This design comes from an exercise in tuning for small area, a short achievable clock period and few clock cycles per item on the open sky130 flow, not from production work.
The RTL was checked by simulation tests, not by an equivalence proof against the original design.
Some runs may be left out. An edit can pass the tests and still lose a function that they never use.
Power figures rest on the tool's default switching activity, not on a simulated workload.

## flow/design.v in outline (module list and top-level ports)
// module SMM1: 5204 lines
// module smm_fa: 4 lines
// module smm_ha: 4 lines
// module smm_nand2: 3 lines
// module smm_nor2: 3 lines
// module smm_nor2b: 3 lines
// module smm_and2: 3 lines
// module smm_or2: 3 lines
// module smm_xor2: 3 lines
// module smm_xnor2: 3 lines
// module smm_a21o: 3 lines
// module smm_xor3: 3 lines
// module smm_maj3: 3 lines
// module smm_inv: 3 lines
// module smm_buf: 3 lines
// module smm_a222oi: 3 lines
module SMM1 (
    input clk, rst,
    input [127:0] A, B,
    input load, sel,
    output [127:0] C_out,
    output reg done
);
  // ...
==> flow/flow/run.sh <==
#!/bin/bash
# Own layout flow: the standard flow, except that the netlist comes from a direct
# gate-level mapping of the design (flow/map.tcl: each smm_* gate module becomes its
# sky130 cell) instead of Yosys/ABC re-synthesis, so the compressor trees keep their
# timing-driven structure. Flip-flops get the standard synthesis's instance names.
# Ports are buffered with buf_4 cells (fast, and resizable within the buf family).
# Global routing reserves more of met1/met2 (flow/fastroute.tcl).
set -euo pipefail
cd "$(dirname "$0")/.."
W=$PWD
export FLOW_DIR=$W/flow
export MAPPED_V=$W/mapped.v
R=$W/orfs/results/$FLOW_PLATFORM/SMM1/base
YOSYS=yosys
if ! command -v yosys > /dev/null; then YOSYS=$FLOW_HOME/../tools/install/yosys/bin/yosys; fi

# 1. standard synthesis (its flip-flop names are kept)
bash standard.sh synth > $W/log_std_synth.txt 2>&1
cp $R/1_2_yosys.v $W/standard_1_2_yosys.v

# 2. gate-level mapping of the design
$YOSYS -c $FLOW_DIR/map.tcl > $W/log_yosys_map.txt 2>&1
python3 $FLOW_DIR/rename.py $W/standard_1_2_yosys.v $MAPPED_V > $W/mapped_renamed.v 2> $W/log_rename.txt

# 3. the standard flow from this netlist
cp $W/mapped_renamed.v $R/1_2_yosys.v
rm -f $R/1_synth.odb
export FASTROUTE_TCL=$FLOW_DIR/fastroute.tcl
BUFFER_PORTS_ARGS="-buffer_cell sky130_fd_sc_hd__buf_4" bash standard.sh > $W/log_std_finish.txt 2>&1
==> flow/flow/cellmap.v <==
// Maps each smm_* gate module of the design to its sky130_fd_sc_hd cell.
module smm_fa (input a, b, c, output s, co);
    sky130_fd_sc_hd__fa_1 _TECHMAP_REPLACE_ (.A(a), .B(b), .CIN(c), .SUM(s), .COUT(co));
endmodule
module smm_ha (input a, b, output s, co);
    sky130_fd_sc_hd__ha_1 _TECHMAP_REPLACE_ (.A(a), .B(b), .SUM(s), .COUT(co));
endmodule
module smm_nand2 (input a, b, output y);
    sky130_fd_sc_hd__nand2_1 _TECHMAP_REPLACE_ (.A(a), .B(b), .Y(y));
endmodule
module smm_nor2 (input a, b, output y);
    sky130_fd_sc_hd__nor2_1 _TECHMAP_REPLACE_ (.A(a), .B(b), .Y(y));
endmodule
module smm_nor2b (input a, bn, output y);
    sky130_fd_sc_hd__nor2b_1 _TECHMAP_REPLACE_ (.A(a), .B_N(bn), .Y(y));
endmodule
module smm_and2 (input a, b, output y);
    sky130_fd_sc_hd__and2_1 _TECHMAP_REPLACE_ (.A(a), .B(b), .X(y));
endmodule
module smm_or2 (input a, b, output y);
    sky130_fd_sc_hd__or2_1 _TECHMAP_REPLACE_ (.A(a), .B(b), .X(y));
endmodule
module smm_xor2 (input a, b, output y);
    sky130_fd_sc_hd__xor2_1 _TECHMAP_REPLACE_ (.A(a), .B(b), .X(y));
endmodule
module smm_xnor2 (input a, b, output y);
    sky130_fd_sc_hd__xnor2_1 _TECHMAP_REPLACE_ (.A(a), .B(b), .Y(y));
endmodule
module smm_inv (input a, output y);
    sky130_fd_sc_hd__inv_1 _TECHMAP_REPLACE_ (.A(a), .Y(y));
endmodule
module smm_buf (input a, output y);
    sky130_fd_sc_hd__buf_1 _TECHMAP_REPLACE_ (.A(a), .X(y));
endmodule
module smm_a21o (input a1, a2, b1, output y);
    sky130_fd_sc_hd__a21o_1 _TECHMAP_REPLACE_ (.A1(a1), .A2(a2), .B1(b1), .X(y));
endmodule
module smm_a222oi (input a1, a2, b1, b2, c1, c2, output y);
    sky130_fd_sc_hd__a222oi_1 _TECHMAP_REPLACE_ (.A1(a1), .A2(a2), .B1(b1), .B2(b2), .C1(c1), .C2(c2), .Y(y));
endmodule
module smm_xor3 (input a, b, c, output y);
    sky130_fd_sc_hd__xor3_1 _TECHMAP_REPLACE_ (.A(a), .B(b), .C(c), .X(y));
endmodule
module smm_maj3 (input a, b, c, output y);
    sky130_fd_sc_hd__maj3_1 _TECHMAP_REPLACE_ (.A(a), .B(b), .C(c), .X(y));
endmodule
==> flow/flow/fastroute.tcl <==
# Global routing: reserve more of met1 and met2 (pin access, power rails) than the
# platform's default 20%, so global routes go up to met3/met4 and detailed routing
# converges on this pin-dense design.
set_global_routing_layer_adjustment met1 0.6
set_global_routing_layer_adjustment met2 0.35
set_global_routing_layer_adjustment met3-$::env(MAX_ROUTING_LAYER) 0.2

set_routing_layers -clock $::env(MIN_CLK_ROUTING_LAYER)-$::env(MAX_ROUTING_LAYER)
set_routing_layers -signal $::env(MIN_ROUTING_LAYER)-$::env(MAX_ROUTING_LAYER)
==> flow/flow/map.tcl <==
# Gate-level synthesis of the design: every smm_* gate module instance becomes its
# sky130 cell (flow/cellmap.v); registers map to flip-flops. No logic optimisation.
set lib $::env(FLOW_HOME)/platforms/sky130hd/lib/sky130_fd_sc_hd__tt_025C_1v80.lib
yosys read_liberty -lib $lib
yosys read_verilog -sv $::env(FLOW_DESIGN)
yosys hierarchy -check -top $::env(FLOW_TOP)
yosys proc
yosys opt_clean
yosys techmap -map $::env(FLOW_DIR)/cellmap.v
yosys hierarchy -top $::env(FLOW_TOP)
yosys flatten
yosys opt_clean -purge
yosys simplemap {t:$dff}
yosys dfflibmap -liberty $lib
yosys opt_clean -purge
yosys splitnets
yosys check -assert
yosys select -assert-none {t:* t:sky130_fd_sc_hd__* %d}
yosys stat -liberty $lib
yosys write_verilog -noattr -nohex -nodec $::env(MAPPED_V)
==> flow/flow/rename.py <==
#!/usr/bin/env python3
"""Give each flip-flop of the gate-level netlist the instance name the standard
synthesis gave the flip-flop of the same register (the register its Q net is named after).
usage: rename.py standard.v mapped.v > out.v"""
import re, sys
std, mapped = open(sys.argv[1]).read(), open(sys.argv[2]).read()
inst_re = re.compile(r'(sky130_fd_sc_hd__df\w+)\s+(\\\S+|\S+)\s*\((.*?)\);', re.S)
def q_net(body):
    m = re.search(r'\.Q\(\s*(.*?)\s*\)\s*(,|$)', body, re.S)
    return m.group(1).strip() if m else None
def key(name):
    # register name: instance name without the leading backslash and the $_..._ suffix
    return name.lstrip('\\').split('$')[0].strip()
std_names = {}
for m in inst_re.finditer(std):
    std_names[key(m.group(2))] = (m.group(1), m.group(2))
out = []
pos = 0
n = 0
for m in inst_re.finditer(mapped):
    qn = key(q_net(m.group(3)))
    if qn not in std_names:
        sys.exit("no standard flip-flop drives %s" % qn)
    typ, name = std_names.pop(qn)
    if typ != m.group(1):
        sys.exit("cell type differs for %s: %s vs %s" % (qn, typ, m.group(1)))
    out.append(mapped[pos:m.start(2)])
    out.append(name + " ")
    pos = m.end(2)
    n += 1
out.append(mapped[pos:])
if std_names:
    sys.exit("standard flip-flops not matched: %s" % list(std_names)[:5])
sys.stderr.write("renamed %d flip-flops\n" % n)
sys.stdout.write("".join(out))
==> flow/standard.sh <==
#!/bin/bash
# synth_recipe.tcl (not shown) runs the flow's synth.tcl, then flattens the netlist and writes it again
# the make line also repeats each setting of config.mk as NAME=value (left out here)
make -C /OpenROAD-flow-scripts/flow DESIGN_CONFIG=/design/flow/config.mk WORK_HOME=/design/flow/orfs CLKGATE_MAP_FILE= SYNTH_SCRIPT=/design/flow/synth_recipe.tcl "${@:-finish}"
==> flow/config.mk <==
export PLATFORM = sky130hd
export DESIGN_NAME = SMM1
export DESIGN_NICKNAME = SMM1
export VERILOG_FILES = /design/flow/design.v
export SDC_FILE = /design/flow/constraint.sdc
export NUM_CORES = 4
export LEC_CHECK = 0
export CAP_MARGIN = 20
export CORE_MARGIN = 2
export CORE_UTILIZATION = 40
export PLACE_DENSITY = 0.6
export SLEW_MARGIN = 20
export SYNTH_HIERARCHICAL = 1
export SYNTH_MINIMUM_KEEP_SIZE = 0
export TNS_END_PERCENT = 100
==> flow/constraint.sdc <==
create_clock -name core_clock -period 5.0 [get_ports {clk}]
set_input_delay 1.0000 -clock core_clock [delete_from_list [all_inputs] [get_ports {clk}]]
set_output_delay 1.0000 -clock core_clock [all_outputs]
set_load 0.01 [all_outputs]
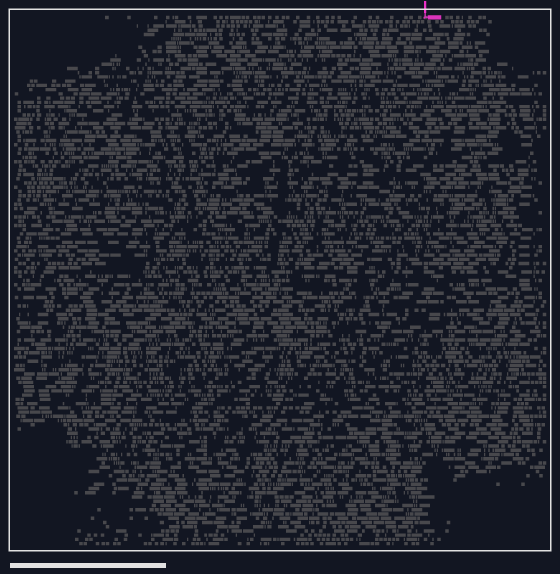
run_1/port_trees.png
Bar = 100 um.
[magenta] `sel` | bits: 1 | direction: input | edge: top | end cells: 1 | buffers: 1 | wire: 8.30 um
io pins: 389
input/output buffers: 388

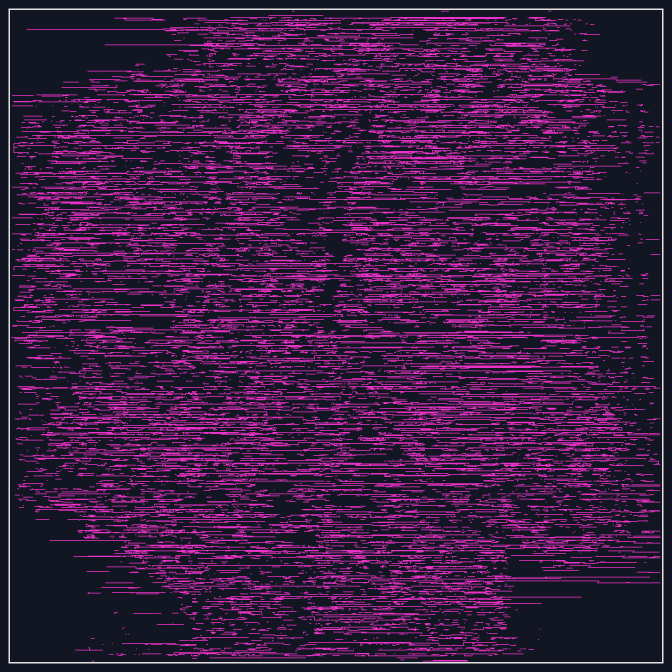
run_1/m1.png
nets with wire on the layer: 6749
wire length on this layer: 60.9 mm
main direction: horizontal
longest straight run: 82.8 um

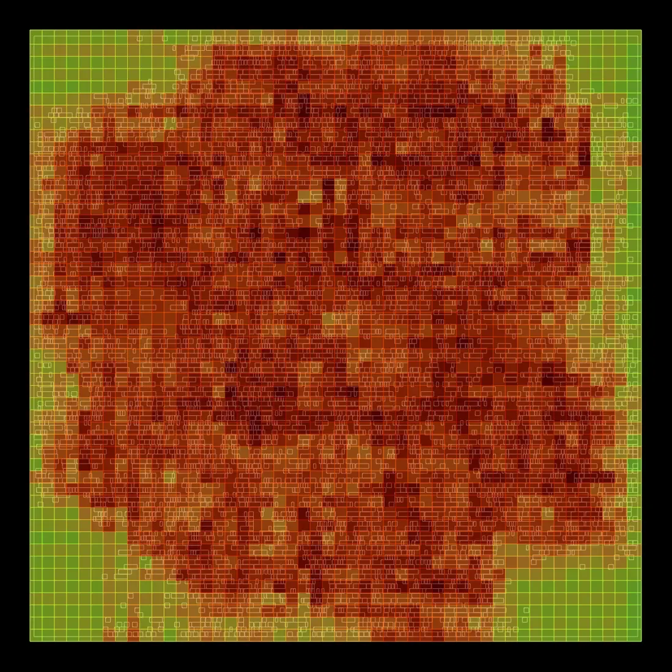
run_1/congestion_map.png
total track usage: 0.483
busiest grt layer: met1
grt met1 use: 0.637

==> results_dict.tcl, run 1 <==
set metrics [dict create \
    slowest_delay_ns 0.56 \
    cp_data_required_time_ns 5.43 \
    ant_nets 0 \
    path_clk_slew_ns 0.07 \
    critical_path.max_fanout 16 \
    setup_viol 0 \
    fin_crit_sh 0.947 \
    cts_tree "yes" \
    layout_commonest_cell "nand2_1" \
    crit_top_cell "fa_1" \
    final_util 0.505 \
    drc 0 \
    drv_slew 0 \
    fmax_mhz 211 \
    h-tree-depth 4 \
    synth_warnings 7 \
    clock_sinks 130 \
    placementRows 125 \
    post_cts_buffers 0 \
    synth_seq_cells 130 \
    power.density_nw_per_um2 580 \
    fin_crit_ns 4.73 \
    clockBufferDepth 2 \
    syn_area_per_cell_um2 9.50 \
    fin_hold_ws_ns 0.536 \
    fillers 10900 \
    holdPathStages 1 \
    vias 40300 \
    irDropWorstVdd_mv 1.07 \
    maxSlewHeadroom 0.106 \
    areaGrowthSynthToFinish_pct 25.3 \
    routed_wl_um 215000 \
    arrival_ns 5.17 \
    synth.distinct_cells 8 \
    postSynthCellCount 4931 \
    core_um2 116000 \
    nets 7605 \
    multi_input_area_um2 44100 \
    slowest_stage "fa_1" \
    mostFrequentLayoutCells "nand2_1 (2304), fa_1 (1296), buf_4 (1017)" \
    status "complete, no violations" \
    grt_pass1_wl_um 314000 \
    grt_max_degree 43 \
    end_kind "flip-flop" \
    worst_slew_pin_slew_ns 1.33 \
    regArea_um2 2610 \
    drt_iter0_markers 1368 \
    cts_hold_buf 0 \
    p_leak_nw 22.0 \
    hold_viol 0 \
    drv_cap 0 \
    antenna_found_initial 16 \
    viasPerCell 5.31 \
    largest_reg_flops 128 \
    gp_congestion 1.03 \
    synth_nets 6487 \
    cts_resized 0 \
    globalRoute.totalOverflow 0 \
    startpoint_type "input port" \
    dp_hpwl_um 179000 \
    die-area_um2 120000 \
    syn_area_um2 46800 \
    rsz0062_at_grt "no" \
    drive_above_1_share 0.187 \
    final.setup.tns_ns 0 \
    die_y_um 346 \
    ctsRootBufferMaster "clkbuf_16" \
    ys_seq_area_frac 0.0556 \
    cts_buffers 17 \
    initial_core_util 0.403 \
    worstPathCellList "buf_4 -> buf_4 -> nand2_1 -> fa_1 -> fa_1 -> fa_1 -> fa_1 -> fa_1 -> fa_1 -> fa_1 -> or2_1 -> xnor2_1" \
    fp.dieW_um 346 \
    hp-class "in2reg" \
    crit_type "in2reg" \
    grt_pass1_vias 48200 \
    wl_per_cell_um 28.3 \
    dr.pass1.iters 5 \
]
Testbench counts for the RTL of run 1, summed over its fixed seeds: cycles 1,928, items 1,920.
-- run 1: layout make-up --
class | instances | area share
Clock buffer | 18 | 0.00749
Multi-Input combinational cell | 4769 | 0.752
Clock inverter | 14 | 0.00301
Sequential cell | 130 | 0.0444
Timing Repair Buffer | 1099 | 0.158
Inverter | 32 | 0.00205
Antenna cell | 13 | 0.000555
Tap cell | 1524 | 0.0325
-- run 1: layer usage --
metal  wire, um  share of wire  track usage
met5        898         0.0042       0.0516
met4      21400          0.099        0.320
met3      47100           0.22        0.392
met2      84500           0.39        0.617
met1      60900           0.28        0.637
-- run 1: power breakdown --
group	internal, W	switching [W]	leakage (nW)
Sequential	0.00200	0.000180	1.10
Clock	0.000802	0.000689	0.295
Combinational	0.0161	0.0143	20.6
-- run 1: through the flow --
step,total power (W),setup slack (ns),cells,cell area (um2)
after global routing,0.0374,0.137,7594,58700
after detailed placement,0.0324,-0.290,7554,58000
after CTS,0.0342,0.315,7586,58600
after global placement,0.0322,-0.268,7554,58000
final,0.0340,0.267,7599,58700
after floorplan,0.0225,0.341,4931,46800
-- run 1: cell families (layout without fill, tap and decap cells) --
family,after synthesis,after routing,share of synthesized area
DFF,130,130,0.0556
adders and majority gates,1296,1296,0.554
buffers and inverters,32,1163,0.00256
other,0,13,0
and+or+nand+nor,2497,2497,0.205
xor gates and xnor gates,976,976,0.183
-- run 1: synthesized netlist by cell type (all sizes together) --
cell type / instances / area [um2]
nor2: 96 / 360
fa: 1296 / 25900
xnor2: 976 / 8550
dfxtp: 130 / 2600
or2: 96 / 601
nor2b: 1 / 13.8
inv: 32 / 120
nand2: 2304 / 8650
-- run 1: worst max-delay path: cells and delay by family --
family        cells  cell delay [ns]
buf+inv           2             0.48
xor+xnor          1             0.12
simple gates      2             0.30
fa+ha+maj         7             3.26
run_1/cts.png
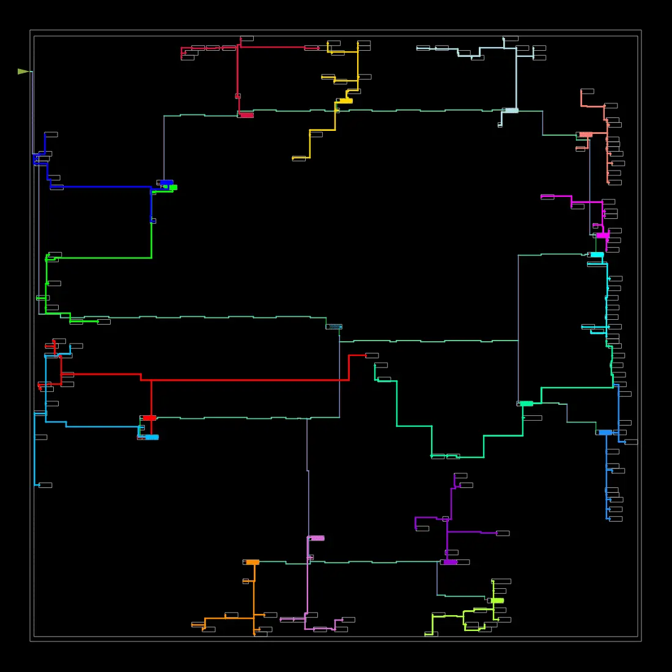

==> run 2, diff against run 1 <==
--- a/flow/config.mk
+++ b/flow/config.mk
@@ -10,3 +10,5 @@
 export CORE_UTILIZATION = 40
+export GPL_TIMING_DRIVEN = 0
 export PLACE_DENSITY = 0.6
+export SETUP_SLACK_MARGIN = 0.2
 export SLEW_MARGIN = 20
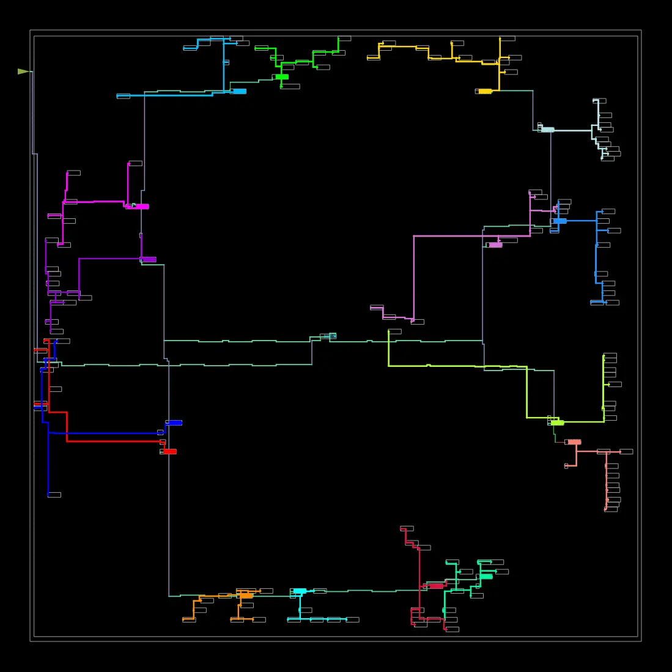
run_2/cts.png
Num Clock Sinks: 130
CTS root buf: clkbuf_16

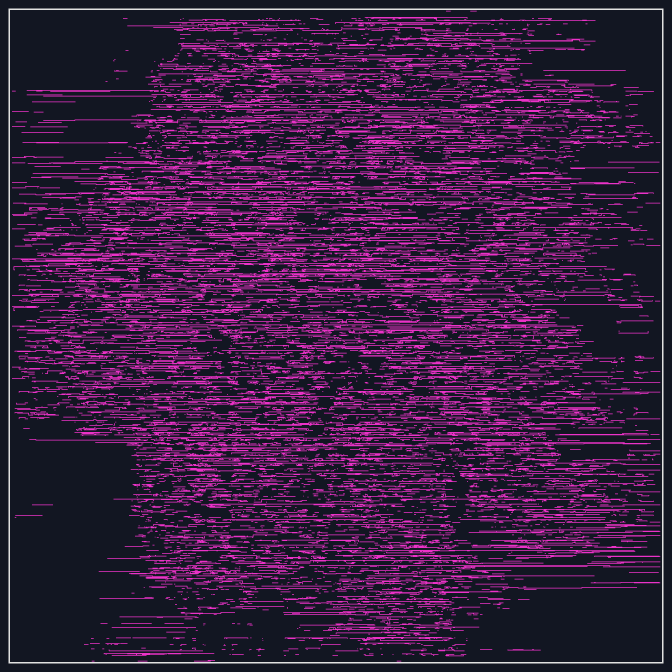
run_2/m1.png
longest straight run: 160 um
wire length on this layer: 57.5 mm
via count: 40200
grt met1 use: 0.594

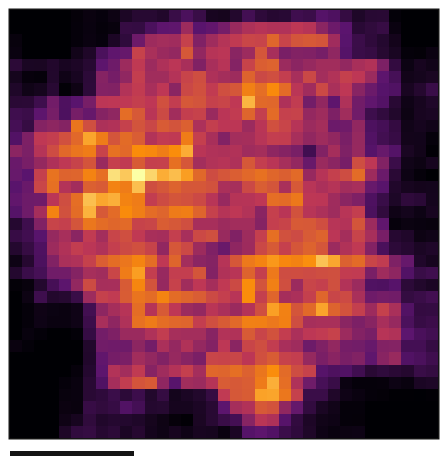
run_2/route_heat.png
Bar = 100 um. 35 x 35 tiles, from black (low) to pale yellow (high), scaled to the fullest tile. Values are wire area over tile area, all layers added.
fullest tile: 1.1
mean over tiles: 0.38
tiles over half the peak: 31%
nearly empty tiles: 10%
densest ninth of the die: middle
Post-Route WL: 213000 um
mean routed wirelength per cell: 30.9 um
total track usage: 0.473

==> results_dict.tcl, run 2 <==
set metrics [dict create \
    synthTopCellsByArea "fa_1 (55%), nand2_1 (18%), xnor2_1 (18%), dfxtp_1 (5.6%), or2_1 (1.3%)" \
    io_pins 389 \
    synthAdderAreaFrac 0.554 \
    synth_seq_cells 130 \
    drv_cap 0 \
    fin_area_um2 53800 \
    die_y_um 346 \
    async_flop_share 0 \
    placementRows 125 \
    die-area_um2 120000 \
    areaGrowthSynthToFinish_pct 14.9 \
    h-tree-depth 4 \
    setup_viol 0 \
    power.density_nw_per_um2 602 \
    muxShareOfSynthArea 0 \
    startpoint_type "input port" \
    hold_viol 0 \
    status "complete, no violations" \
    synth.top_cell.area_share 0.554 \
    antenna_found_initial 26 \
    dpl_cell_area_um2 51700 \
    syn_area_um2 46800 \
    globalRoute.totalOverflow 0 \
    fp.dieW_um 346 \
    crit_type "in2reg" \
    initial_core_util 0.403 \
    critical_path.max_fanout 20 \
    synth.distinct_cells 8 \
    final_util 0.463 \
    drc 0 \
    core_um2 116000 \
    synth_warnings 7 \
    worst_slew_pin_slew_ns 0.800 \
    p_leak_nw 18.8 \
    hp-class "in2reg" \
    synth-compound-area-share 0 \
    layout_commonest_cell "nand2_1" \
    setup_slack_ns 0.154 \
    drv_slew 0 \
    cp_data_required_time_ns 5.40 \
    synth_flop_cell "dfxtp_1" \
    cts_buffers 17 \
    postSynthCellCount 4931 \
    synthXorXnorAreaFrac 0.183 \
    cts_tree "yes" \
    power_w 0.0324 \
    fin_crit_sh 0.969 \
    arrival_ns 5.24 \
    yosysTopAreaCell "fa_1" \
    synth_top_family_by_area "adder cells" \
    place.port_buffers 388 \
    ys_top_cells_by_count "nand2_1 (2304), fa_1 (1296), xnor2_1 (976)" \
    path_clk_slew_ns 0.07 \
    fmax_mhz 206 \
    largest_reg_flops 128 \
    grt_max_degree 55 \
    maxSlewHeadroom 0.463 \
    synth_edf_count 0 \
    ant_nets 0 \
    synth_nets 6487 \
    drt_iter0_markers 1688 \
]
## run 2: cell counts after synthesis
Identical to the previous run, type by type.
## run 2: where the power goes
part           switching, W  internal [W]  leakage [nW]
clock network      0.000628      0.000793         0.301
logic                0.0147        0.0140          17.4
registers          0.000170       0.00201          1.10
total                0.0155        0.0168          18.8
## run 2: what timing repair did
| action | in CTS | in global routing |
|---|---|---|
| pin swaps | 0 | 5 |
| gates resized for setup | 84 | 265 |
| hold buffers | 0 | 0 |
| endpoints found under the setup margin | 19 | 20 |
| buffers inserted | 0 | 1 |
| gates cloned | 0 | 7 |
## run 2: cell type report
type / count / area, um2
multi-input combinational: 4769 / 44200
clock inverter: 13 / 159
inverter: 32 / 120
fill: 11000 / 62400
tap: 1524 / 1910
antenna: 22 / 55.1
clock buffer: 19 / 443
timing repair buffer: 397 / 4320
sequential: 130 / 2610
## run 2: cell families (layout without fill, tap and decap cells)
| group | count (synthesis) | after routing |
|---|---|---|
| other | 0 | 22 |
| AND/OR/NAND/NOR | 2497 | 2497 |
| flip-flops | 130 | 130 |
| adder cells (fa/ha/maj) | 1296 | 1296 |
| buffers and inverters | 32 | 461 |
| XOR/XNOR | 976 | 976 |
## run 2: per-stage QoR
stage                     hold slack, ns  instances  TNS [ns]
after CTS                          0.496       6876         0
after detailed placement            1.11       6844    -13.60
after floorplan                     1.03       4931         0
after global placement              1.10       6843    -12.30
final                              0.553       6906         0
after global routing               0.524       6898         0
## run 2: layer usage
| metal | vias to the layer above | global-route usage | part of all wire |
|---|---|---|---|
| met5 | - | 0.0680 | 0.0077 |
| met3 | 1295 | 0.414 | 0.23 |
| li1 | 15700 | - | - |
| met2 | 4207 | 0.582 | 0.39 |
| met1 | 19000 | 0.594 | 0.27 |
| met4 | 56 | 0.334 | 0.10 |
## run 2: critical path, cell delays in order
cell,delay (ns)
buf_12,0.16
nand2_1,0.10
fa_1,0.44
fa_2,0.55
fa_1,0.47
fa_1,0.47
fa_1,0.48
fa_1,0.43
fa_1,0.50
buf_4,0.16
xnor2_2,0.44
run_2/floorplan.png
Bar = 100 um. Pins as bars on the die edge. Tap cells in grey.
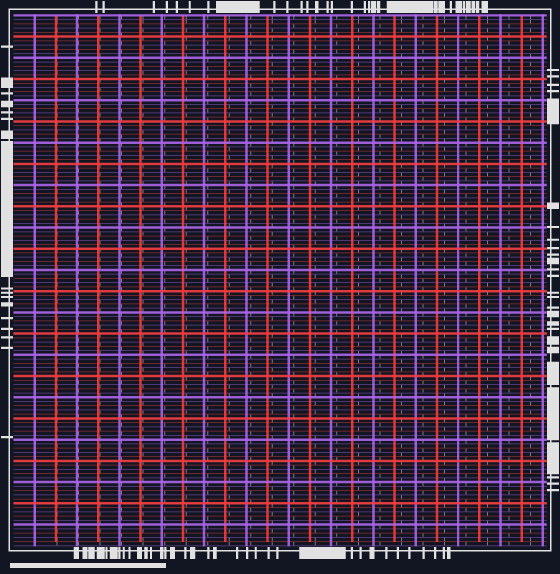

==> run 3, diff against run 2 <==
--- a/flow/design.v
+++ b/flow/design.v
@@ -618,3 +618,3 @@
     smm_fa u810 (.a(w800), .b(w804), .c(w664), .s(w808), .co(w809));
-    smm_or2 u813 (.a(w667), .b(w808), .y(w812));
+    smm_nor2 u813 (.a(w667), .b(w808), .y(w812));
     smm_xnor2 u815 (.a(w667), .b(w808), .y(w814));
@@ -674,3 +674,3 @@
     smm_xnor2 u1033 (.a(w1029), .b(w809), .y(w1032));
-    smm_xnor2 u1036 (.a(w1032), .b(w812), .y(w1035));
+    smm_xor2 u1036 (.a(w1032), .b(w812), .y(w1035));
     smm_nand2 u1039 (.a(A[0]), .b(B[8]), .y(w1038));
@@ -910,3 +910,3 @@
     smm_fa u1848 (.a(w1838), .b(w1842), .c(w1702), .s(w1846), .co(w1847));
-    smm_or2 u1851 (.a(w1705), .b(w1846), .y(w1850));
+    smm_nor2 u1851 (.a(w1705), .b(w1846), .y(w1850));
     smm_xnor2 u1853 (.a(w1705), .b(w1846), .y(w1852));
@@ -966,3 +966,3 @@
     smm_xnor2 u2071 (.a(w2067), .b(w1847), .y(w2070));
-    smm_xnor2 u2074 (.a(w2070), .b(w1850), .y(w2073));
+    smm_xor2 u2074 (.a(w2070), .b(w1850), .y(w2073));
     smm_nand2 u2077 (.a(A[0]), .b(B[16]), .y(w2076));
@@ -1202,3 +1202,3 @@
     smm_fa u2886 (.a(w2876), .b(w2880), .c(w2740), .s(w2884), .co(w2885));
-    smm_or2 u2889 (.a(w2743), .b(w2884), .y(w2888));
+    smm_nor2 u2889 (.a(w2743), .b(w2884), .y(w2888));
     smm_xnor2 u2891 (.a(w2743), .b(w2884), .y(w2890));
@@ -1258,3 +1258,3 @@
     smm_xnor2 u3109 (.a(w3105), .b(w2885), .y(w3108));
-    smm_xnor2 u3112 (.a(w3108), .b(w2888), .y(w3111));
+    smm_xor2 u3112 (.a(w3108), .b(w2888), .y(w3111));
     smm_nand2 u3115 (.a(A[0]), .b(B[24]), .y(w3114));
@@ -1494,3 +1494,3 @@
     smm_fa u3924 (.a(w3914), .b(w3918), .c(w3778), .s(w3922), .co(w3923));
-    smm_or2 u3927 (.a(w3781), .b(w3922), .y(w3926));
+    smm_nor2 u3927 (.a(w3781), .b(w3922), .y(w3926));
     smm_xnor2 u3929 (.a(w3781), .b(w3922), .y(w3928));
@@ -1550,3 +1550,3 @@
     smm_xnor2 u4147 (.a(w4143), .b(w3923), .y(w4146));
-    smm_xnor2 u4150 (.a(w4146), .b(w3926), .y(w4149));
+    smm_xor2 u4150 (.a(w4146), .b(w3926), .y(w4149));
     smm_nand2 u4153 (.a(A[32]), .b(B[0]), .y(w4152));
@@ -1786,3 +1786,3 @@
     smm_fa u4962 (.a(w4952), .b(w4956), .c(w4816), .s(w4960), .co(w4961));
-    smm_or2 u4965 (.a(w4819), .b(w4960), .y(w4964));
+    smm_nor2 u4965 (.a(w4819), .b(w4960), .y(w4964));
     smm_xnor2 u4967 (.a(w4819), .b(w4960), .y(w4966));
@@ -1842,3 +1842,3 @@
     smm_xnor2 u5185 (.a(w5181), .b(w4961), .y(w5184));
-    smm_xnor2 u5188 (.a(w5184), .b(w4964), .y(w5187));
+    smm_xor2 u5188 (.a(w5184), .b(w4964), .y(w5187));
     smm_nand2 u5191 (.a(A[32]), .b(B[8]), .y(w5190));
@@ -2078,3 +2078,3 @@
     smm_fa u6000 (.a(w5990), .b(w5994), .c(w5854), .s(w5998), .co(w5999));
-    smm_or2 u6003 (.a(w5857), .b(w5998), .y(w6002));
+    smm_nor2 u6003 (.a(w5857), .b(w5998), .y(w6002));
     smm_xnor2 u6005 (.a(w5857), .b(w5998), .y(w6004));
@@ -2134,3 +2134,3 @@
     smm_xnor2 u6223 (.a(w6219), .b(w5999), .y(w6222));
-    smm_xnor2 u6226 (.a(w6222), .b(w6002), .y(w6225));
+    smm_xor2 u6226 (.a(w6222), .b(w6002), .y(w6225));
     smm_nand2 u6229 (.a(A[32]), .b(B[16]), .y(w6228));
@@ -2370,3 +2370,3 @@
     smm_fa u7038 (.a(w7028), .b(w7032), .c(w6892), .s(w7036), .co(w7037));
-    smm_or2 u7041 (.a(w6895), .b(w7036), .y(w7040));
+    smm_nor2 u7041 (.a(w6895), .b(w7036), .y(w7040));
     smm_xnor2 u7043 (.a(w6895), .b(w7036), .y(w7042));
@@ -2426,3 +2426,3 @@
     smm_xnor2 u7261 (.a(w7257), .b(w7037), .y(w7260));
-    smm_xnor2 u7264 (.a(w7260), .b(w7040), .y(w7263));
+    smm_xor2 u7264 (.a(w7260), .b(w7040), .y(w7263));
     smm_nand2 u7267 (.a(A[32]), .b(B[24]), .y(w7266));
@@ -2662,3 +2662,3 @@
     smm_fa u8076 (.a(w8066), .b(w8070), .c(w7930), .s(w8074), .co(w8075));
-    smm_or2 u8079 (.a(w7933), .b(w8074), .y(w8078));
+    smm_nor2 u8079 (.a(w7933), .b(w8074), .y(w8078));
     smm_xnor2 u8081 (.a(w7933), .b(w8074), .y(w8080));
@@ -2718,3 +2718,3 @@
     smm_xnor2 u8299 (.a(w8295), .b(w8075), .y(w8298));
-    smm_xnor2 u8302 (.a(w8298), .b(w8078), .y(w8301));
+    smm_xor2 u8302 (.a(w8298), .b(w8078), .y(w8301));
     smm_nand2 u8305 (.a(A[64]), .b(B[0]), .y(w8304));
@@ -2954,3 +2954,3 @@
     smm_fa u9114 (.a(w9104), .b(w9108), .c(w8968), .s(w9112), .co(w9113));
-    smm_or2 u9117 (.a(w8971), .b(w9112), .y(w9116));
+    smm_nor2 u9117 (.a(w8971), .b(w9112), .y(w9116));
     smm_xnor2 u9119 (.a(w8971), .b(w9112), .y(w9118));
@@ -3010,3 +3010,3 @@
     smm_xnor2 u9337 (.a(w9333), .b(w9113), .y(w9336));
-    smm_xnor2 u9340 (.a(w9336), .b(w9116), .y(w9339));
+    smm_xor2 u9340 (.a(w9336), .b(w9116), .y(w9339));
     smm_nand2 u9343 (.a(A[64]), .b(B[8]), .y(w9342));
@@ -3246,3 +3246,3 @@
     smm_fa u10152 (.a(w10142), .b(w10146), .c(w10006), .s(w10150), .co(w10151));
-    smm_or2 u10155 (.a(w10009), .b(w10150), .y(w10154));
+    smm_nor2 u10155 (.a(w10009), .b(w10150), .y(w10154));
     smm_xnor2 u10157 (.a(w10009), .b(w10150), .y(w10156));
@@ -3302,3 +3302,3 @@
     smm_xnor2 u10375 (.a(w10371), .b(w10151), .y(w10374));
-    smm_xnor2 u10378 (.a(w10374), .b(w10154), .y(w10377));
+    smm_xor2 u10378 (.a(w10374), .b(w10154), .y(w10377));
     smm_nand2 u10381 (.a(A[64]), .b(B[16]), .y(w10380));
@@ -3538,3 +3538,3 @@
     smm_fa u11190 (.a(w11180), .b(w11184), .c(w11044), .s(w11188), .co(w11189));
-    smm_or2 u11193 (.a(w11047), .b(w11188), .y(w11192));
+    smm_nor2 u11193 (.a(w11047), .b(w11188), .y(w11192));
     smm_xnor2 u11195 (.a(w11047), .b(w11188), .y(w11194));
@@ -3594,3 +3594,3 @@
     smm_xnor2 u11413 (.a(w11409), .b(w11189), .y(w11412));
-    smm_xnor2 u11416 (.a(w11412), .b(w11192), .y(w11415));
+    smm_xor2 u11416 (.a(w11412), .b(w11192), .y(w11415));
     smm_nand2 u11419 (.a(A[64]), .b(B[24]), .y(w11418));
@@ -3830,3 +3830,3 @@
     smm_fa u12228 (.a(w12218), .b(w12222), .c(w12082), .s(w12226), .co(w12227));
-    smm_or2 u12231 (.a(w12085), .b(w12226), .y(w12230));
+    smm_nor2 u12231 (.a(w12085), .b(w12226), .y(w12230));
     smm_xnor2 u12233 (.a(w12085), .b(w12226), .y(w12232));
@@ -3886,3 +3886,3 @@
     smm_xnor2 u12451 (.a(w12447), .b(w12227), .y(w12450));
-    smm_xnor2 u12454 (.a(w12450), .b(w12230), .y(w12453));
+    smm_xor2 u12454 (.a(w12450), .b(w12230), .y(w12453));
     smm_nand2 u12457 (.a(A[96]), .b(B[0]), .y(w12456));
@@ -4122,3 +4122,3 @@
     smm_fa u13266 (.a(w13256), .b(w13260), .c(w13120), .s(w13264), .co(w13265));
-    smm_or2 u13269 (.a(w13123), .b(w13264), .y(w13268));
+    smm_nor2 u13269 (.a(w13123), .b(w13264), .y(w13268));
     smm_xnor2 u13271 (.a(w13123), .b(w13264), .y(w13270));
@@ -4178,3 +4178,3 @@
     smm_xnor2 u13489 (.a(w13485), .b(w13265), .y(w13488));
-    smm_xnor2 u13492 (.a(w13488), .b(w13268), .y(w13491));
+    smm_xor2 u13492 (.a(w13488), .b(w13268), .y(w13491));
     smm_nand2 u13495 (.a(A[96]), .b(B[8]), .y(w13494));
@@ -4414,3 +4414,3 @@
     smm_fa u14304 (.a(w14294), .b(w14298), .c(w14158), .s(w14302), .co(w14303));
-    smm_or2 u14307 (.a(w14161), .b(w14302), .y(w14306));
+    smm_nor2 u14307 (.a(w14161), .b(w14302), .y(w14306));
     smm_xnor2 u14309 (.a(w14161), .b(w14302), .y(w14308));
@@ -4470,3 +4470,3 @@
     smm_xnor2 u14527 (.a(w14523), .b(w14303), .y(w14526));
-    smm_xnor2 u14530 (.a(w14526), .b(w14306), .y(w14529));
+    smm_xor2 u14530 (.a(w14526), .b(w14306), .y(w14529));
     smm_nand2 u14533 (.a(A[96]), .b(B[16]), .y(w14532));
@@ -4706,3 +4706,3 @@
     smm_fa u15342 (.a(w15332), .b(w15336), .c(w15196), .s(w15340), .co(w15341));
-    smm_or2 u15345 (.a(w15199), .b(w15340), .y(w15344));
+    smm_nor2 u15345 (.a(w15199), .b(w15340), .y(w15344));
     smm_xnor2 u15347 (.a(w15199), .b(w15340), .y(w15346));
@@ -4762,3 +4762,3 @@
     smm_xnor2 u15565 (.a(w15561), .b(w15341), .y(w15564));
-    smm_xnor2 u15568 (.a(w15564), .b(w15344), .y(w15567));
+    smm_xor2 u15568 (.a(w15564), .b(w15344), .y(w15567));
     smm_nand2 u15571 (.a(A[96]), .b(B[24]), .y(w15570));
@@ -4998,3 +4998,3 @@
     smm_fa u16380 (.a(w16370), .b(w16374), .c(w16234), .s(w16378), .co(w16379));
-    smm_or2 u16383 (.a(w16237), .b(w16378), .y(w16382));
+    smm_nor2 u16383 (.a(w16237), .b(w16378), .y(w16382));
     smm_xnor2 u16385 (.a(w16237), .b(w16378), .y(w16384));
@@ -5054,3 +5054,3 @@
     smm_xnor2 u16603 (.a(w16599), .b(w16379), .y(w16602));
-    smm_xnor2 u16606 (.a(w16602), .b(w16382), .y(w16605));
+    smm_xor2 u16606 (.a(w16602), .b(w16382), .y(w16605));
     assign prod[0] = w298;
@@ -5242,2 +5242,5 @@
 endmodule
+module smm_a22oi (input a1, a2, b1, b2, output y);
+    assign y = ~((a1 & a2) | (b1 & b2));
+endmodule
 module smm_inv (input a, output y);
--- a/flow/config.mk
+++ b/flow/config.mk
@@ -9,5 +9,5 @@
 export CORE_MARGIN = 2
-export CORE_UTILIZATION = 40
+export CORE_UTILIZATION = 50
 export GPL_TIMING_DRIVEN = 0
-export PLACE_DENSITY = 0.6
+export PLACE_DENSITY = 0.7
 export SETUP_SLACK_MARGIN = 0.2
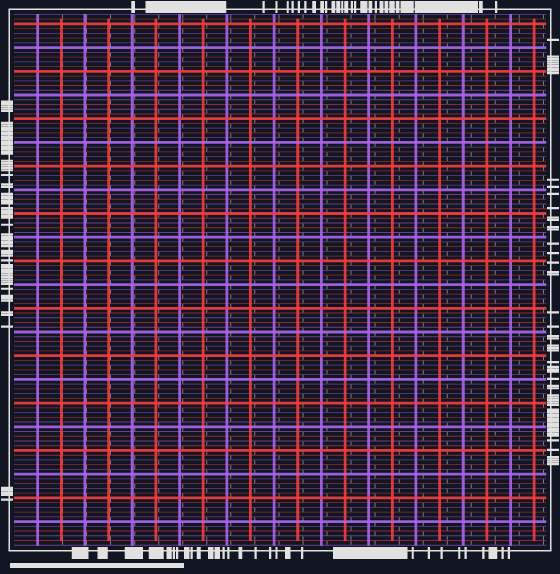
run_3/floorplan.png
Bar = 100 um. Pins as bars on the die edge. Tap cells in grey.
[purple] VSS
[red] VDD
tap cells: 1254
met5 straps: 22
signal pins: 389
met1 rails: 113
rows: 112

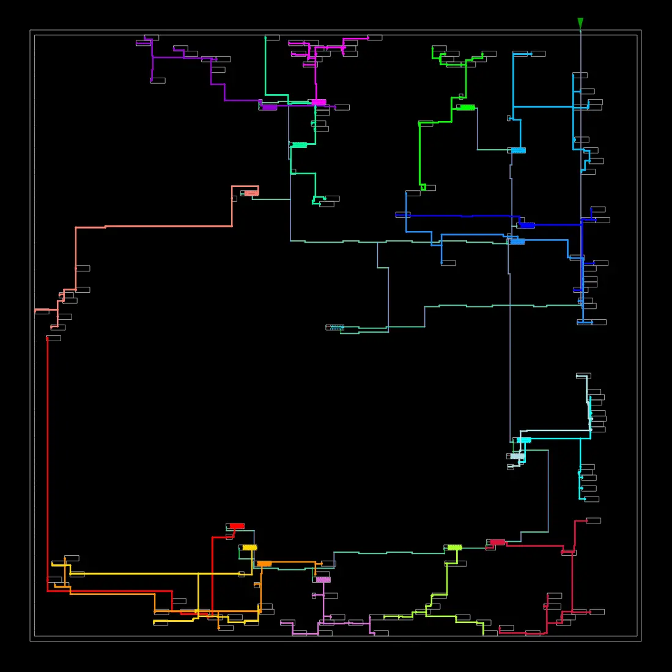
run_3/cts.png
CTS H-Tree Depth: 4
TritonCTS Buffers: 17
FF+latch count: 130

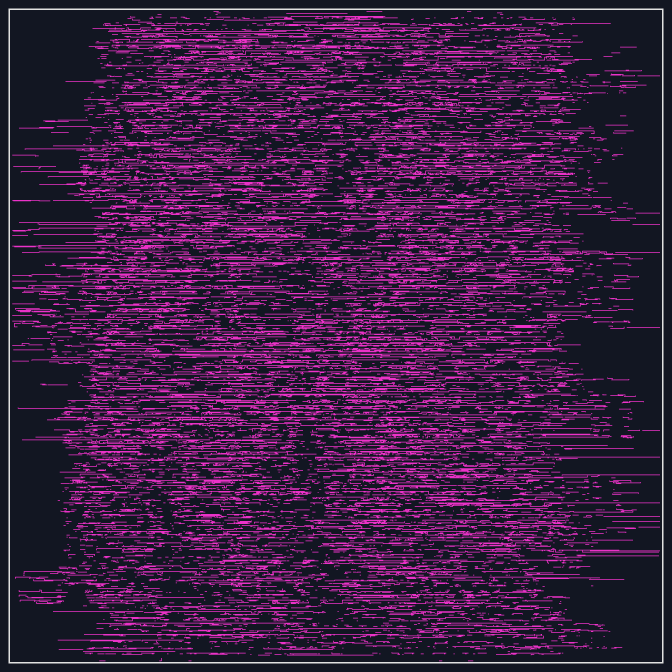
run_3/m1.png
grt met1 use: 0.645
via count: 41000
Post-Route WL: 203000 um

==> results_dict.tcl, run 3 <==
set metrics [dict create \
    synth_nets 6487 \
    startpoint_type "input port" \
    arrival_ns 5.18 \
    power_w 0.0302 \
    io_pins 389 \
    clockBufferDepth 2 \
    viasPerCell 6.16 \
    ys_seq_area_frac 0.0556 \
    nets 6895 \
    drv_cap 0 \
    dp_hpwl_um 125000 \
    worst_slew_pin_slew_ns 0.672 \
    ctsRootBufferMaster "clkbuf_16" \
    p_clk_frac 0.045 \
    synth_warnings 7 \
    place.port_buffers 388 \
    place_ws_ns -0.449 \
    layout_commonest_cell "nand2_1" \
    internal_power_w 0.0158 \
    hold_viol 0 \
    fin_crit_sh 0.952 \
    globalRoute.totalOverflow 0 \
    fin_hold_ws_ns 0.575 \
    dpl_cell_area_um2 51300 \
    crit_family "adder cells" \
    post_cts_buffers 0 \
    die_y_um 310 \
    clock_sinks 130 \
    crit_top_cell "fa_1" \
    gp_congestion 1.01 \
    p_leak_nw 18.4 \
    slowest_stage "fa_1" \
    fp.dieW_um 310 \
    cp_num_buf_inv 1 \
    synth.distinct_cells 9 \
    synth_flop_cell "dfxtp_1" \
    postSynthCellCount 4931 \
    grt_pass1_vias 49500 \
    slowest_delay_ns 0.53 \
    areaGrowthSynthToFinish_pct 12.1 \
    synth_seq_cells 130 \
    end_kind "flip-flop" \
    hp-class "in2reg" \
    placementRows 112 \
    synth_edf_count 0 \
    initial_core_util 0.503 \
    p_sw_w 0.0144 \
    syn_area_um2 46800 \
    largest_reg_flops 128 \
    power_frac_seq 0.072 \
    cts_tree "yes" \
    track_usage 0.576 \
    worstPathCellList "buf_6 -> nand2_1 -> fa_1 -> fa_1 -> fa_1 -> fa_1 -> fa_1 -> fa_1 -> fa_1 -> nor2_1 -> xor2_1" \
    rsz0062_at_grt "yes" \
    status "complete, no violations" \
    multi_input_area_um2 44100 \
    path_clk_slew_ns 0.07 \
    grt_max_degree 62 \
    fillers 8287 \
    drv_slew 0 \
    wl_per_cell_um 30.5 \
    fmax_mhz 210 \
    yosysTopAreaCell "fa_1" \
    holdPathStages 1 \
    combPwrFrac 0.883 \
    drc 0 \
    drt_iter0_markers 1961 \
    cp_data_required_time_ns 5.42 \
    yosysMostFrequentCell "nand2_1" \
    regArea_um2 2610 \
    dr.pass1.iters 5 \
    grt_pass1_wl_um 304000 \
    antenna_found_initial 50 \
    irDropWorstVdd_mv 0.546 \
    async_flop_share 0 \
    maxSlewHeadroom 0.549 \
    drive_above_1_share 0.0787 \
    ys_top_cells_by_count "nand2_1 (2304), fa_1 (1296), xnor2_1 (960)" \
    syn_area_per_cell_um2 9.49 \
    core_um2 93000 \
    power.density_nw_per_um2 577 \
    switching_share 0.477 \
    crit_type "in2reg" \
    fin_area_um2 52500 \
    setup_slack_ns 0.239 \
    fin_crit_ns 4.76 \
    synthTopCellsByArea "fa_1 (55%), nand2_1 (18%), xnor2_1 (18%), dfxtp_1 (5.6%), or2_1 (1.1%)" \
    ant_nets 0 \
    critical_path.max_fanout 28 \
    critical_path_cell_count 11 \
    mostFrequentLayoutCells "nand2_1 (2304), fa_1 (1296), xnor2_1 (960)" \
    setup_viol 0 \
    synth.top_cell.area_share 0.554 \
    die-area_um2 96000 \
]
Testbench counts for the RTL of run 3, summed over its fixed seeds: cycles 1,928, items 1,920.
run 3: changes by cell type after synthesis, sizes merged:
| cell | previous run | this run |
|---|---|---|
| nor2 | 96 | 112 |
| or2 | 96 | 80 |
| xnor2 | 976 | 960 |
| xor2 | 0 | 16 |
run 3: routing by layer:
| layer | part of all wire | track usage |
|---|---|---|
| met4 | 0.11 | 0.462 |
| met3 | 0.22 | 0.525 |
| met2 | 0.40 | 0.693 |
| met5 | 0.010 | 0.208 |
| met1 | 0.26 | 0.645 |
run 3: area by class of cell:
cell class	count	share of cell area
multi-input combinational	4769	0.840
timing repair buffer	389	0.0648
tap	1254	0.0299
clock buffer	19	0.00844
clock inverter	13	0.00215
antenna	52	0.00248
sequential	130	0.0497
inverter	32	0.00229
run 3: timing repair:
action,CTS,global route
gates resized for setup,16,125
cloned,0,0
endpoints found under the setup margin,13,26
hold buffers,0,0
run 3: power groups by stage:
stage | clock [W] | combinational, W | sequential [W]
detailed placement | 0 | 0.0262 | 0.00218
global placement | 0 | 0.0258 | 0.00219
global route | 0.00146 | 0.0294 | 0.00221
finish | 0.00137 | 0.0267 | 0.00217
floorplan | 0 | 0.0201 | 0.00212
CTS | 0.00139 | 0.0265 | 0.00216
run 3: metrics by stage:
| stage | util | TNS (ns) | std cells |
|---|---|---|---|
| floorplan | - | 0 | 4931 |
| global placement | 0.551 | -8.14 | 6573 |
| detailed placement | 0.551 | -9.90 | 6574 |
| CTS | 0.558 | 0 | 6606 |
| global route | 0.563 | 0 | 6632 |
| finish | 0.564 | 0 | 6658 |
run 3: logic make-up (layout without fill, tap and decap cells):
kind of cell | Yosys count | count (layout) | synth area share
AND/OR/NAND/NOR | 2497 | 2497 | 0.205
XOR/XNOR | 976 | 976 | 0.183
buffers and inverters | 32 | 453 | 0.00257
other | 0 | 52 | 0
adder cells (fa/ha/maj) | 1296 | 1296 | 0.554
flip-flops | 130 | 130 | 0.0556
run_3/congestion_map.png
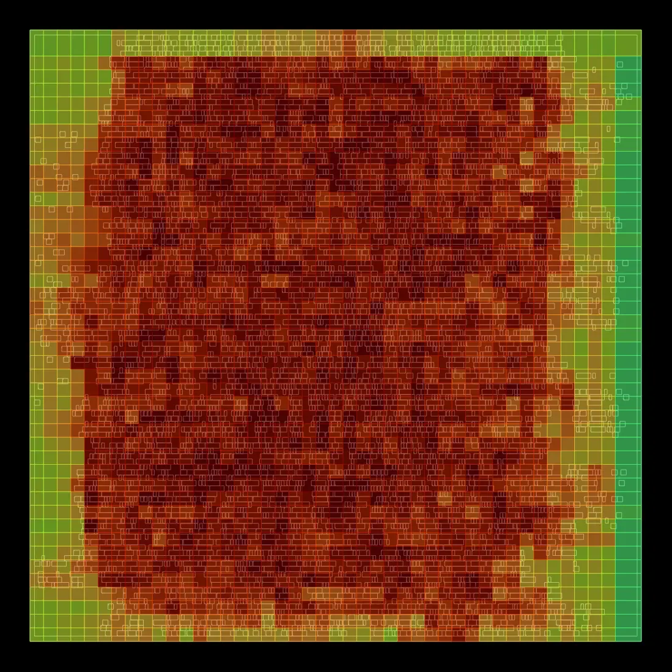

==> run 4, diff against run 3 <==
--- a/flow/flow/run.sh
+++ b/flow/flow/run.sh
@@ -28,2 +28,4 @@
 export FASTROUTE_TCL=$FLOW_DIR/fastroute.tcl
+# after global placement, output port buffers become buf_1 (flow/post_gpl.tcl)
+export POST_GLOBAL_PLACE_TCL=$FLOW_DIR/post_gpl.tcl
 BUFFER_PORTS_ARGS="-buffer_cell sky130_fd_sc_hd__buf_4" bash standard.sh > $W/log_std_finish.txt 2>&1
==> flow/flow/post_gpl.tcl (new file) <==
# Output ports drive only the port's load, so their port buffers can be the
# smallest buffer; input port buffers keep the size the flow gave them.
set n 0
foreach inst [get_cells output*] {
  set m [get_property $inst ref_name]
  if {[string match "sky130_fd_sc_hd__buf_*" $m] && $m ne "sky130_fd_sc_hd__buf_1"} {
    replace_cell $inst sky130_fd_sc_hd__buf_1
    incr n
  }
}
puts "post_gpl: $n output port buffers set to buf_1"
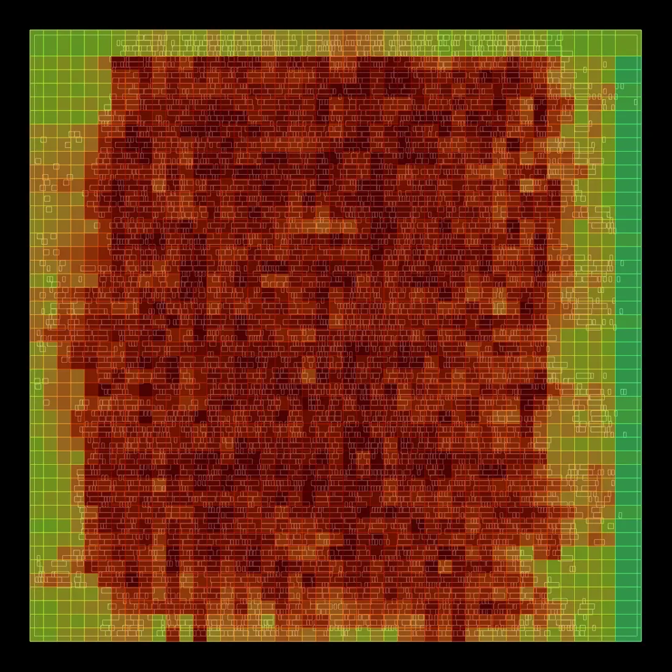
run_4/congestion_map.png
mean routed wirelength per cell: 30.5 um
Final Util: 0.559

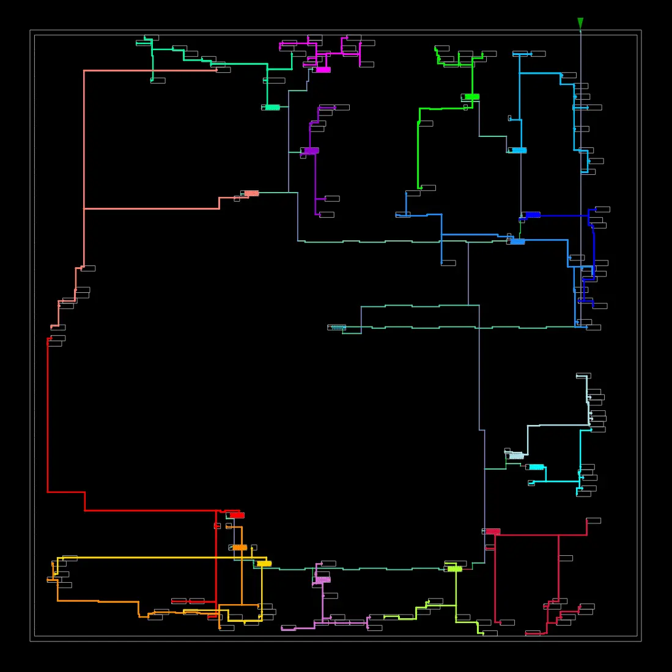
run_4/cts.png

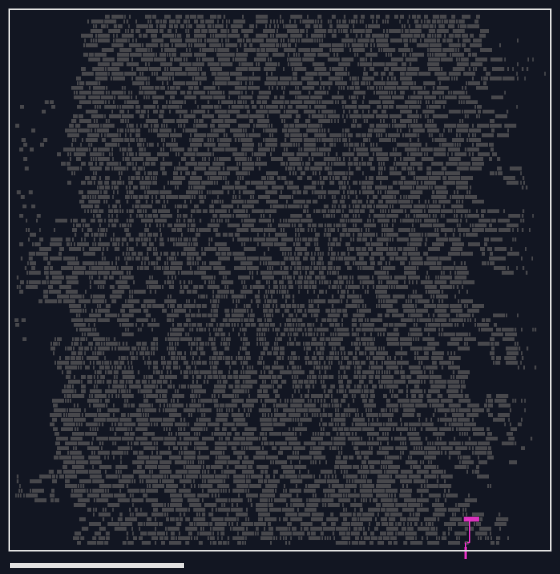
run_4/port_trees.png
Bar = 100 um.
[magenta] `sel` | bits: 1 | direction: input | edge: bottom | end cells: 1 | buffers: 1 | wire: 20.5 um

==> results_dict.tcl, run 4 <==
set metrics [dict create \
    status "complete, no violations" \
    synth_edf_count 0 \
    drc 0 \
    dp_hpwl_um 125000 \
    worst_slew_pin_slew_ns 0.893 \
    yosysMostFrequentCell "nand2_1" \
    grt_pass1_wl_um 303000 \
    ant_nets 0 \
    syn_area_per_cell_um2 9.49 \
    cts_buffers 17 \
    place_ws_ns -0.441 \
    fillers 8341 \
    routedLengthMet1_um 51200 \
    fp.dieW_um 310 \
    hp-class "in2reg" \
    crit_top_cell "fa_1" \
    layout_commonest_cell "nand2_1" \
    clock_sinks 130 \
    critical_path_cell_count 11 \
    h-tree-depth 4 \
    nets 6895 \
    dp.cells 6574 \
    slowest_delay_ns 0.53 \
    maxSlewHeadroom 0.400 \
    rsz0062_at_grt "yes" \
    synthTopCellsByArea "fa_1 (55%), nand2_1 (18%), xnor2_1 (18%), dfxtp_1 (5.6%), or2_1 (1.1%)" \
    post_cts_buffers 0 \
    p_leak_nw 17.9 \
    fin_cells 6636 \
    synth_seq_cells 130 \
    crit_type "in2reg" \
    fin_crit_ns 4.74 \
    die_y_um 310 \
    synth_nets 6487 \
    synth_warnings 7 \
    switching_share 0.481 \
    drv_slew 0 \
    postSynthCellCount 4931 \
    startpoint_type "input port" \
    drive_above_1_share 0.0546 \
    critical_path.max_fanout 32 \
    core_um2 93000 \
    internal_power_w 0.0156 \
    ys_seq_area_frac 0.0556 \
    synth_flop_cell "dfxtp_1" \
    async_flop_share 0 \
    drv_cap 0 \
    io_pins 389 \
    fmax_mhz 211 \
    top_layer "met5" \
    initial_core_util 0.503 \
    fin_crit_sh 0.948 \
    irDropWorstVdd_mv 0.605 \
    mostFrequentLayoutCells "nand2_1 (2304), fa_1 (1296), xnor2_1 (960)" \
    route.met2.wl_um 79000 \
    slowest_stage "fa_1" \
    power_w 0.0301 \
    cp_data_required_time_ns 5.44 \
    cp_num_buf_inv 1 \
    die-area_um2 96000 \
    arrival_ns 5.18 \
    routed_wl_um 203000 \
    yosysTopAreaCell "fa_1" \
    antenna_found_initial 48 \
    cts_hold_buf 0 \
    end_kind "flip-flop" \
    setup_slack_ns 0.261 \
    viasPerCell 6.14 \
    dr.pass1.iters 8 \
    syn_area_um2 46800 \
    holdPathStages 1 \
    track_usage 0.578 \
    synth.top_cell.area_share 0.554 \
    hold_viol 0 \
    met3_length_um 46600 \
    areaGrowthSynthToFinish_pct 11.1 \
    place.port_buffers 388 \
    clockBufferDepth 2 \
    grt_pass1_vias 48900 \
    power.density_nw_per_um2 579 \
    grt_max_degree 62 \
    path_clk_slew_ns 0.08 \
    combPwrFrac 0.880 \
    crit_family "adder cells" \
    power_frac_seq 0.072 \
    ys_top_cells_by_count "nand2_1 (2304), fa_1 (1296), xnor2_1 (960)" \
    vias 40800 \
    placementRows 112 \
    cts_tree "yes" \
    setup_viol 0 \
    drt_iter0_markers 2068 \
    worstPathCellList "buf_8 -> nand2_1 -> fa_1 -> fa_1 -> fa_1 -> fa_1 -> fa_1 -> fa_1 -> fa_1 -> xnor2_1 -> xor2_1" \
    ctsRootBufferMaster "clkbuf_16" \
    synth.distinct_cells 9 \
    largest_reg_flops 128 \
    p_clk_frac 0.048 \
    p_sw_w 0.0145 \
    globalRoute.totalOverflow 0 \
]
-- run 4: cell count changes in the layout (fill, tap and decap cells not counted) --
cell / delta
buf_8: +1
buf_4: -132
buf_12: +1
buf_1: +129
buf_6: -1
diode_2: -22
bufinv_16: +1
clkbuf_8: +3
clkinv_2: -2
-- run 4: metrics by stage --
| step | utilization | area [um2] | setup TNS (ns) | hold slack [ns] |
|---|---|---|---|---|
| 2_1_floorplan | - | 46800 | 0 | 1.03 |
| 3_3_place_gp | 0.551 | 51300 | -8.14 | 1.10 |
| 3_5_place_dp | 0.546 | 50800 | -9.56 | 1.11 |
| 4_1_cts | 0.553 | 51500 | 0 | 0.559 |
| 5_1_grt | 0.558 | 52000 | 0 | 0.560 |
| 6_report | 0.559 | 52000 | 0 | 0.577 |
-- run 4: power groups by stage --
| stage | logic (W) | registers, W | clock network [W] |
|---|---|---|---|
| floorplan | 0.0201 | 0.00212 | 0 |
| global placement | 0.0258 | 0.00219 | 0 |
| detailed placement | 0.0260 | 0.00218 | 0 |
| CTS | 0.0262 | 0.00217 | 0.00144 |
| global route | 0.0291 | 0.00222 | 0.00152 |
| finish | 0.0265 | 0.00217 | 0.00143 |
-- run 4: area by class of cell --
type | instances | area, um2 | share of cell area
multi-input cells | 4769 | 44100 | 0.848
repair buffers | 389 | 2950 | 0.0567
flip-flops and latches | 130 | 2610 | 0.0501
well taps | 1254 | 1570 | 0.0302
clock buffers | 20 | 457 | 0.00879
clock inverters | 12 | 133 | 0.00255
inverters | 32 | 120 | 0.00231
diodes | 30 | 75.1 | 0.00144
-- run 4: logic make-up (layout without fill, tap and decap cells) --
| logic type | Yosys count | after routing | share of synthesized area |
|---|---|---|---|
| adder cells (fa/ha/maj) | 1296 | 1296 | 0.554 |
| other | 0 | 30 | 0 |
| XOR/XNOR | 976 | 976 | 0.183 |
| flip-flops | 130 | 130 | 0.0556 |
| buffers and inverters | 32 | 453 | 0.00257 |
| AND/OR/NAND/NOR | 2497 | 2497 | 0.205 |
-- run 4: what timing repair did --
item / CTS / global route
setup endpoints to repair: 10 / 28
gates resized for setup: 15 / 136
gates cloned: 0 / 0
pin swaps: 0 / 0
-- run 4: per-layer routing --
metal,vias to the layer above,global-route usage
met1,19200,0.639
li1,15600,-
met3,1588,0.533
met2,4223,0.696
met4,85,0.461
met5,-,0.194
run_4/route_heat.png
Bar = 100 um. 31 x 31 tiles, from black (low) to pale yellow (high), scaled to the fullest tile. Values are wire area over tile area, all layers added.
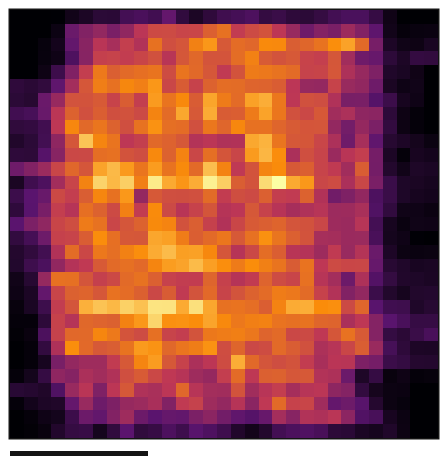

==> run 5, diff against run 4 <==
--- a/flow/config.mk
+++ b/flow/config.mk
@@ -12,3 +12,3 @@
 export PLACE_DENSITY = 0.7
-export SETUP_SLACK_MARGIN = 0.2
+export SETUP_SLACK_MARGIN = 0.4
 export SLEW_MARGIN = 20
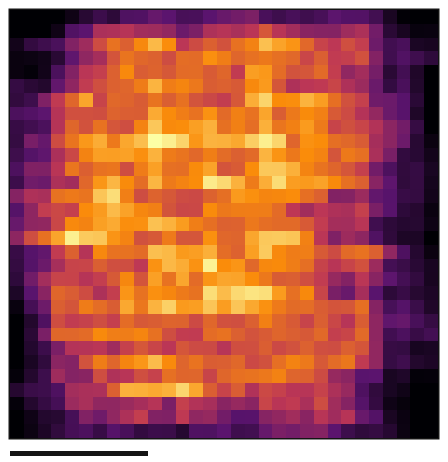
run_5/route_heat.png
Bar = 100 um. 31 x 31 tiles, from black (low) to pale yellow (high), scaled to the fullest tile. Values are wire area over tile area, all layers added.
mean over tiles: 0.55
densest ninth of the die: middle
nearly empty tiles: 3.7%
emptiest ninth of the die: bottom right
Post-Route WL: 227000 um
via count: 42300
total track usage: 0.575

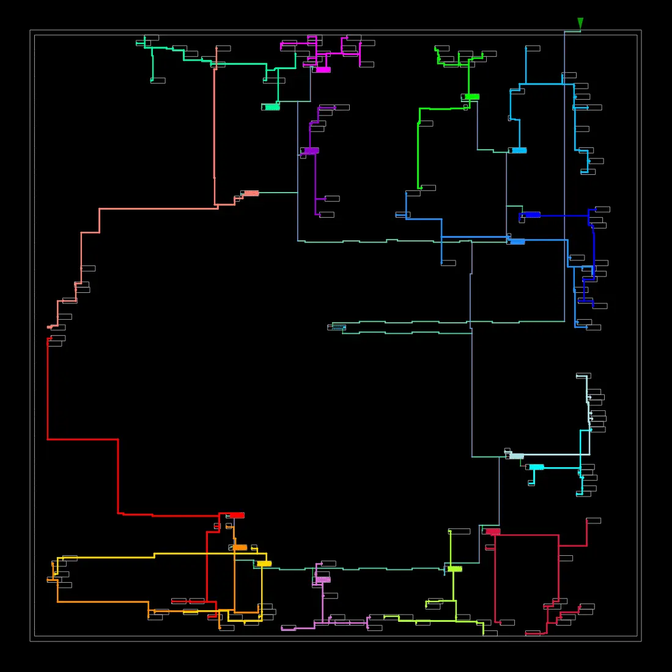
run_5/cts.png

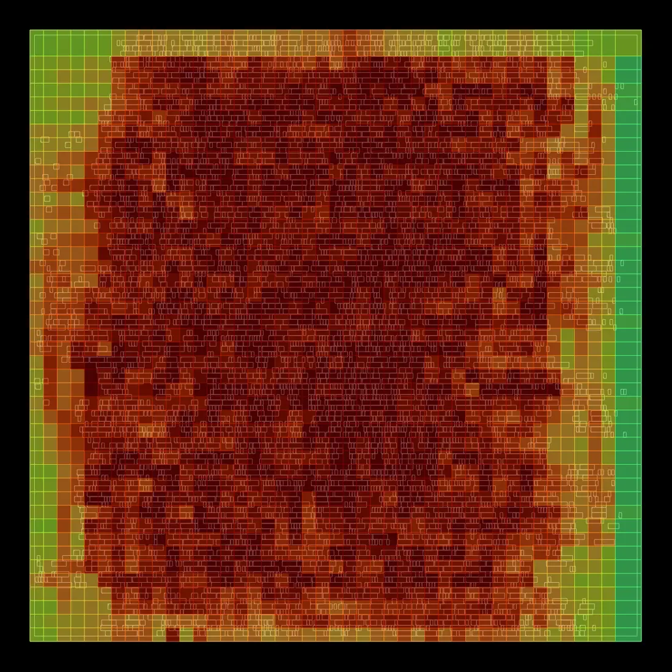
run_5/congestion_map.png
mean routed wirelength per cell: 34.1 um
M3 GR Usage: 0.523
busiest grt layer: met2
Final Util: 0.580
met2 GRT Util: 0.694

==> results_dict.tcl, run 5 <==
set metrics [dict create \
    die-area_um2 96000 \
    syn_area_um2 46800 \
    syn_area_per_cell_um2 9.49 \
    async_flop_share 0 \
    fin_area_um2 54000 \
    hp-class "in2reg" \
    synth_flop_cell "dfxtp_1" \
    clock_sinks 130 \
    grt_pass1_vias 49000 \
    cts_tree "yes" \
    dr.pass1.iters 8 \
    yosysTopAreaCell "fa_1" \
    fin_crit_sh 0.924 \
    yosysMostFrequentCell "nand2_1" \
    synth_nets 6487 \
    power.density_nw_per_um2 579 \
    antenna_found_initial 50 \
    layout_commonest_cell "nand2_1" \
    ys_seq_area_frac 0.0556 \
    critical_path.max_fanout 20 \
    placementRows 112 \
    areaGrowthSynthToFinish_pct 15.4 \
    cp_data_required_time_ns 5.44 \
    drv_cap 0 \
    fmax_mhz 217 \
    die_y_um 310 \
    startpoint_type "input port" \
    synth_seq_cells 130 \
    fp.dieW_um 310 \
    largest_reg_flops 128 \
    grt_pass1_wl_um 302000 \
    synth.top_cell.area_share 0.554 \
    end_kind "flip-flop" \
    viasPerCell 6.33 \
    h-tree-depth 4 \
    drc 0 \
    cts_buffers 17 \
    arrival_ns 5.06 \
    synth_warnings 7 \
    nets 6925 \
    maxSlewHeadroom 0.554 \
    synthTopCellsByArea "fa_1 (55%), nand2_1 (18%), xnor2_1 (18%), dfxtp_1 (5.6%), or2_1 (1.1%)" \
    status "complete, no violations" \
    path_clk_slew_ns 0.08 \
    postSynthCellCount 4931 \
    clockBufferDepth 2 \
    io_pins 389 \
    hold_viol 0 \
    rsz0062_at_grt "yes" \
    synth.distinct_cells 9 \
    worst_slew_pin_slew_ns 0.665 \
    ctsRootBufferMaster "clkbuf_16" \
    dpl_cell_area_um2 50800 \
    globalRoute.totalOverflow 0 \
    drive_above_1_share 0.0630 \
    place.port_buffers 388 \
    fin_crit_ns 4.62 \
    p_leak_nw 18.8 \
    drv_slew 0 \
    ys_top_cells_by_count "nand2_1 (2304), fa_1 (1296), xnor2_1 (960)" \
    drt_iter0_markers 2526 \
    ant_nets 0 \
    irDropWorstVdd_mv 0.690 \
    synth_edf_count 0 \
    setup_viol 0 \
    core_um2 93000 \
    initial_core_util 0.503 \
    mostFrequentLayoutCells "nand2_1 (2304), fa_1 (1286), xnor2_1 (954)" \
    crit_type "in2reg" \
    holdPathStages 1 \
    fillers 8064 \
    grt_max_degree 62 \
    dp_hpwl_um 125000 \
    power_w 0.0313 \
]
-- run 5: cell counts after synthesis --
No cell type changed its count.
-- run 5: worst max-delay path, cell delays in order --
cell and delay (ns):
buf_8 0.31, nand2_1 0.12, fa_1 0.52, fa_1 0.45
fa_1 0.42, fa_1 0.42, fa_1 0.47, fa_1 0.42
fa_1 0.42, xnor2_1 0.30, xor2_1 0.19
-- run 5: final cells by class --
type                            count  area (um2)  share of cell area
Sequential cell                   130        2610              0.0483
Multi-Input combinational cell   4769       44100               0.818
Timing Repair Buffer              419        4860              0.0900
Inverter                           32         120             0.00222
Antenna cell                       42         105             0.00195
Tap cell                         1254        1570              0.0291
Clock buffer                       20         457             0.00846
Clock inverter                     12         133             0.00246
-- run 5: repair_timing --
item	CTS	global route
hold buffers	0	0
setup buffers	0	0
pin swaps	0	4
endpoints found under the hold margin	0	0
gates cloned	0	30
setup endpoints to repair	32	25
resized for setup	150	261
-- run 5: cell families (layout without fill, tap and decap cells) --
family,after synthesis,count (layout),synth area share
other cells,0,42,0
flops,130,130,0.0556
simple gates,2497,2497,0.205
buf+inv,32,483,0.00257
fa+ha+maj,1296,1296,0.554
xor+xnor,976,976,0.183
-- run 5: through the flow --
step	setup WS, ns	utilization	std cells	setup TNS (ns)	hold WS [ns]
finish	0.381	0.580	6678	0	0.569
detailed placement	-0.441	0.546	6574	-9.56	1.11
global placement	-0.375	0.551	6573	-8.14	1.10
global route	0.333	0.580	6671	0	0.564
CTS	0.375	0.559	6606	0	0.559
floorplan	0.448	-	4931	0	1.03
-- run 5: power by group --
group,total (W),internal [W],switching (W)
sequential,0.00218,0.00200,0.000175
clock,0.00145,0.000759,0.000689
combinational,0.0276,0.0135,0.0142
total,0.0313,0.0162,0.0150
-- run 5: layer usage --
metal  routed length (um)  GRT usage
met1                55000      0.643
met2                84300      0.694
met3                53300      0.523
met4                31000      0.463
met5                 3890      0.196
run_5/m1.png
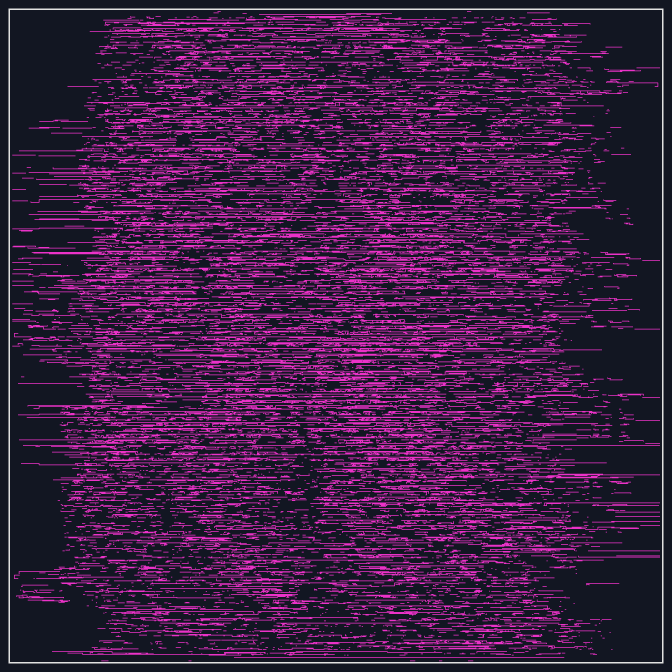

==> run 6, diff against run 5 <==
--- a/flow/config.mk
+++ b/flow/config.mk
@@ -12,3 +12,3 @@
 export PLACE_DENSITY = 0.7
-export SETUP_SLACK_MARGIN = 0.4
+export SETUP_SLACK_MARGIN = 0.1
 export SLEW_MARGIN = 20
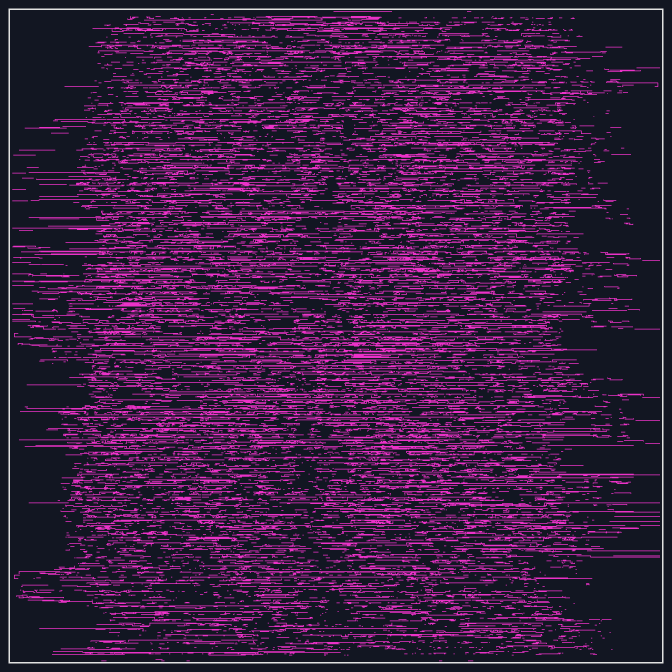
run_6/m1.png
share of all routed wire: 25%
nets with wire on the layer: 6099
wire length on this layer: 51.6 mm
main direction: horizontal
longest straight run: 83.0 um
Post-Route WL: 204000 um
via count: 41000
grt met1 use: 0.641

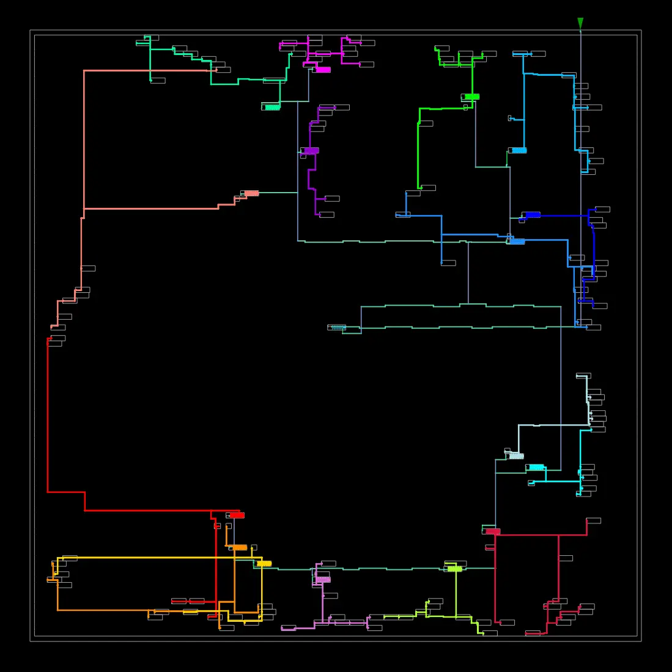
run_6/cts.png

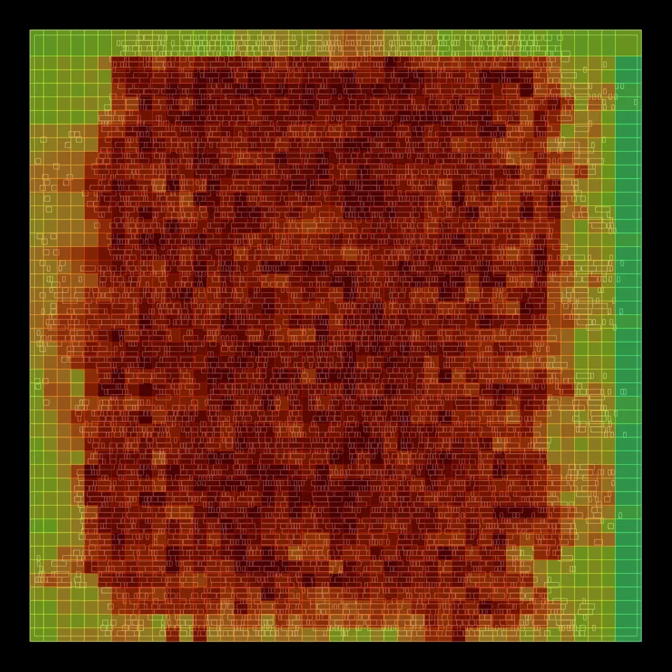
run_6/congestion_map.png
M3 GR Usage: 0.534
met2 GRT Util: 0.696
Final Util: 0.555
total track usage: 0.578
mean routed wirelength per cell: 30.7 um

==> results_dict.tcl, run 6 <==
set metrics [dict create \
    syn_area_um2 46800 \
    crit_type "in2reg" \
    layout_commonest_cell "nand2_1" \
    antenna_found_initial 50 \
    synth.distinct_cells 9 \
    slowest_delay_ns 0.59 \
    areaGrowthSynthToFinish_pct 10.4 \
    switching_share 0.481 \
    mostFrequentLayoutCells "nand2_1 (2304), fa_1 (1296), xnor2_1 (960)" \
    syn_area_per_cell_um2 9.49 \
    initial_core_util 0.503 \
    globalRoute.totalOverflow 0 \
    ys_seq_area_frac 0.0556 \
    fillers 8363 \
    power_frac_seq 0.072 \
    startpoint_type "input port" \
    p_sw_w 0.0144 \
    postSynthCellCount 4931 \
    critical_path.max_fanout 24 \
    ant_nets 0 \
    crit_top_cell "fa_1" \
    path_clk_slew_ns 0.08 \
    synth_nets 6487 \
    synth_edf_count 0 \
    synth_seq_cells 130 \
    fin_crit_ns 4.86 \
    maxSlewHeadroom 0.378 \
    synth_flop_cell "dfxtp_1" \
    synth.top_cell.area_share 0.554 \
    nets 6895 \
    cts_hold_buf 0 \
    yosysTopAreaCell "fa_1" \
    viasPerCell 6.18 \
    arrival_ns 5.31 \
    ys_top_cells_by_count "nand2_1 (2304), fa_1 (1296), xnor2_1 (960)" \
    combPwrFrac 0.880 \
    setup_viol 0 \
    power.density_nw_per_um2 581 \
    grt_pass1_wl_um 303000 \
    internal_power_w 0.0156 \
    synth_warnings 7 \
    cts_buffers 17 \
    drive_above_1_share 0.0546 \
    status "complete, no violations" \
    grt_pass1_vias 49100 \
    placementRows 112 \
    irDropWorstVdd_mv 0.606 \
    rsz0062_at_grt "yes" \
    drc 0 \
    holdPathStages 1 \
    final.setup.tns_ns 0 \
    ctsRootBufferMaster "clkbuf_16" \
    fp.dieW_um 310 \
    fmax_mhz 206 \
    dr.pass1.iters 6 \
    h-tree-depth 4 \
    drv_slew 0 \
    worstPathCellList "buf_4 -> nand2_1 -> fa_1 -> fa_1 -> fa_1 -> fa_1 -> fa_1 -> fa_1 -> fa_1 -> xnor2_1 -> xor2_1" \
    die_y_um 310 \
    post_cts_buffers 0 \
    fin_cells 6637 \
    slowest_stage "fa_1" \
    drv_cap 0 \
    cts_tree "yes" \
    fin_crit_sh 0.973 \
    clockBufferDepth 2 \
    p_clk_frac 0.048 \
    fin_area_um2 51700 \
]
==> run 6: cell counts after synthesis <==
Identical to the previous run, type by type.
==> run 6: logic make-up after synthesis <==
logic type                 Yosys count  synth area share
and+or+nand+nor                   2497             0.205
DFF                                130            0.0556
adders and majority gates         1296             0.554
buffers and inverters               32           0.00257
xor gates and xnor gates           976             0.183
==> run 6: per-stage QoR <==
step / setup slack [ns] / power (W)
2_1_floorplan: 0.448 / 0.0222
3_3_place_gp: -0.375 / 0.0280
3_5_place_dp: -0.441 / 0.0281
4_1_cts: 0.114 / 0.0298
5_1_grt: 0.103 / 0.0328
6_report: 0.137 / 0.0300
==> run 6: timing repair <==
action	in CTS	in global routing
cloned	0	0
endpoints found under the setup margin	1	25
gates resized for setup	1	54
==> run 6: critical path, delay by kind of cell <==
| kind | cells | cell delay [ns] |
|---|---|---|
| adder cells (fa/ha/maj) | 7 | 3.20 |
| XOR/XNOR | 2 | 0.49 |
| buffers and inverters | 1 | 0.45 |
| AND/OR/NAND/NOR | 1 | 0.16 |
==> run 6: final cells by class <==
class / count / area [um2] / area share
clock inverter: 12 / 133 / 0.00257
clock buffer: 20 / 457 / 0.00884
inverter: 32 / 120 / 0.00232
timing repair buffer: 389 / 2650 / 0.0513
tap: 1254 / 1570 / 0.0304
sequential: 130 / 2610 / 0.0504
multi-input combinational: 4769 / 44100 / 0.853
antenna: 31 / 77.6 / 0.00150
==> run 6: per-layer routing <==
metal	GRT usage	up-vias	wire, um
li1	-	15600	-
met4	0.463	106	22700
met2	0.696	4260	80300
met3	0.534	1601	47000
met5	0.190	-	2060
met1	0.641	19400	51600
==> run 6: power groups by stage <==
stage	Sequential, W	Combinational (W)	Clock [W]
final	0.00217	0.0264	0.00144
after global placement	0.00219	0.0258	0
after global routing	0.00222	0.0291	0.00152
after detailed placement	0.00218	0.0260	0
after CTS	0.00217	0.0262	0.00144
after floorplan	0.00212	0.0201	0
run_6/port_trees.png
Bar = 100 um.
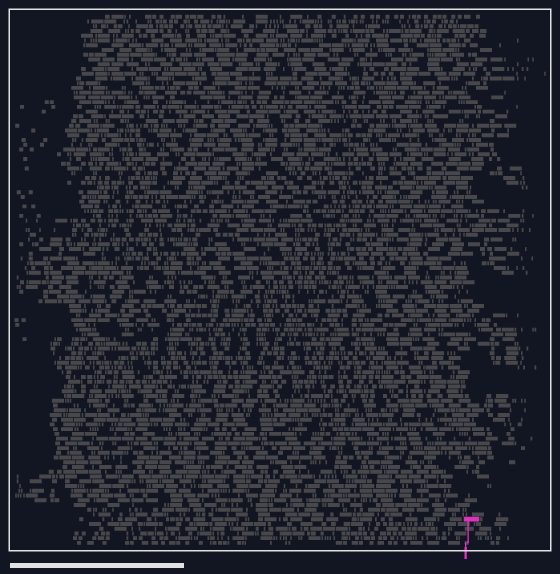

==> run 7, diff against run 6 <==
--- a/flow/config.mk
+++ b/flow/config.mk
@@ -9,6 +9,6 @@
 export CORE_MARGIN = 2
-export CORE_UTILIZATION = 50
+export CORE_UTILIZATION = 60
 export GPL_TIMING_DRIVEN = 0
-export PLACE_DENSITY = 0.7
-export SETUP_SLACK_MARGIN = 0.1
+export PLACE_DENSITY = 0.8
+export SETUP_SLACK_MARGIN = 0.2
 export SLEW_MARGIN = 20
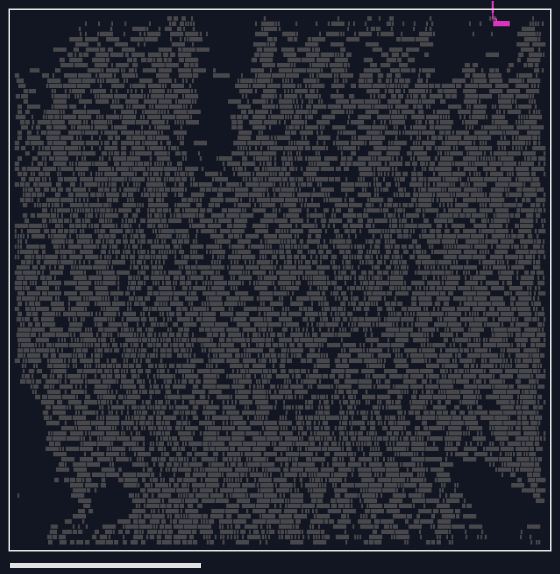
run_7/port_trees.png
Bar = 100 um.
[magenta] `sel` | bits: 1 | direction: input | edge: top | end cells: 1 | buffers: 1 | wire: 7.80 um

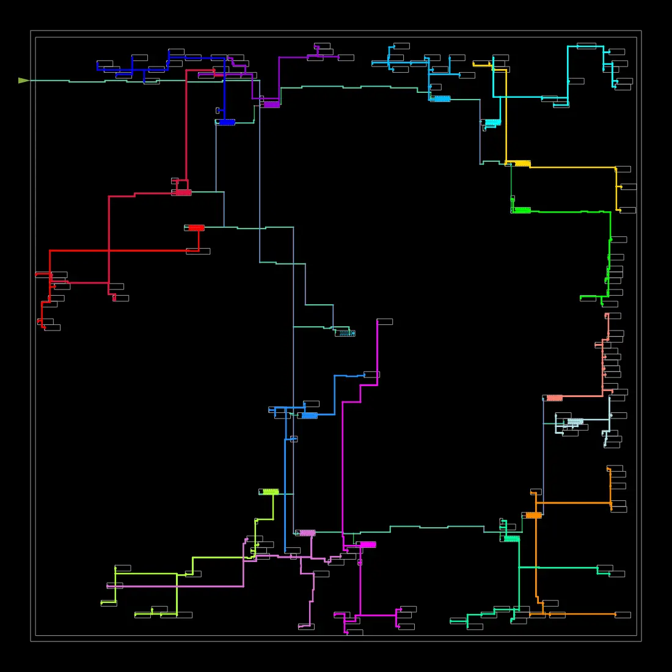
run_7/cts.png

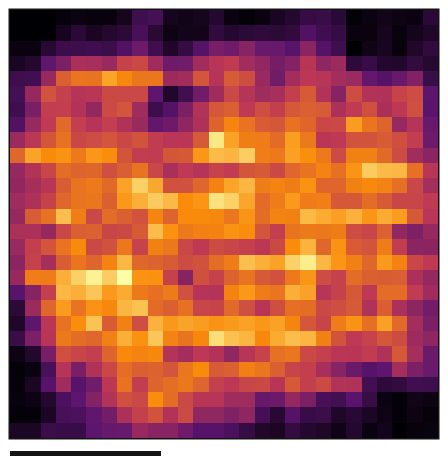
run_7/route_heat.png
Bar = 100 um. 28 x 28 tiles, from black (low) to pale yellow (high), scaled to the fullest tile. Values are wire area over tile area, all layers added.
nearly empty tiles: 2.4%
tiles over half the peak: 56%
mean over tiles: 0.53
fullest tile: 1.1
mean routed wirelength per cell: 29.9 um
via count: 41900
Post-Route WL: 192000 um
total track usage: 0.643

==> results_dict.tcl, run 7 <==
set metrics [dict create \
    status "complete, no violations" \
    fin_crit_ns 4.79 \
    crit_family "adder cells" \
    syn_area_um2 46800 \
    crit_top_cell "fa_1" \
    hold_viol 0 \
    critical_path_cell_count 10 \
    ant_nets 0 \
    die_y_um 283 \
    place.port_buffers 388 \
    die-area_um2 80200 \
    globalRoute.totalOverflow 0 \
    post_cts_buffers 0 \
    grt_pass1_wl_um 292000 \
    ys_top_cells_by_count "nand2_1 (2304), fa_1 (1296), xnor2_1 (960)" \
    grt_pass1_vias 51300 \
    cts_buffers 17 \
    path_clk_slew_ns 0.08 \
    synth.distinct_cells 9 \
    postSynthCellCount 4931 \
    drc 0 \
    fp.dieW_um 283 \
    initial_core_util 0.605 \
    place_ws_ns -0.467 \
    maxSlewHeadroom 0.376 \
    areaGrowthSynthToFinish_pct 10.4 \
    fmax_mhz 209 \
    power.density_nw_per_um2 581 \
    crit_type "in2reg" \
    final.setup.tns_ns 0 \
    yosysTopAreaCell "fa_1" \
    drv_cap 0 \
    drv_slew 0 \
    clockBufferDepth 2 \
    cts_resized 21 \
    viasPerCell 6.54 \
    critical_path.max_fanout 32 \
    layout_commonest_cell "nand2_1" \
    cp_data_required_time_ns 5.36 \
    slowest_stage "fa_1" \
    drt_iter0_markers 2621 \
    mostFrequentLayoutCells "nand2_1 (2304), fa_1 (1296), xnor2_1 (959)" \
    p_leak_nw 17.9 \
    cts_tree "yes" \
    synth_edf_count 0 \
    slowest_delay_ns 0.58 \
    cts_hold_buf 0 \
    yosysMostFrequentCell "nand2_1" \
    holdPathStages 1 \
    synth_flop_cell "dfxtp_1" \
    hp-class "in2reg" \
    io_pins 389 \
    setup_viol 0 \
    drive_above_1_share 0.0544 \
    synth_seq_cells 130 \
    h-tree-depth 4 \
    syn_area_per_cell_um2 9.49 \
    worstPathCellList "buf_8 -> nand2_1 -> fa_1 -> fa_1 -> fa_1 -> fa_1 -> fa_1 -> fa_1 -> fa_1 -> xnor2_1" \
    setup_slack_ns 0.209 \
    ctsRootBufferMaster "clkbuf_16" \
    fin_crit_sh 0.958 \
    synth.top_cell.area_share 0.554 \
    startpoint_type "input port" \
    cp_num_buf_inv 1 \
    dr.pass1.iters 9 \
    synth_warnings 7 \
    arrival_ns 5.15 \
    ys_seq_area_frac 0.0556 \
    nets 6895 \
    irDropWorstVdd_mv 0.813 \
    rsz0062_at_grt "yes" \
    antenna_found_initial 29 \
    synth_nets 6487 \
    placementRows 102 \
]
run 7: per-layer routing:
layer	routed length, um	up-vias	track usage	part of all wire
li1	-	15600	-	-
met1	47400	19500	0.714	0.25
met2	75500	4864	0.764	0.39
met3	45200	1792	0.597	0.24
met4	21200	84	0.513	0.11
met5	2320	-	0.259	0.012
run 7: cell families after synthesis:
kind of cell               Yosys count  synth area share
xor gates and xnor gates           976             0.183
DFF                                130            0.0556
buffers and inverters               32           0.00257
and+or+nand+nor                   2497             0.205
adders and majority gates         1296             0.554
run 7: layout make-up:
class                      instances  area (um2)
sequential                       130        2610
timing repair buffer             389        2940
clock buffer                      23         468
antenna                           25        62.6
tap                             1040        1300
multi-input combinational       4769       44100
inverter                          32         120
fill                            6227       25700
clock inverter                     9        82.6
run 7: power by group:
group / total, W / switching (W) / internal [W] / leakage [nW]
Sequential: 0.00216 / 0.000161 / 0.00200 / 1.10
Combinational: 0.0265 / 0.0136 / 0.0129 / 16.6
Clock: 0.00133 / 0.000621 / 0.000707 / 0.267
Total: 0.0300 / 0.0144 / 0.0156 / 17.9
run 7: through the flow:
| stage | power (W) | cell area, um2 | hold WS [ns] | util | cells |
|---|---|---|---|---|---|
| 2_1_floorplan | 0.0222 | 46800 | 1.03 | - | 4931 |
| 3_3_place_gp | 0.0274 | 51000 | 1.11 | 0.660 | 6359 |
| 3_5_place_dp | 0.0280 | 50600 | 1.11 | 0.654 | 6360 |
| 4_1_cts | 0.0295 | 51200 | 0.571 | 0.662 | 6392 |
| 5_1_grt | 0.0326 | 51600 | 0.577 | 0.668 | 6407 |
| 6_report | 0.0300 | 51700 | 0.595 | 0.668 | 6417 |
run_7/congestion_map.png
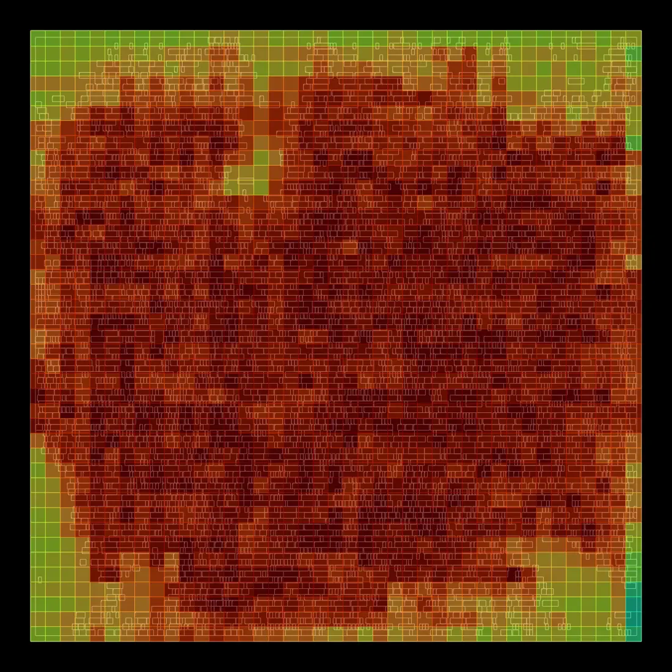

==> run 8, diff against run 7 <==
--- a/flow/flow/run.sh
+++ b/flow/flow/run.sh
@@ -5,3 +5,3 @@
 # timing-driven structure. Flip-flops get the standard synthesis's instance names.
-# Ports are buffered with buf_4 cells (fast, and resizable within the buf family).
+# Ports are buffered with buf_2 cells (fast, and resizable within the buf family).
 # Global routing reserves more of met1/met2 (flow/fastroute.tcl).
@@ -30,2 +30,2 @@
 export POST_GLOBAL_PLACE_TCL=$FLOW_DIR/post_gpl.tcl
-BUFFER_PORTS_ARGS="-buffer_cell sky130_fd_sc_hd__buf_4" bash standard.sh > $W/log_std_finish.txt 2>&1
+BUFFER_PORTS_ARGS="-buffer_cell sky130_fd_sc_hd__buf_2" bash standard.sh > $W/log_std_finish.txt 2>&1
--- a/flow/config.mk
+++ b/flow/config.mk
@@ -9,5 +9,5 @@
 export CORE_MARGIN = 2
-export CORE_UTILIZATION = 60
+export CORE_UTILIZATION = 50
 export GPL_TIMING_DRIVEN = 0
-export PLACE_DENSITY = 0.8
+export PLACE_DENSITY = 0.7
 export SETUP_SLACK_MARGIN = 0.2
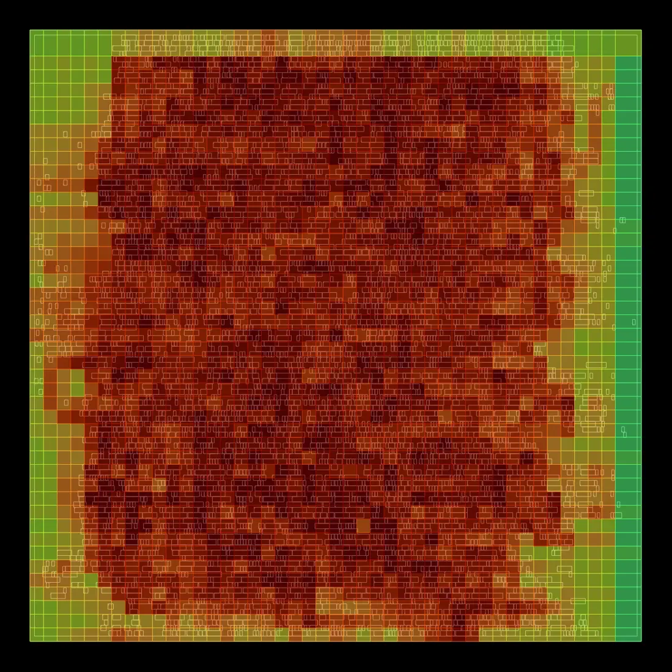
run_8/congestion_map.png
grt met1 use: 0.640
Final Util: 0.554
total track usage: 0.576
met2 GRT Util: 0.700

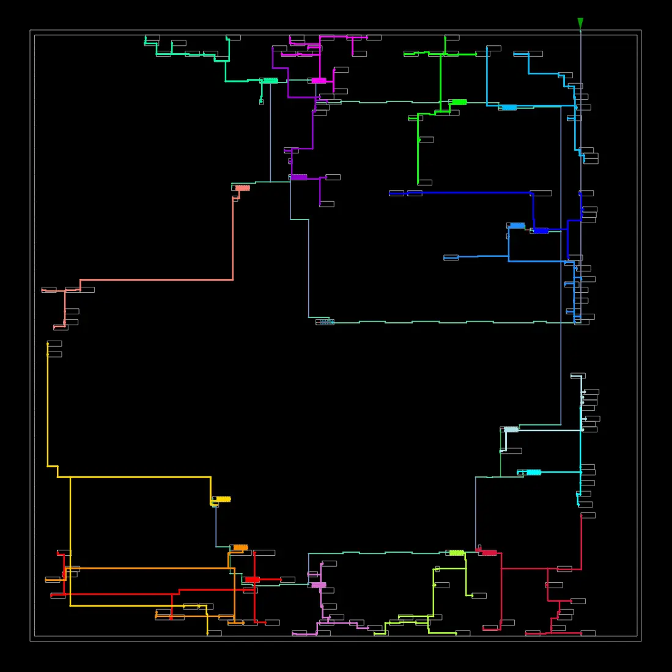
run_8/cts.png

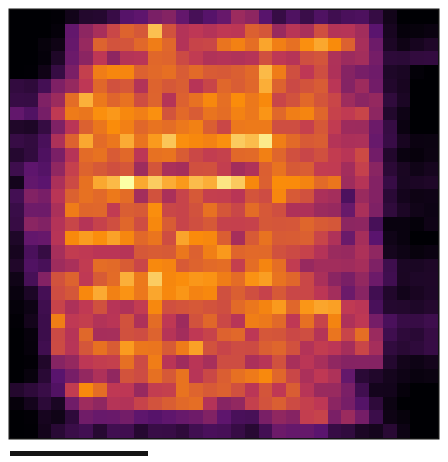
run_8/route_heat.png
Bar = 100 um. 31 x 31 tiles, from black (low) to pale yellow (high), scaled to the fullest tile. Values are wire area over tile area, all layers added.
fullest tile: 1.1
tiles over half the peak: 48%
mean over tiles: 0.46
nearly empty tiles: 6.2%
mean routed wirelength per cell: 30.5 um
via count: 40800
Post-Route WL: 203000 um

==> results_dict.tcl, run 8 <==
set metrics [dict create \
    critical_path.max_fanout 20 \
    place.port_buffers 388 \
    p_leak_nw 17.8 \
    drive_above_1_share 0.0542 \
    nets 6895 \
    hp-class "in2reg" \
    startpoint_type "input port" \
    cts_tree "yes" \
    yosysTopAreaCell "fa_1" \
    fmax_mhz 207 \
    synth.top_cell.area_share 0.554 \
    arrival_ns 5.26 \
    setup_viol 0 \
    grt_pass1_vias 49100 \
    setup_slack_ns 0.175 \
    grt_pass1_wl_um 301000 \
    cts_buffers 17 \
    fin_crit_sh 0.965 \
    dr.pass1.iters 7 \
    ys_top_cells_by_count "nand2_1 (2304), fa_1 (1296), xnor2_1 (960)" \
    maxSlewHeadroom 0.349 \
    fin_crit_ns 4.82 \
    fp.dieW_um 310 \
    antenna_found_initial 63 \
    async_flop_share 0 \
    placementRows 112 \
    largest_reg_flops 128 \
    grt_max_degree 65 \
    areaGrowthSynthToFinish_pct 10.2 \
    fin_area_um2 51600 \
    clockBufferDepth 2 \
    synth_edf_count 0 \
    synth_nets 6487 \
    holdPathStages 1 \
    core_um2 93000 \
    synth_seq_cells 130 \
    drt_iter0_markers 1928 \
    syn_area_um2 46800 \
    fin_hold_ws_ns 0.574 \
    status "complete, no violations" \
    postSynthCellCount 4931 \
    place_ws_ns -0.774 \
    io_pins 389 \
    drc 0 \
    irDropWorstVdd_mv 0.919 \
    initial_core_util 0.503 \
    layout_commonest_cell "nand2_1" \
    end_kind "flip-flop" \
    synth_flop_cell "dfxtp_1" \
    synth.distinct_cells 9 \
    die-area_um2 96000 \
    clock_sinks 130 \
    yosysMostFrequentCell "nand2_1" \
    crit_type "in2reg" \
    dp_hpwl_um 126000 \
    syn_area_per_cell_um2 9.49 \
    synth_warnings 7 \
    viasPerCell 6.14 \
    h-tree-depth 4 \
    path_clk_slew_ns 0.07 \
    power.density_nw_per_um2 582 \
    ant_nets 0 \
    globalRoute.totalOverflow 0 \
    cts_hold_buf 0 \
    hold_viol 0 \
    drv_cap 0 \
    die_y_um 310 \
    mostFrequentLayoutCells "nand2_1 (2304), fa_1 (1296), xnor2_1 (960)" \
    fillers 8351 \
    worst_slew_pin_slew_ns 0.977 \
    ys_seq_area_frac 0.0556 \
    drv_slew 0 \
    cp_data_required_time_ns 5.43 \
    dpl_cell_area_um2 50200 \
    synthTopCellsByArea "fa_1 (55%), nand2_1 (18%), xnor2_1 (18%), dfxtp_1 (5.6%), or2_1 (1.1%)" \
    rsz0062_at_grt "yes" \
    ctsRootBufferMaster "clkbuf_16" \
]
-- run 8: worst max-delay path, stage by stage --
cell and delay, ns:
buf_6 0.34, nand2_1 0.18, fa_1 0.63, fa_1 0.49, fa_1 0.42, fa_1 0.44, fa_1 0.48, fa_1 0.42
fa_1 0.39, xnor2_1 0.25, xor2_1 0.18
-- run 8: cells by family after synthesis --
logic type / Yosys count / synth area share
flops: 130 / 0.0556
buf+inv: 32 / 0.00257
xor+xnor: 976 / 0.183
simple gates: 2497 / 0.205
fa+ha+maj: 1296 / 0.554
-- run 8: power breakdown --
part / switching, W / internal, W
logic: 0.0135 / 0.0128
registers: 0.000182 / 0.00200
clock network: 0.000656 / 0.000855
total: 0.0143 / 0.0157
-- run 8: metal layers --
layer	global-route usage	part of all wire	wire [um]	vias up
li1	-	-	-	15700
met1	0.640	0.26	51700	19300
met2	0.700	0.39	79200	4123
met3	0.515	0.22	44900	1644
met4	0.476	0.12	24400	110
met5	0.178	0.011	2310	-
-- run 8: final cells by class --
class / instances / area (um2) / area share
diodes: 41 / 103 / 0.00199
clock buffers: 21 / 460 / 0.00893
clock inverters: 10 / 159 / 0.00308
inverters: 32 / 120 / 0.00233
multi-input cells: 4769 / 44100 / 0.855
flip-flops and latches: 130 / 2610 / 0.0505
well taps: 1254 / 1570 / 0.0304
repair buffers: 389 / 2480 / 0.0480
-- run 8: timing repair --
action / 4_1_cts / 5_1_grt
buffers inserted: 0 / 0
setup endpoints to repair: 32 / 30
gates resized for setup: 122 / 114
gates cloned: 0 / 0
-- run 8: metrics by stage --
step / setup TNS [ns] / std cells / power (W)
4_1_cts: 0 / 6605 / 0.0297
2_1_floorplan: 0 / 4931 / 0.0222
3_3_place_gp: -21.82 / 6573 / 0.0276
3_5_place_dp: -23.99 / 6574 / 0.0280
6_report: 0 / 6646 / 0.0300
5_1_grt: 0 / 6632 / 0.0327
run_8/m1.png
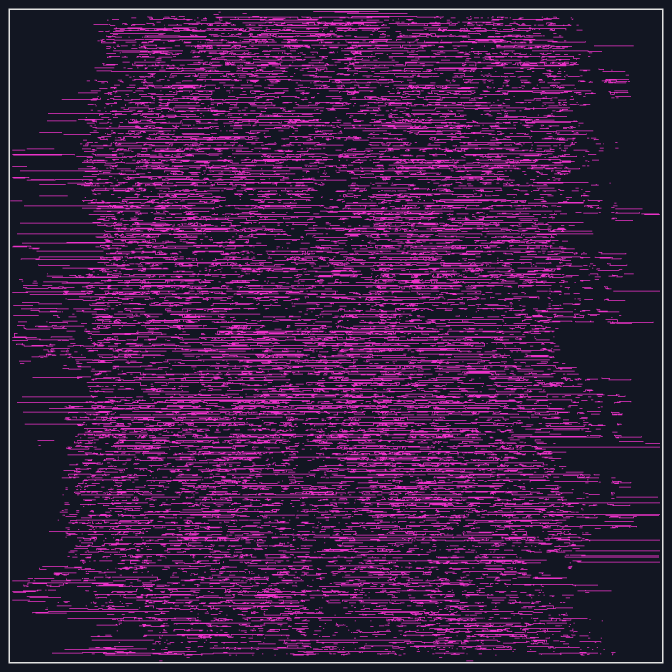

--- run 9: outline of the changes from run 8 ---
flow/design.v: 5254 -> 5254 lines; modules unchanged: 16
  SMM1: edited, 5204 -> 5204 lines
--- a/flow/flow/run.sh
+++ b/flow/flow/run.sh
@@ -4,5 +4,5 @@
 # sky130 cell) instead of Yosys/ABC re-synthesis, so the compressor trees keep their
 # timing-driven structure. Flip-flops get the standard synthesis's instance names.
-# Ports are buffered with buf_2 cells (fast, and resizable within the buf family).
+# Ports are buffered with buf_4 cells (fast, and resizable within the buf family).
 # Global routing reserves more of met1/met2 (flow/fastroute.tcl).
 set -euo pipefail
@@ -29,3 +29,3 @@
 # after global placement, output port buffers become buf_1 (flow/post_gpl.tcl)
 export POST_GLOBAL_PLACE_TCL=$FLOW_DIR/post_gpl.tcl
-BUFFER_PORTS_ARGS="-buffer_cell sky130_fd_sc_hd__buf_2" bash standard.sh > $W/log_std_finish.txt 2>&1
+BUFFER_PORTS_ARGS="-buffer_cell sky130_fd_sc_hd__buf_4" bash standard.sh > $W/log_std_finish.txt 2>&1
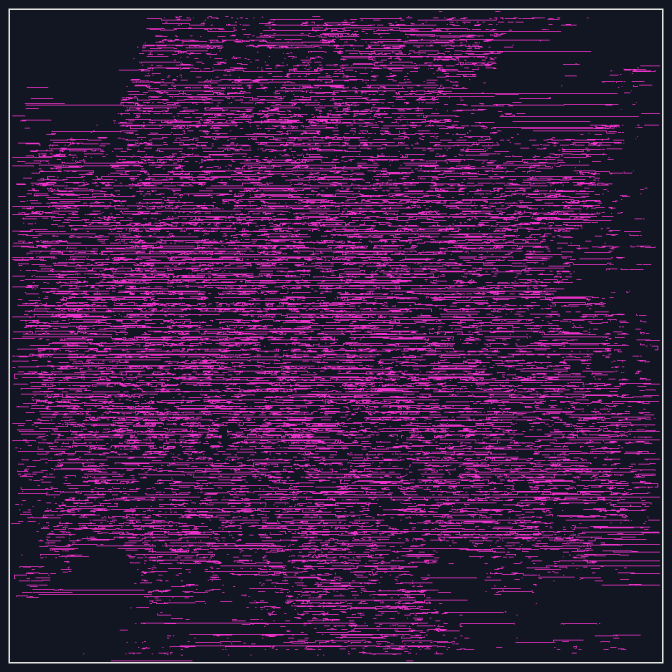
run_9/m1.png
wire length on this layer: 51.8 mm
main direction: horizontal
longest straight run: 84.2 um
nets with wire on the layer: 6064
share of all routed wire: 26%
grt met1 use: 0.643
Post-Route WL: 197000 um
via count: 40700

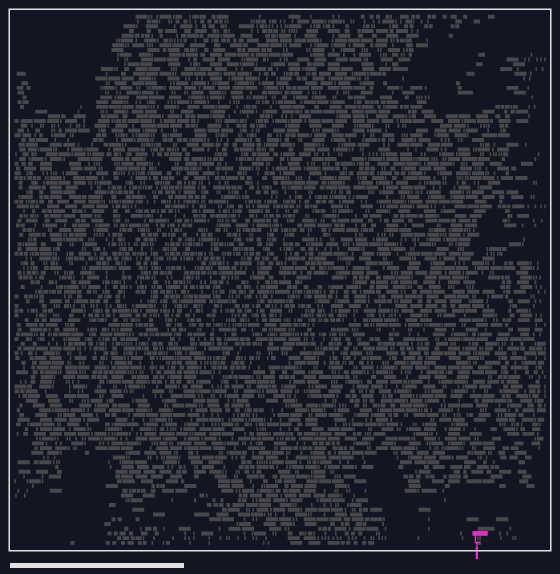
run_9/port_trees.png
Bar = 100 um.

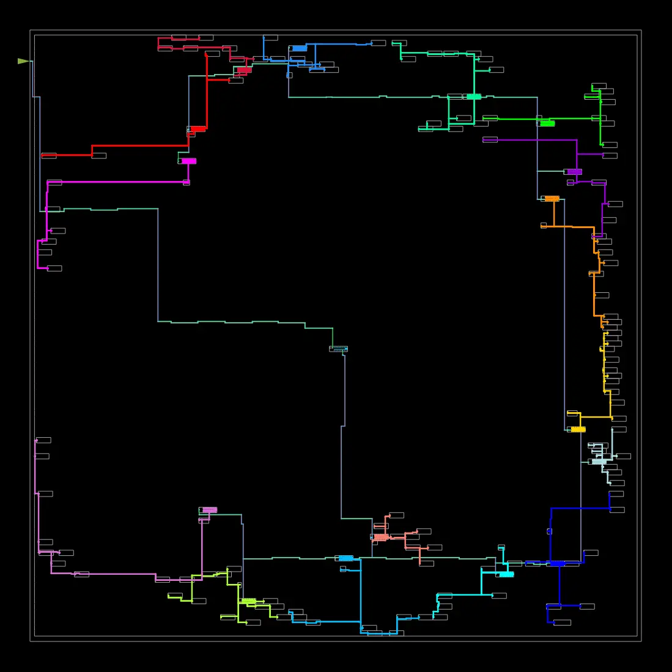
run_9/cts.png

==> results_dict.tcl, run 9 <==
set metrics [dict create \
    drv_slew 0 \
    grt_pass1_wl_um 291000 \
    yosysMostFrequentCell "nand2_1" \
    dr.pass1.iters 5 \
    crit_family "adder cells" \
    slowest_stage "fa_1" \
    antenna_found_initial 26 \
    hp-class "in2reg" \
    dp_hpwl_um 126000 \
    place.port_buffers 388 \
    synth_edf_count 0 \
    fin_crit_sh 0.947 \
    ys_seq_area_frac 0.0556 \
    ant_nets 0 \
    viasPerCell 6.14 \
    drc 0 \
    place_ws_ns -0.475 \
    syn_area_per_cell_um2 9.49 \
    use_met3 0.487 \
    end_kind "flip-flop" \
    grt_pass1_vias 48900 \
    crit_type "in2reg" \
    fin_cells 6633 \
    fmax_mhz 211 \
    top_usage_layer "met2" \
    worstPathCellList "buf_6 -> nand2_1 -> fa_1 -> fa_1 -> fa_1 -> fa_1 -> fa_1 -> fa_1 -> fa_1 -> nor2_1 -> xor2_1" \
    h-tree-depth 4 \
    cts_tree "yes" \
    drt_iter0_markers 1757 \
    arrival_ns 5.13 \
    critical_path.max_fanout 28 \
    gr-usage-met2 0.675 \
    nets 6895 \
    cp_num_buf_inv 1 \
    initial_core_util 0.503 \
    post_cts_buffers 0 \
    die-area_um2 96000 \
    grt_max_degree 52 \
    synth_warnings 7 \
    crit_top_cell "fa_1" \
    synth.distinct_cells 9 \
    core_um2 93000 \
    irDropWorstVdd_mv 1.45 \
    path_clk_slew_ns 0.07 \
    p_leak_nw 17.9 \
    track_usage 0.553 \
    drive_above_1_share 0.0551 \
    layout_commonest_cell "nand2_1" \
    hold_viol 0 \
    drv_cap 0 \
    setup_slack_ns 0.267 \
    mostFrequentLayoutCells "nand2_1 (2304), fa_1 (1295), xnor2_1 (959)" \
    largest_reg_flops 128 \
    startpoint_type "input port" \
    synth_seq_cells 130 \
    worst_slew_pin_slew_ns 0.763 \
    status "complete, no violations" \
    rsz0062_at_grt "yes" \
    syn_area_um2 46800 \
    fin_crit_ns 4.73 \
    fp.dieW_um 310 \
    synth_flop_cell "dfxtp_1" \
    holdPathStages 1 \
    synth.top_cell.area_share 0.554 \
    final.setup.tns_ns 0 \
    die_y_um 310 \
    power_w 0.0299 \
    cp_data_required_time_ns 5.39 \
    globalRoute.totalOverflow 0 \
    maxSlewHeadroom 0.488 \
    clockBufferDepth 2 \
    io_pins 389 \
    synthTopCellsByArea "fa_1 (55%), nand2_1 (18%), xnor2_1 (18%), dfxtp_1 (5.6%), or2_1 (1.1%)" \
    dp.cells 6574 \
    setup_viol 0 \
    areaGrowthSynthToFinish_pct 10.9 \
    synth_nets 6487 \
    critical_path_cell_count 11 \
    clock_sinks 130 \
    postSynthCellCount 4931 \
    wl_per_cell_um 29.7 \
    placementRows 112 \
    yosysTopAreaCell "fa_1" \
    power.density_nw_per_um2 576 \
    ys_top_cells_by_count "nand2_1 (2304), fa_1 (1296), xnor2_1 (960)" \
    ctsRootBufferMaster "clkbuf_16" \
    async_flop_share 0 \
    cts_buffers 17 \
    cts_hold_buf 0 \
    slowest_delay_ns 0.59 \
]
Testbench counts for the RTL of run 9, summed over its fixed seeds: cycles 1,928, items 1,920.
==> run 9: layout make-up <==
| class | instances | area (um2) |
|---|---|---|
| multi-input combinational | 4769 | 44100 |
| fill | 8379 | 41200 |
| timing repair buffer | 389 | 2890 |
| sequential | 130 | 2610 |
| tap | 1254 | 1570 |
| clock buffer | 19 | 453 |
| inverter | 32 | 120 |
| clock inverter | 13 | 103 |
| antenna | 27 | 67.6 |
==> run 9: cell families (layout without fill, tap and decap cells) <==
| kind of cell | Yosys count | in the layout | share of synthesized area |
|---|---|---|---|
| flops | 130 | 130 | 0.0556 |
| other cells | 0 | 27 | 0 |
| buf+inv | 32 | 453 | 0.00257 |
| xor+xnor | 976 | 976 | 0.183 |
| simple gates | 2497 | 2497 | 0.205 |
| fa+ha+maj | 1296 | 1296 | 0.554 |
==> run 9: metal layers <==
metal / vias up / routed length, um
li1: 15700 / -
met1: 19200 / 51800
met2: 4309 / 77800
met3: 1471 / 45300
met4: 64 / 20400
met5: - / 1460
==> run 9: repair_timing <==
action	in CTS	in global routing
gates resized for setup	12	120
endpoints found under the setup margin	5	29
gates cloned	0	0
==> run 9: stage by stage <==
step                      hold slack [ns]  instance area (um2)   util
final                               0.581                51900  0.558
after floorplan                      1.03                46800      -
after global routing                0.556                51900  0.557
after CTS                           0.533                51400  0.553
after global placement               1.10                51300  0.551
after detailed placement             1.11                50800  0.546
==> run 9: power by group <==
| group | switching (W) | internal, W |
|---|---|---|
| clock | 0.000613 | 0.000663 |
| sequential | 0.000140 | 0.00200 |
| combinational | 0.0136 | 0.0129 |
| total | 0.0143 | 0.0156 |

==> notes/layouts.md <==
Pictures saved along the way, in no particular order.

Wire density map.
Plate I
Bar = 100 um. 31 x 31 tiles, from black (low) to pale yellow (high), scaled to the fullest tile. Values are wire area over tile area, all layers added.
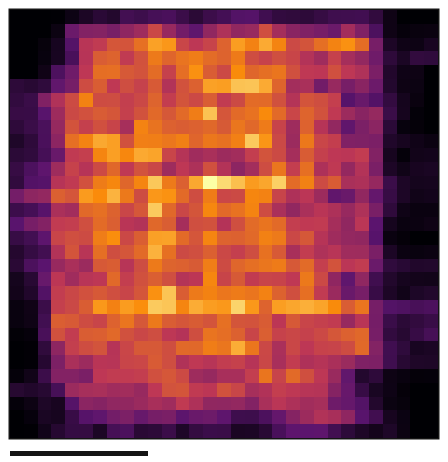
Plate II
Bar = 100 um. 35 x 35 tiles, from black (low) to pale yellow (high), scaled to the fullest tile. Values are wire area over tile area, all layers added.
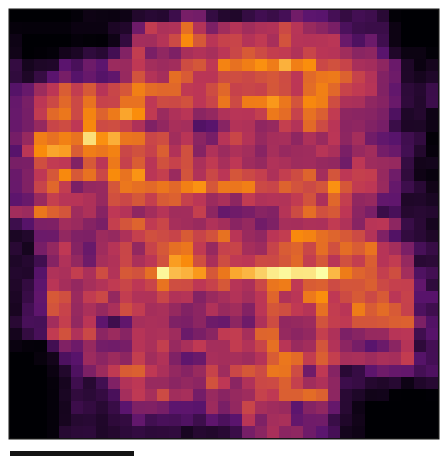
Plate III
Bar = 100 um. 31 x 31 tiles, from black (low) to pale yellow (high), scaled to the fullest tile. Values are wire area over tile area, all layers added.
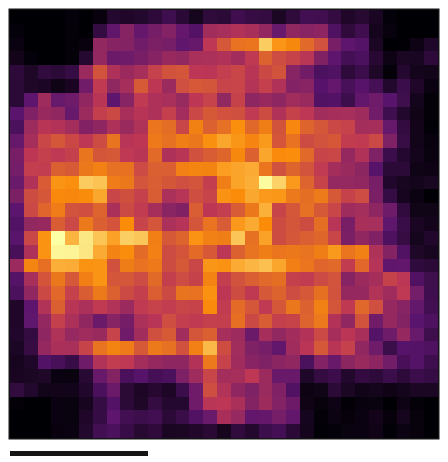
run 9: Plate III
run 6: Plate I
run 1: Plate II
The one with the largest die is Plate II.

Key to Plate II:
densest ninth of the die: middle
tiles over half the peak: 33%
emptiest ninth of the die: bottom left
fullest tile: 0.93
nearly empty tiles: 6.8%


==> gallery <==
I/O nets highlighted.
Bar = 100 um.
image #1
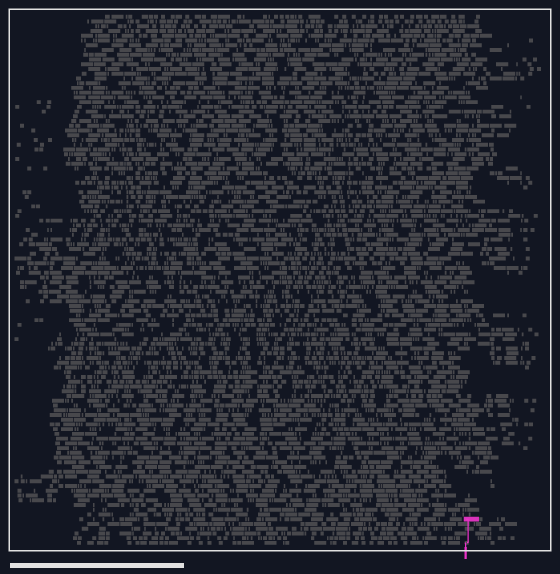
image #2
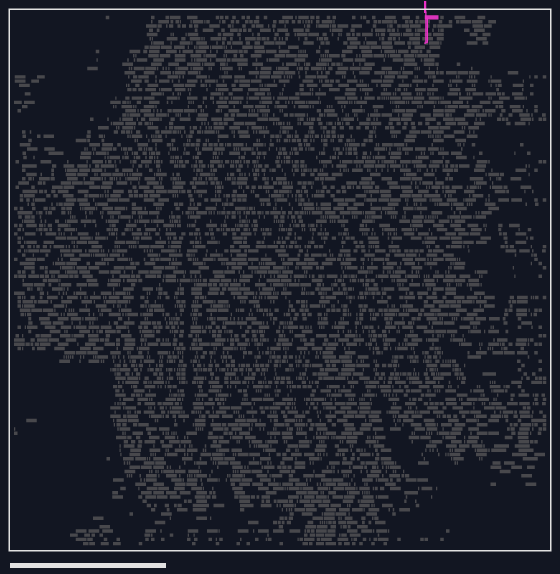
image #2 -> run 2
image #1 -> run 3
Of these, largest die: image #2

static timing again, ports no longer ideal:
The results above use ideal ports. As a check the final layouts listed here were re-extracted and re-timed, cells and wires unchanged. Step 1 sets driving cells, clkbuf_16 on the clock port and buf_2 on the other inputs (assumed; they add their load-dependent delay and slew). Step 2 times the ports against the registers' clock, not the clock port: input delays grow and output delays shrink by t, the midpoint of the rising clock arrivals with the driver on. a / b / c = ideal ports / drivers / drivers and shift; a / b = the first two.
run | t (ns) | slack for setup (ns) | worst setup path after step 2
run 1 | 0.634 | 0.267 / 0.307 / -0.327 | input to register
run 2 | 0.629 | 0.154 / 0.040 / -0.589 | input to register
run 3 | 0.595 | 0.239 / 0.262 / -0.333 | input to register
run 4 | 0.593 | 0.261 / 0.280 / -0.314 | input to register
run 5 | 0.603 | 0.381 / 0.166 / -0.437 | input to register
run 6 | 0.609 | 0.137 / 0.185 / -0.425 | input to register
run 7 | 0.566 | 0.209 / 0.220 / -0.346 | input to register
run 8 | 0.603 | 0.175 / 0.211 / -0.392 | input to register
run 9 | 0.595 | 0.267 / 0.286 / -0.309 | input to register
With both steps, setup timing fails in every run listed, where it was met with ideal ports. The setup slack of run 5, which loses most, moves by -0.215 ns with the drivers and by -0.818 ns with both steps.
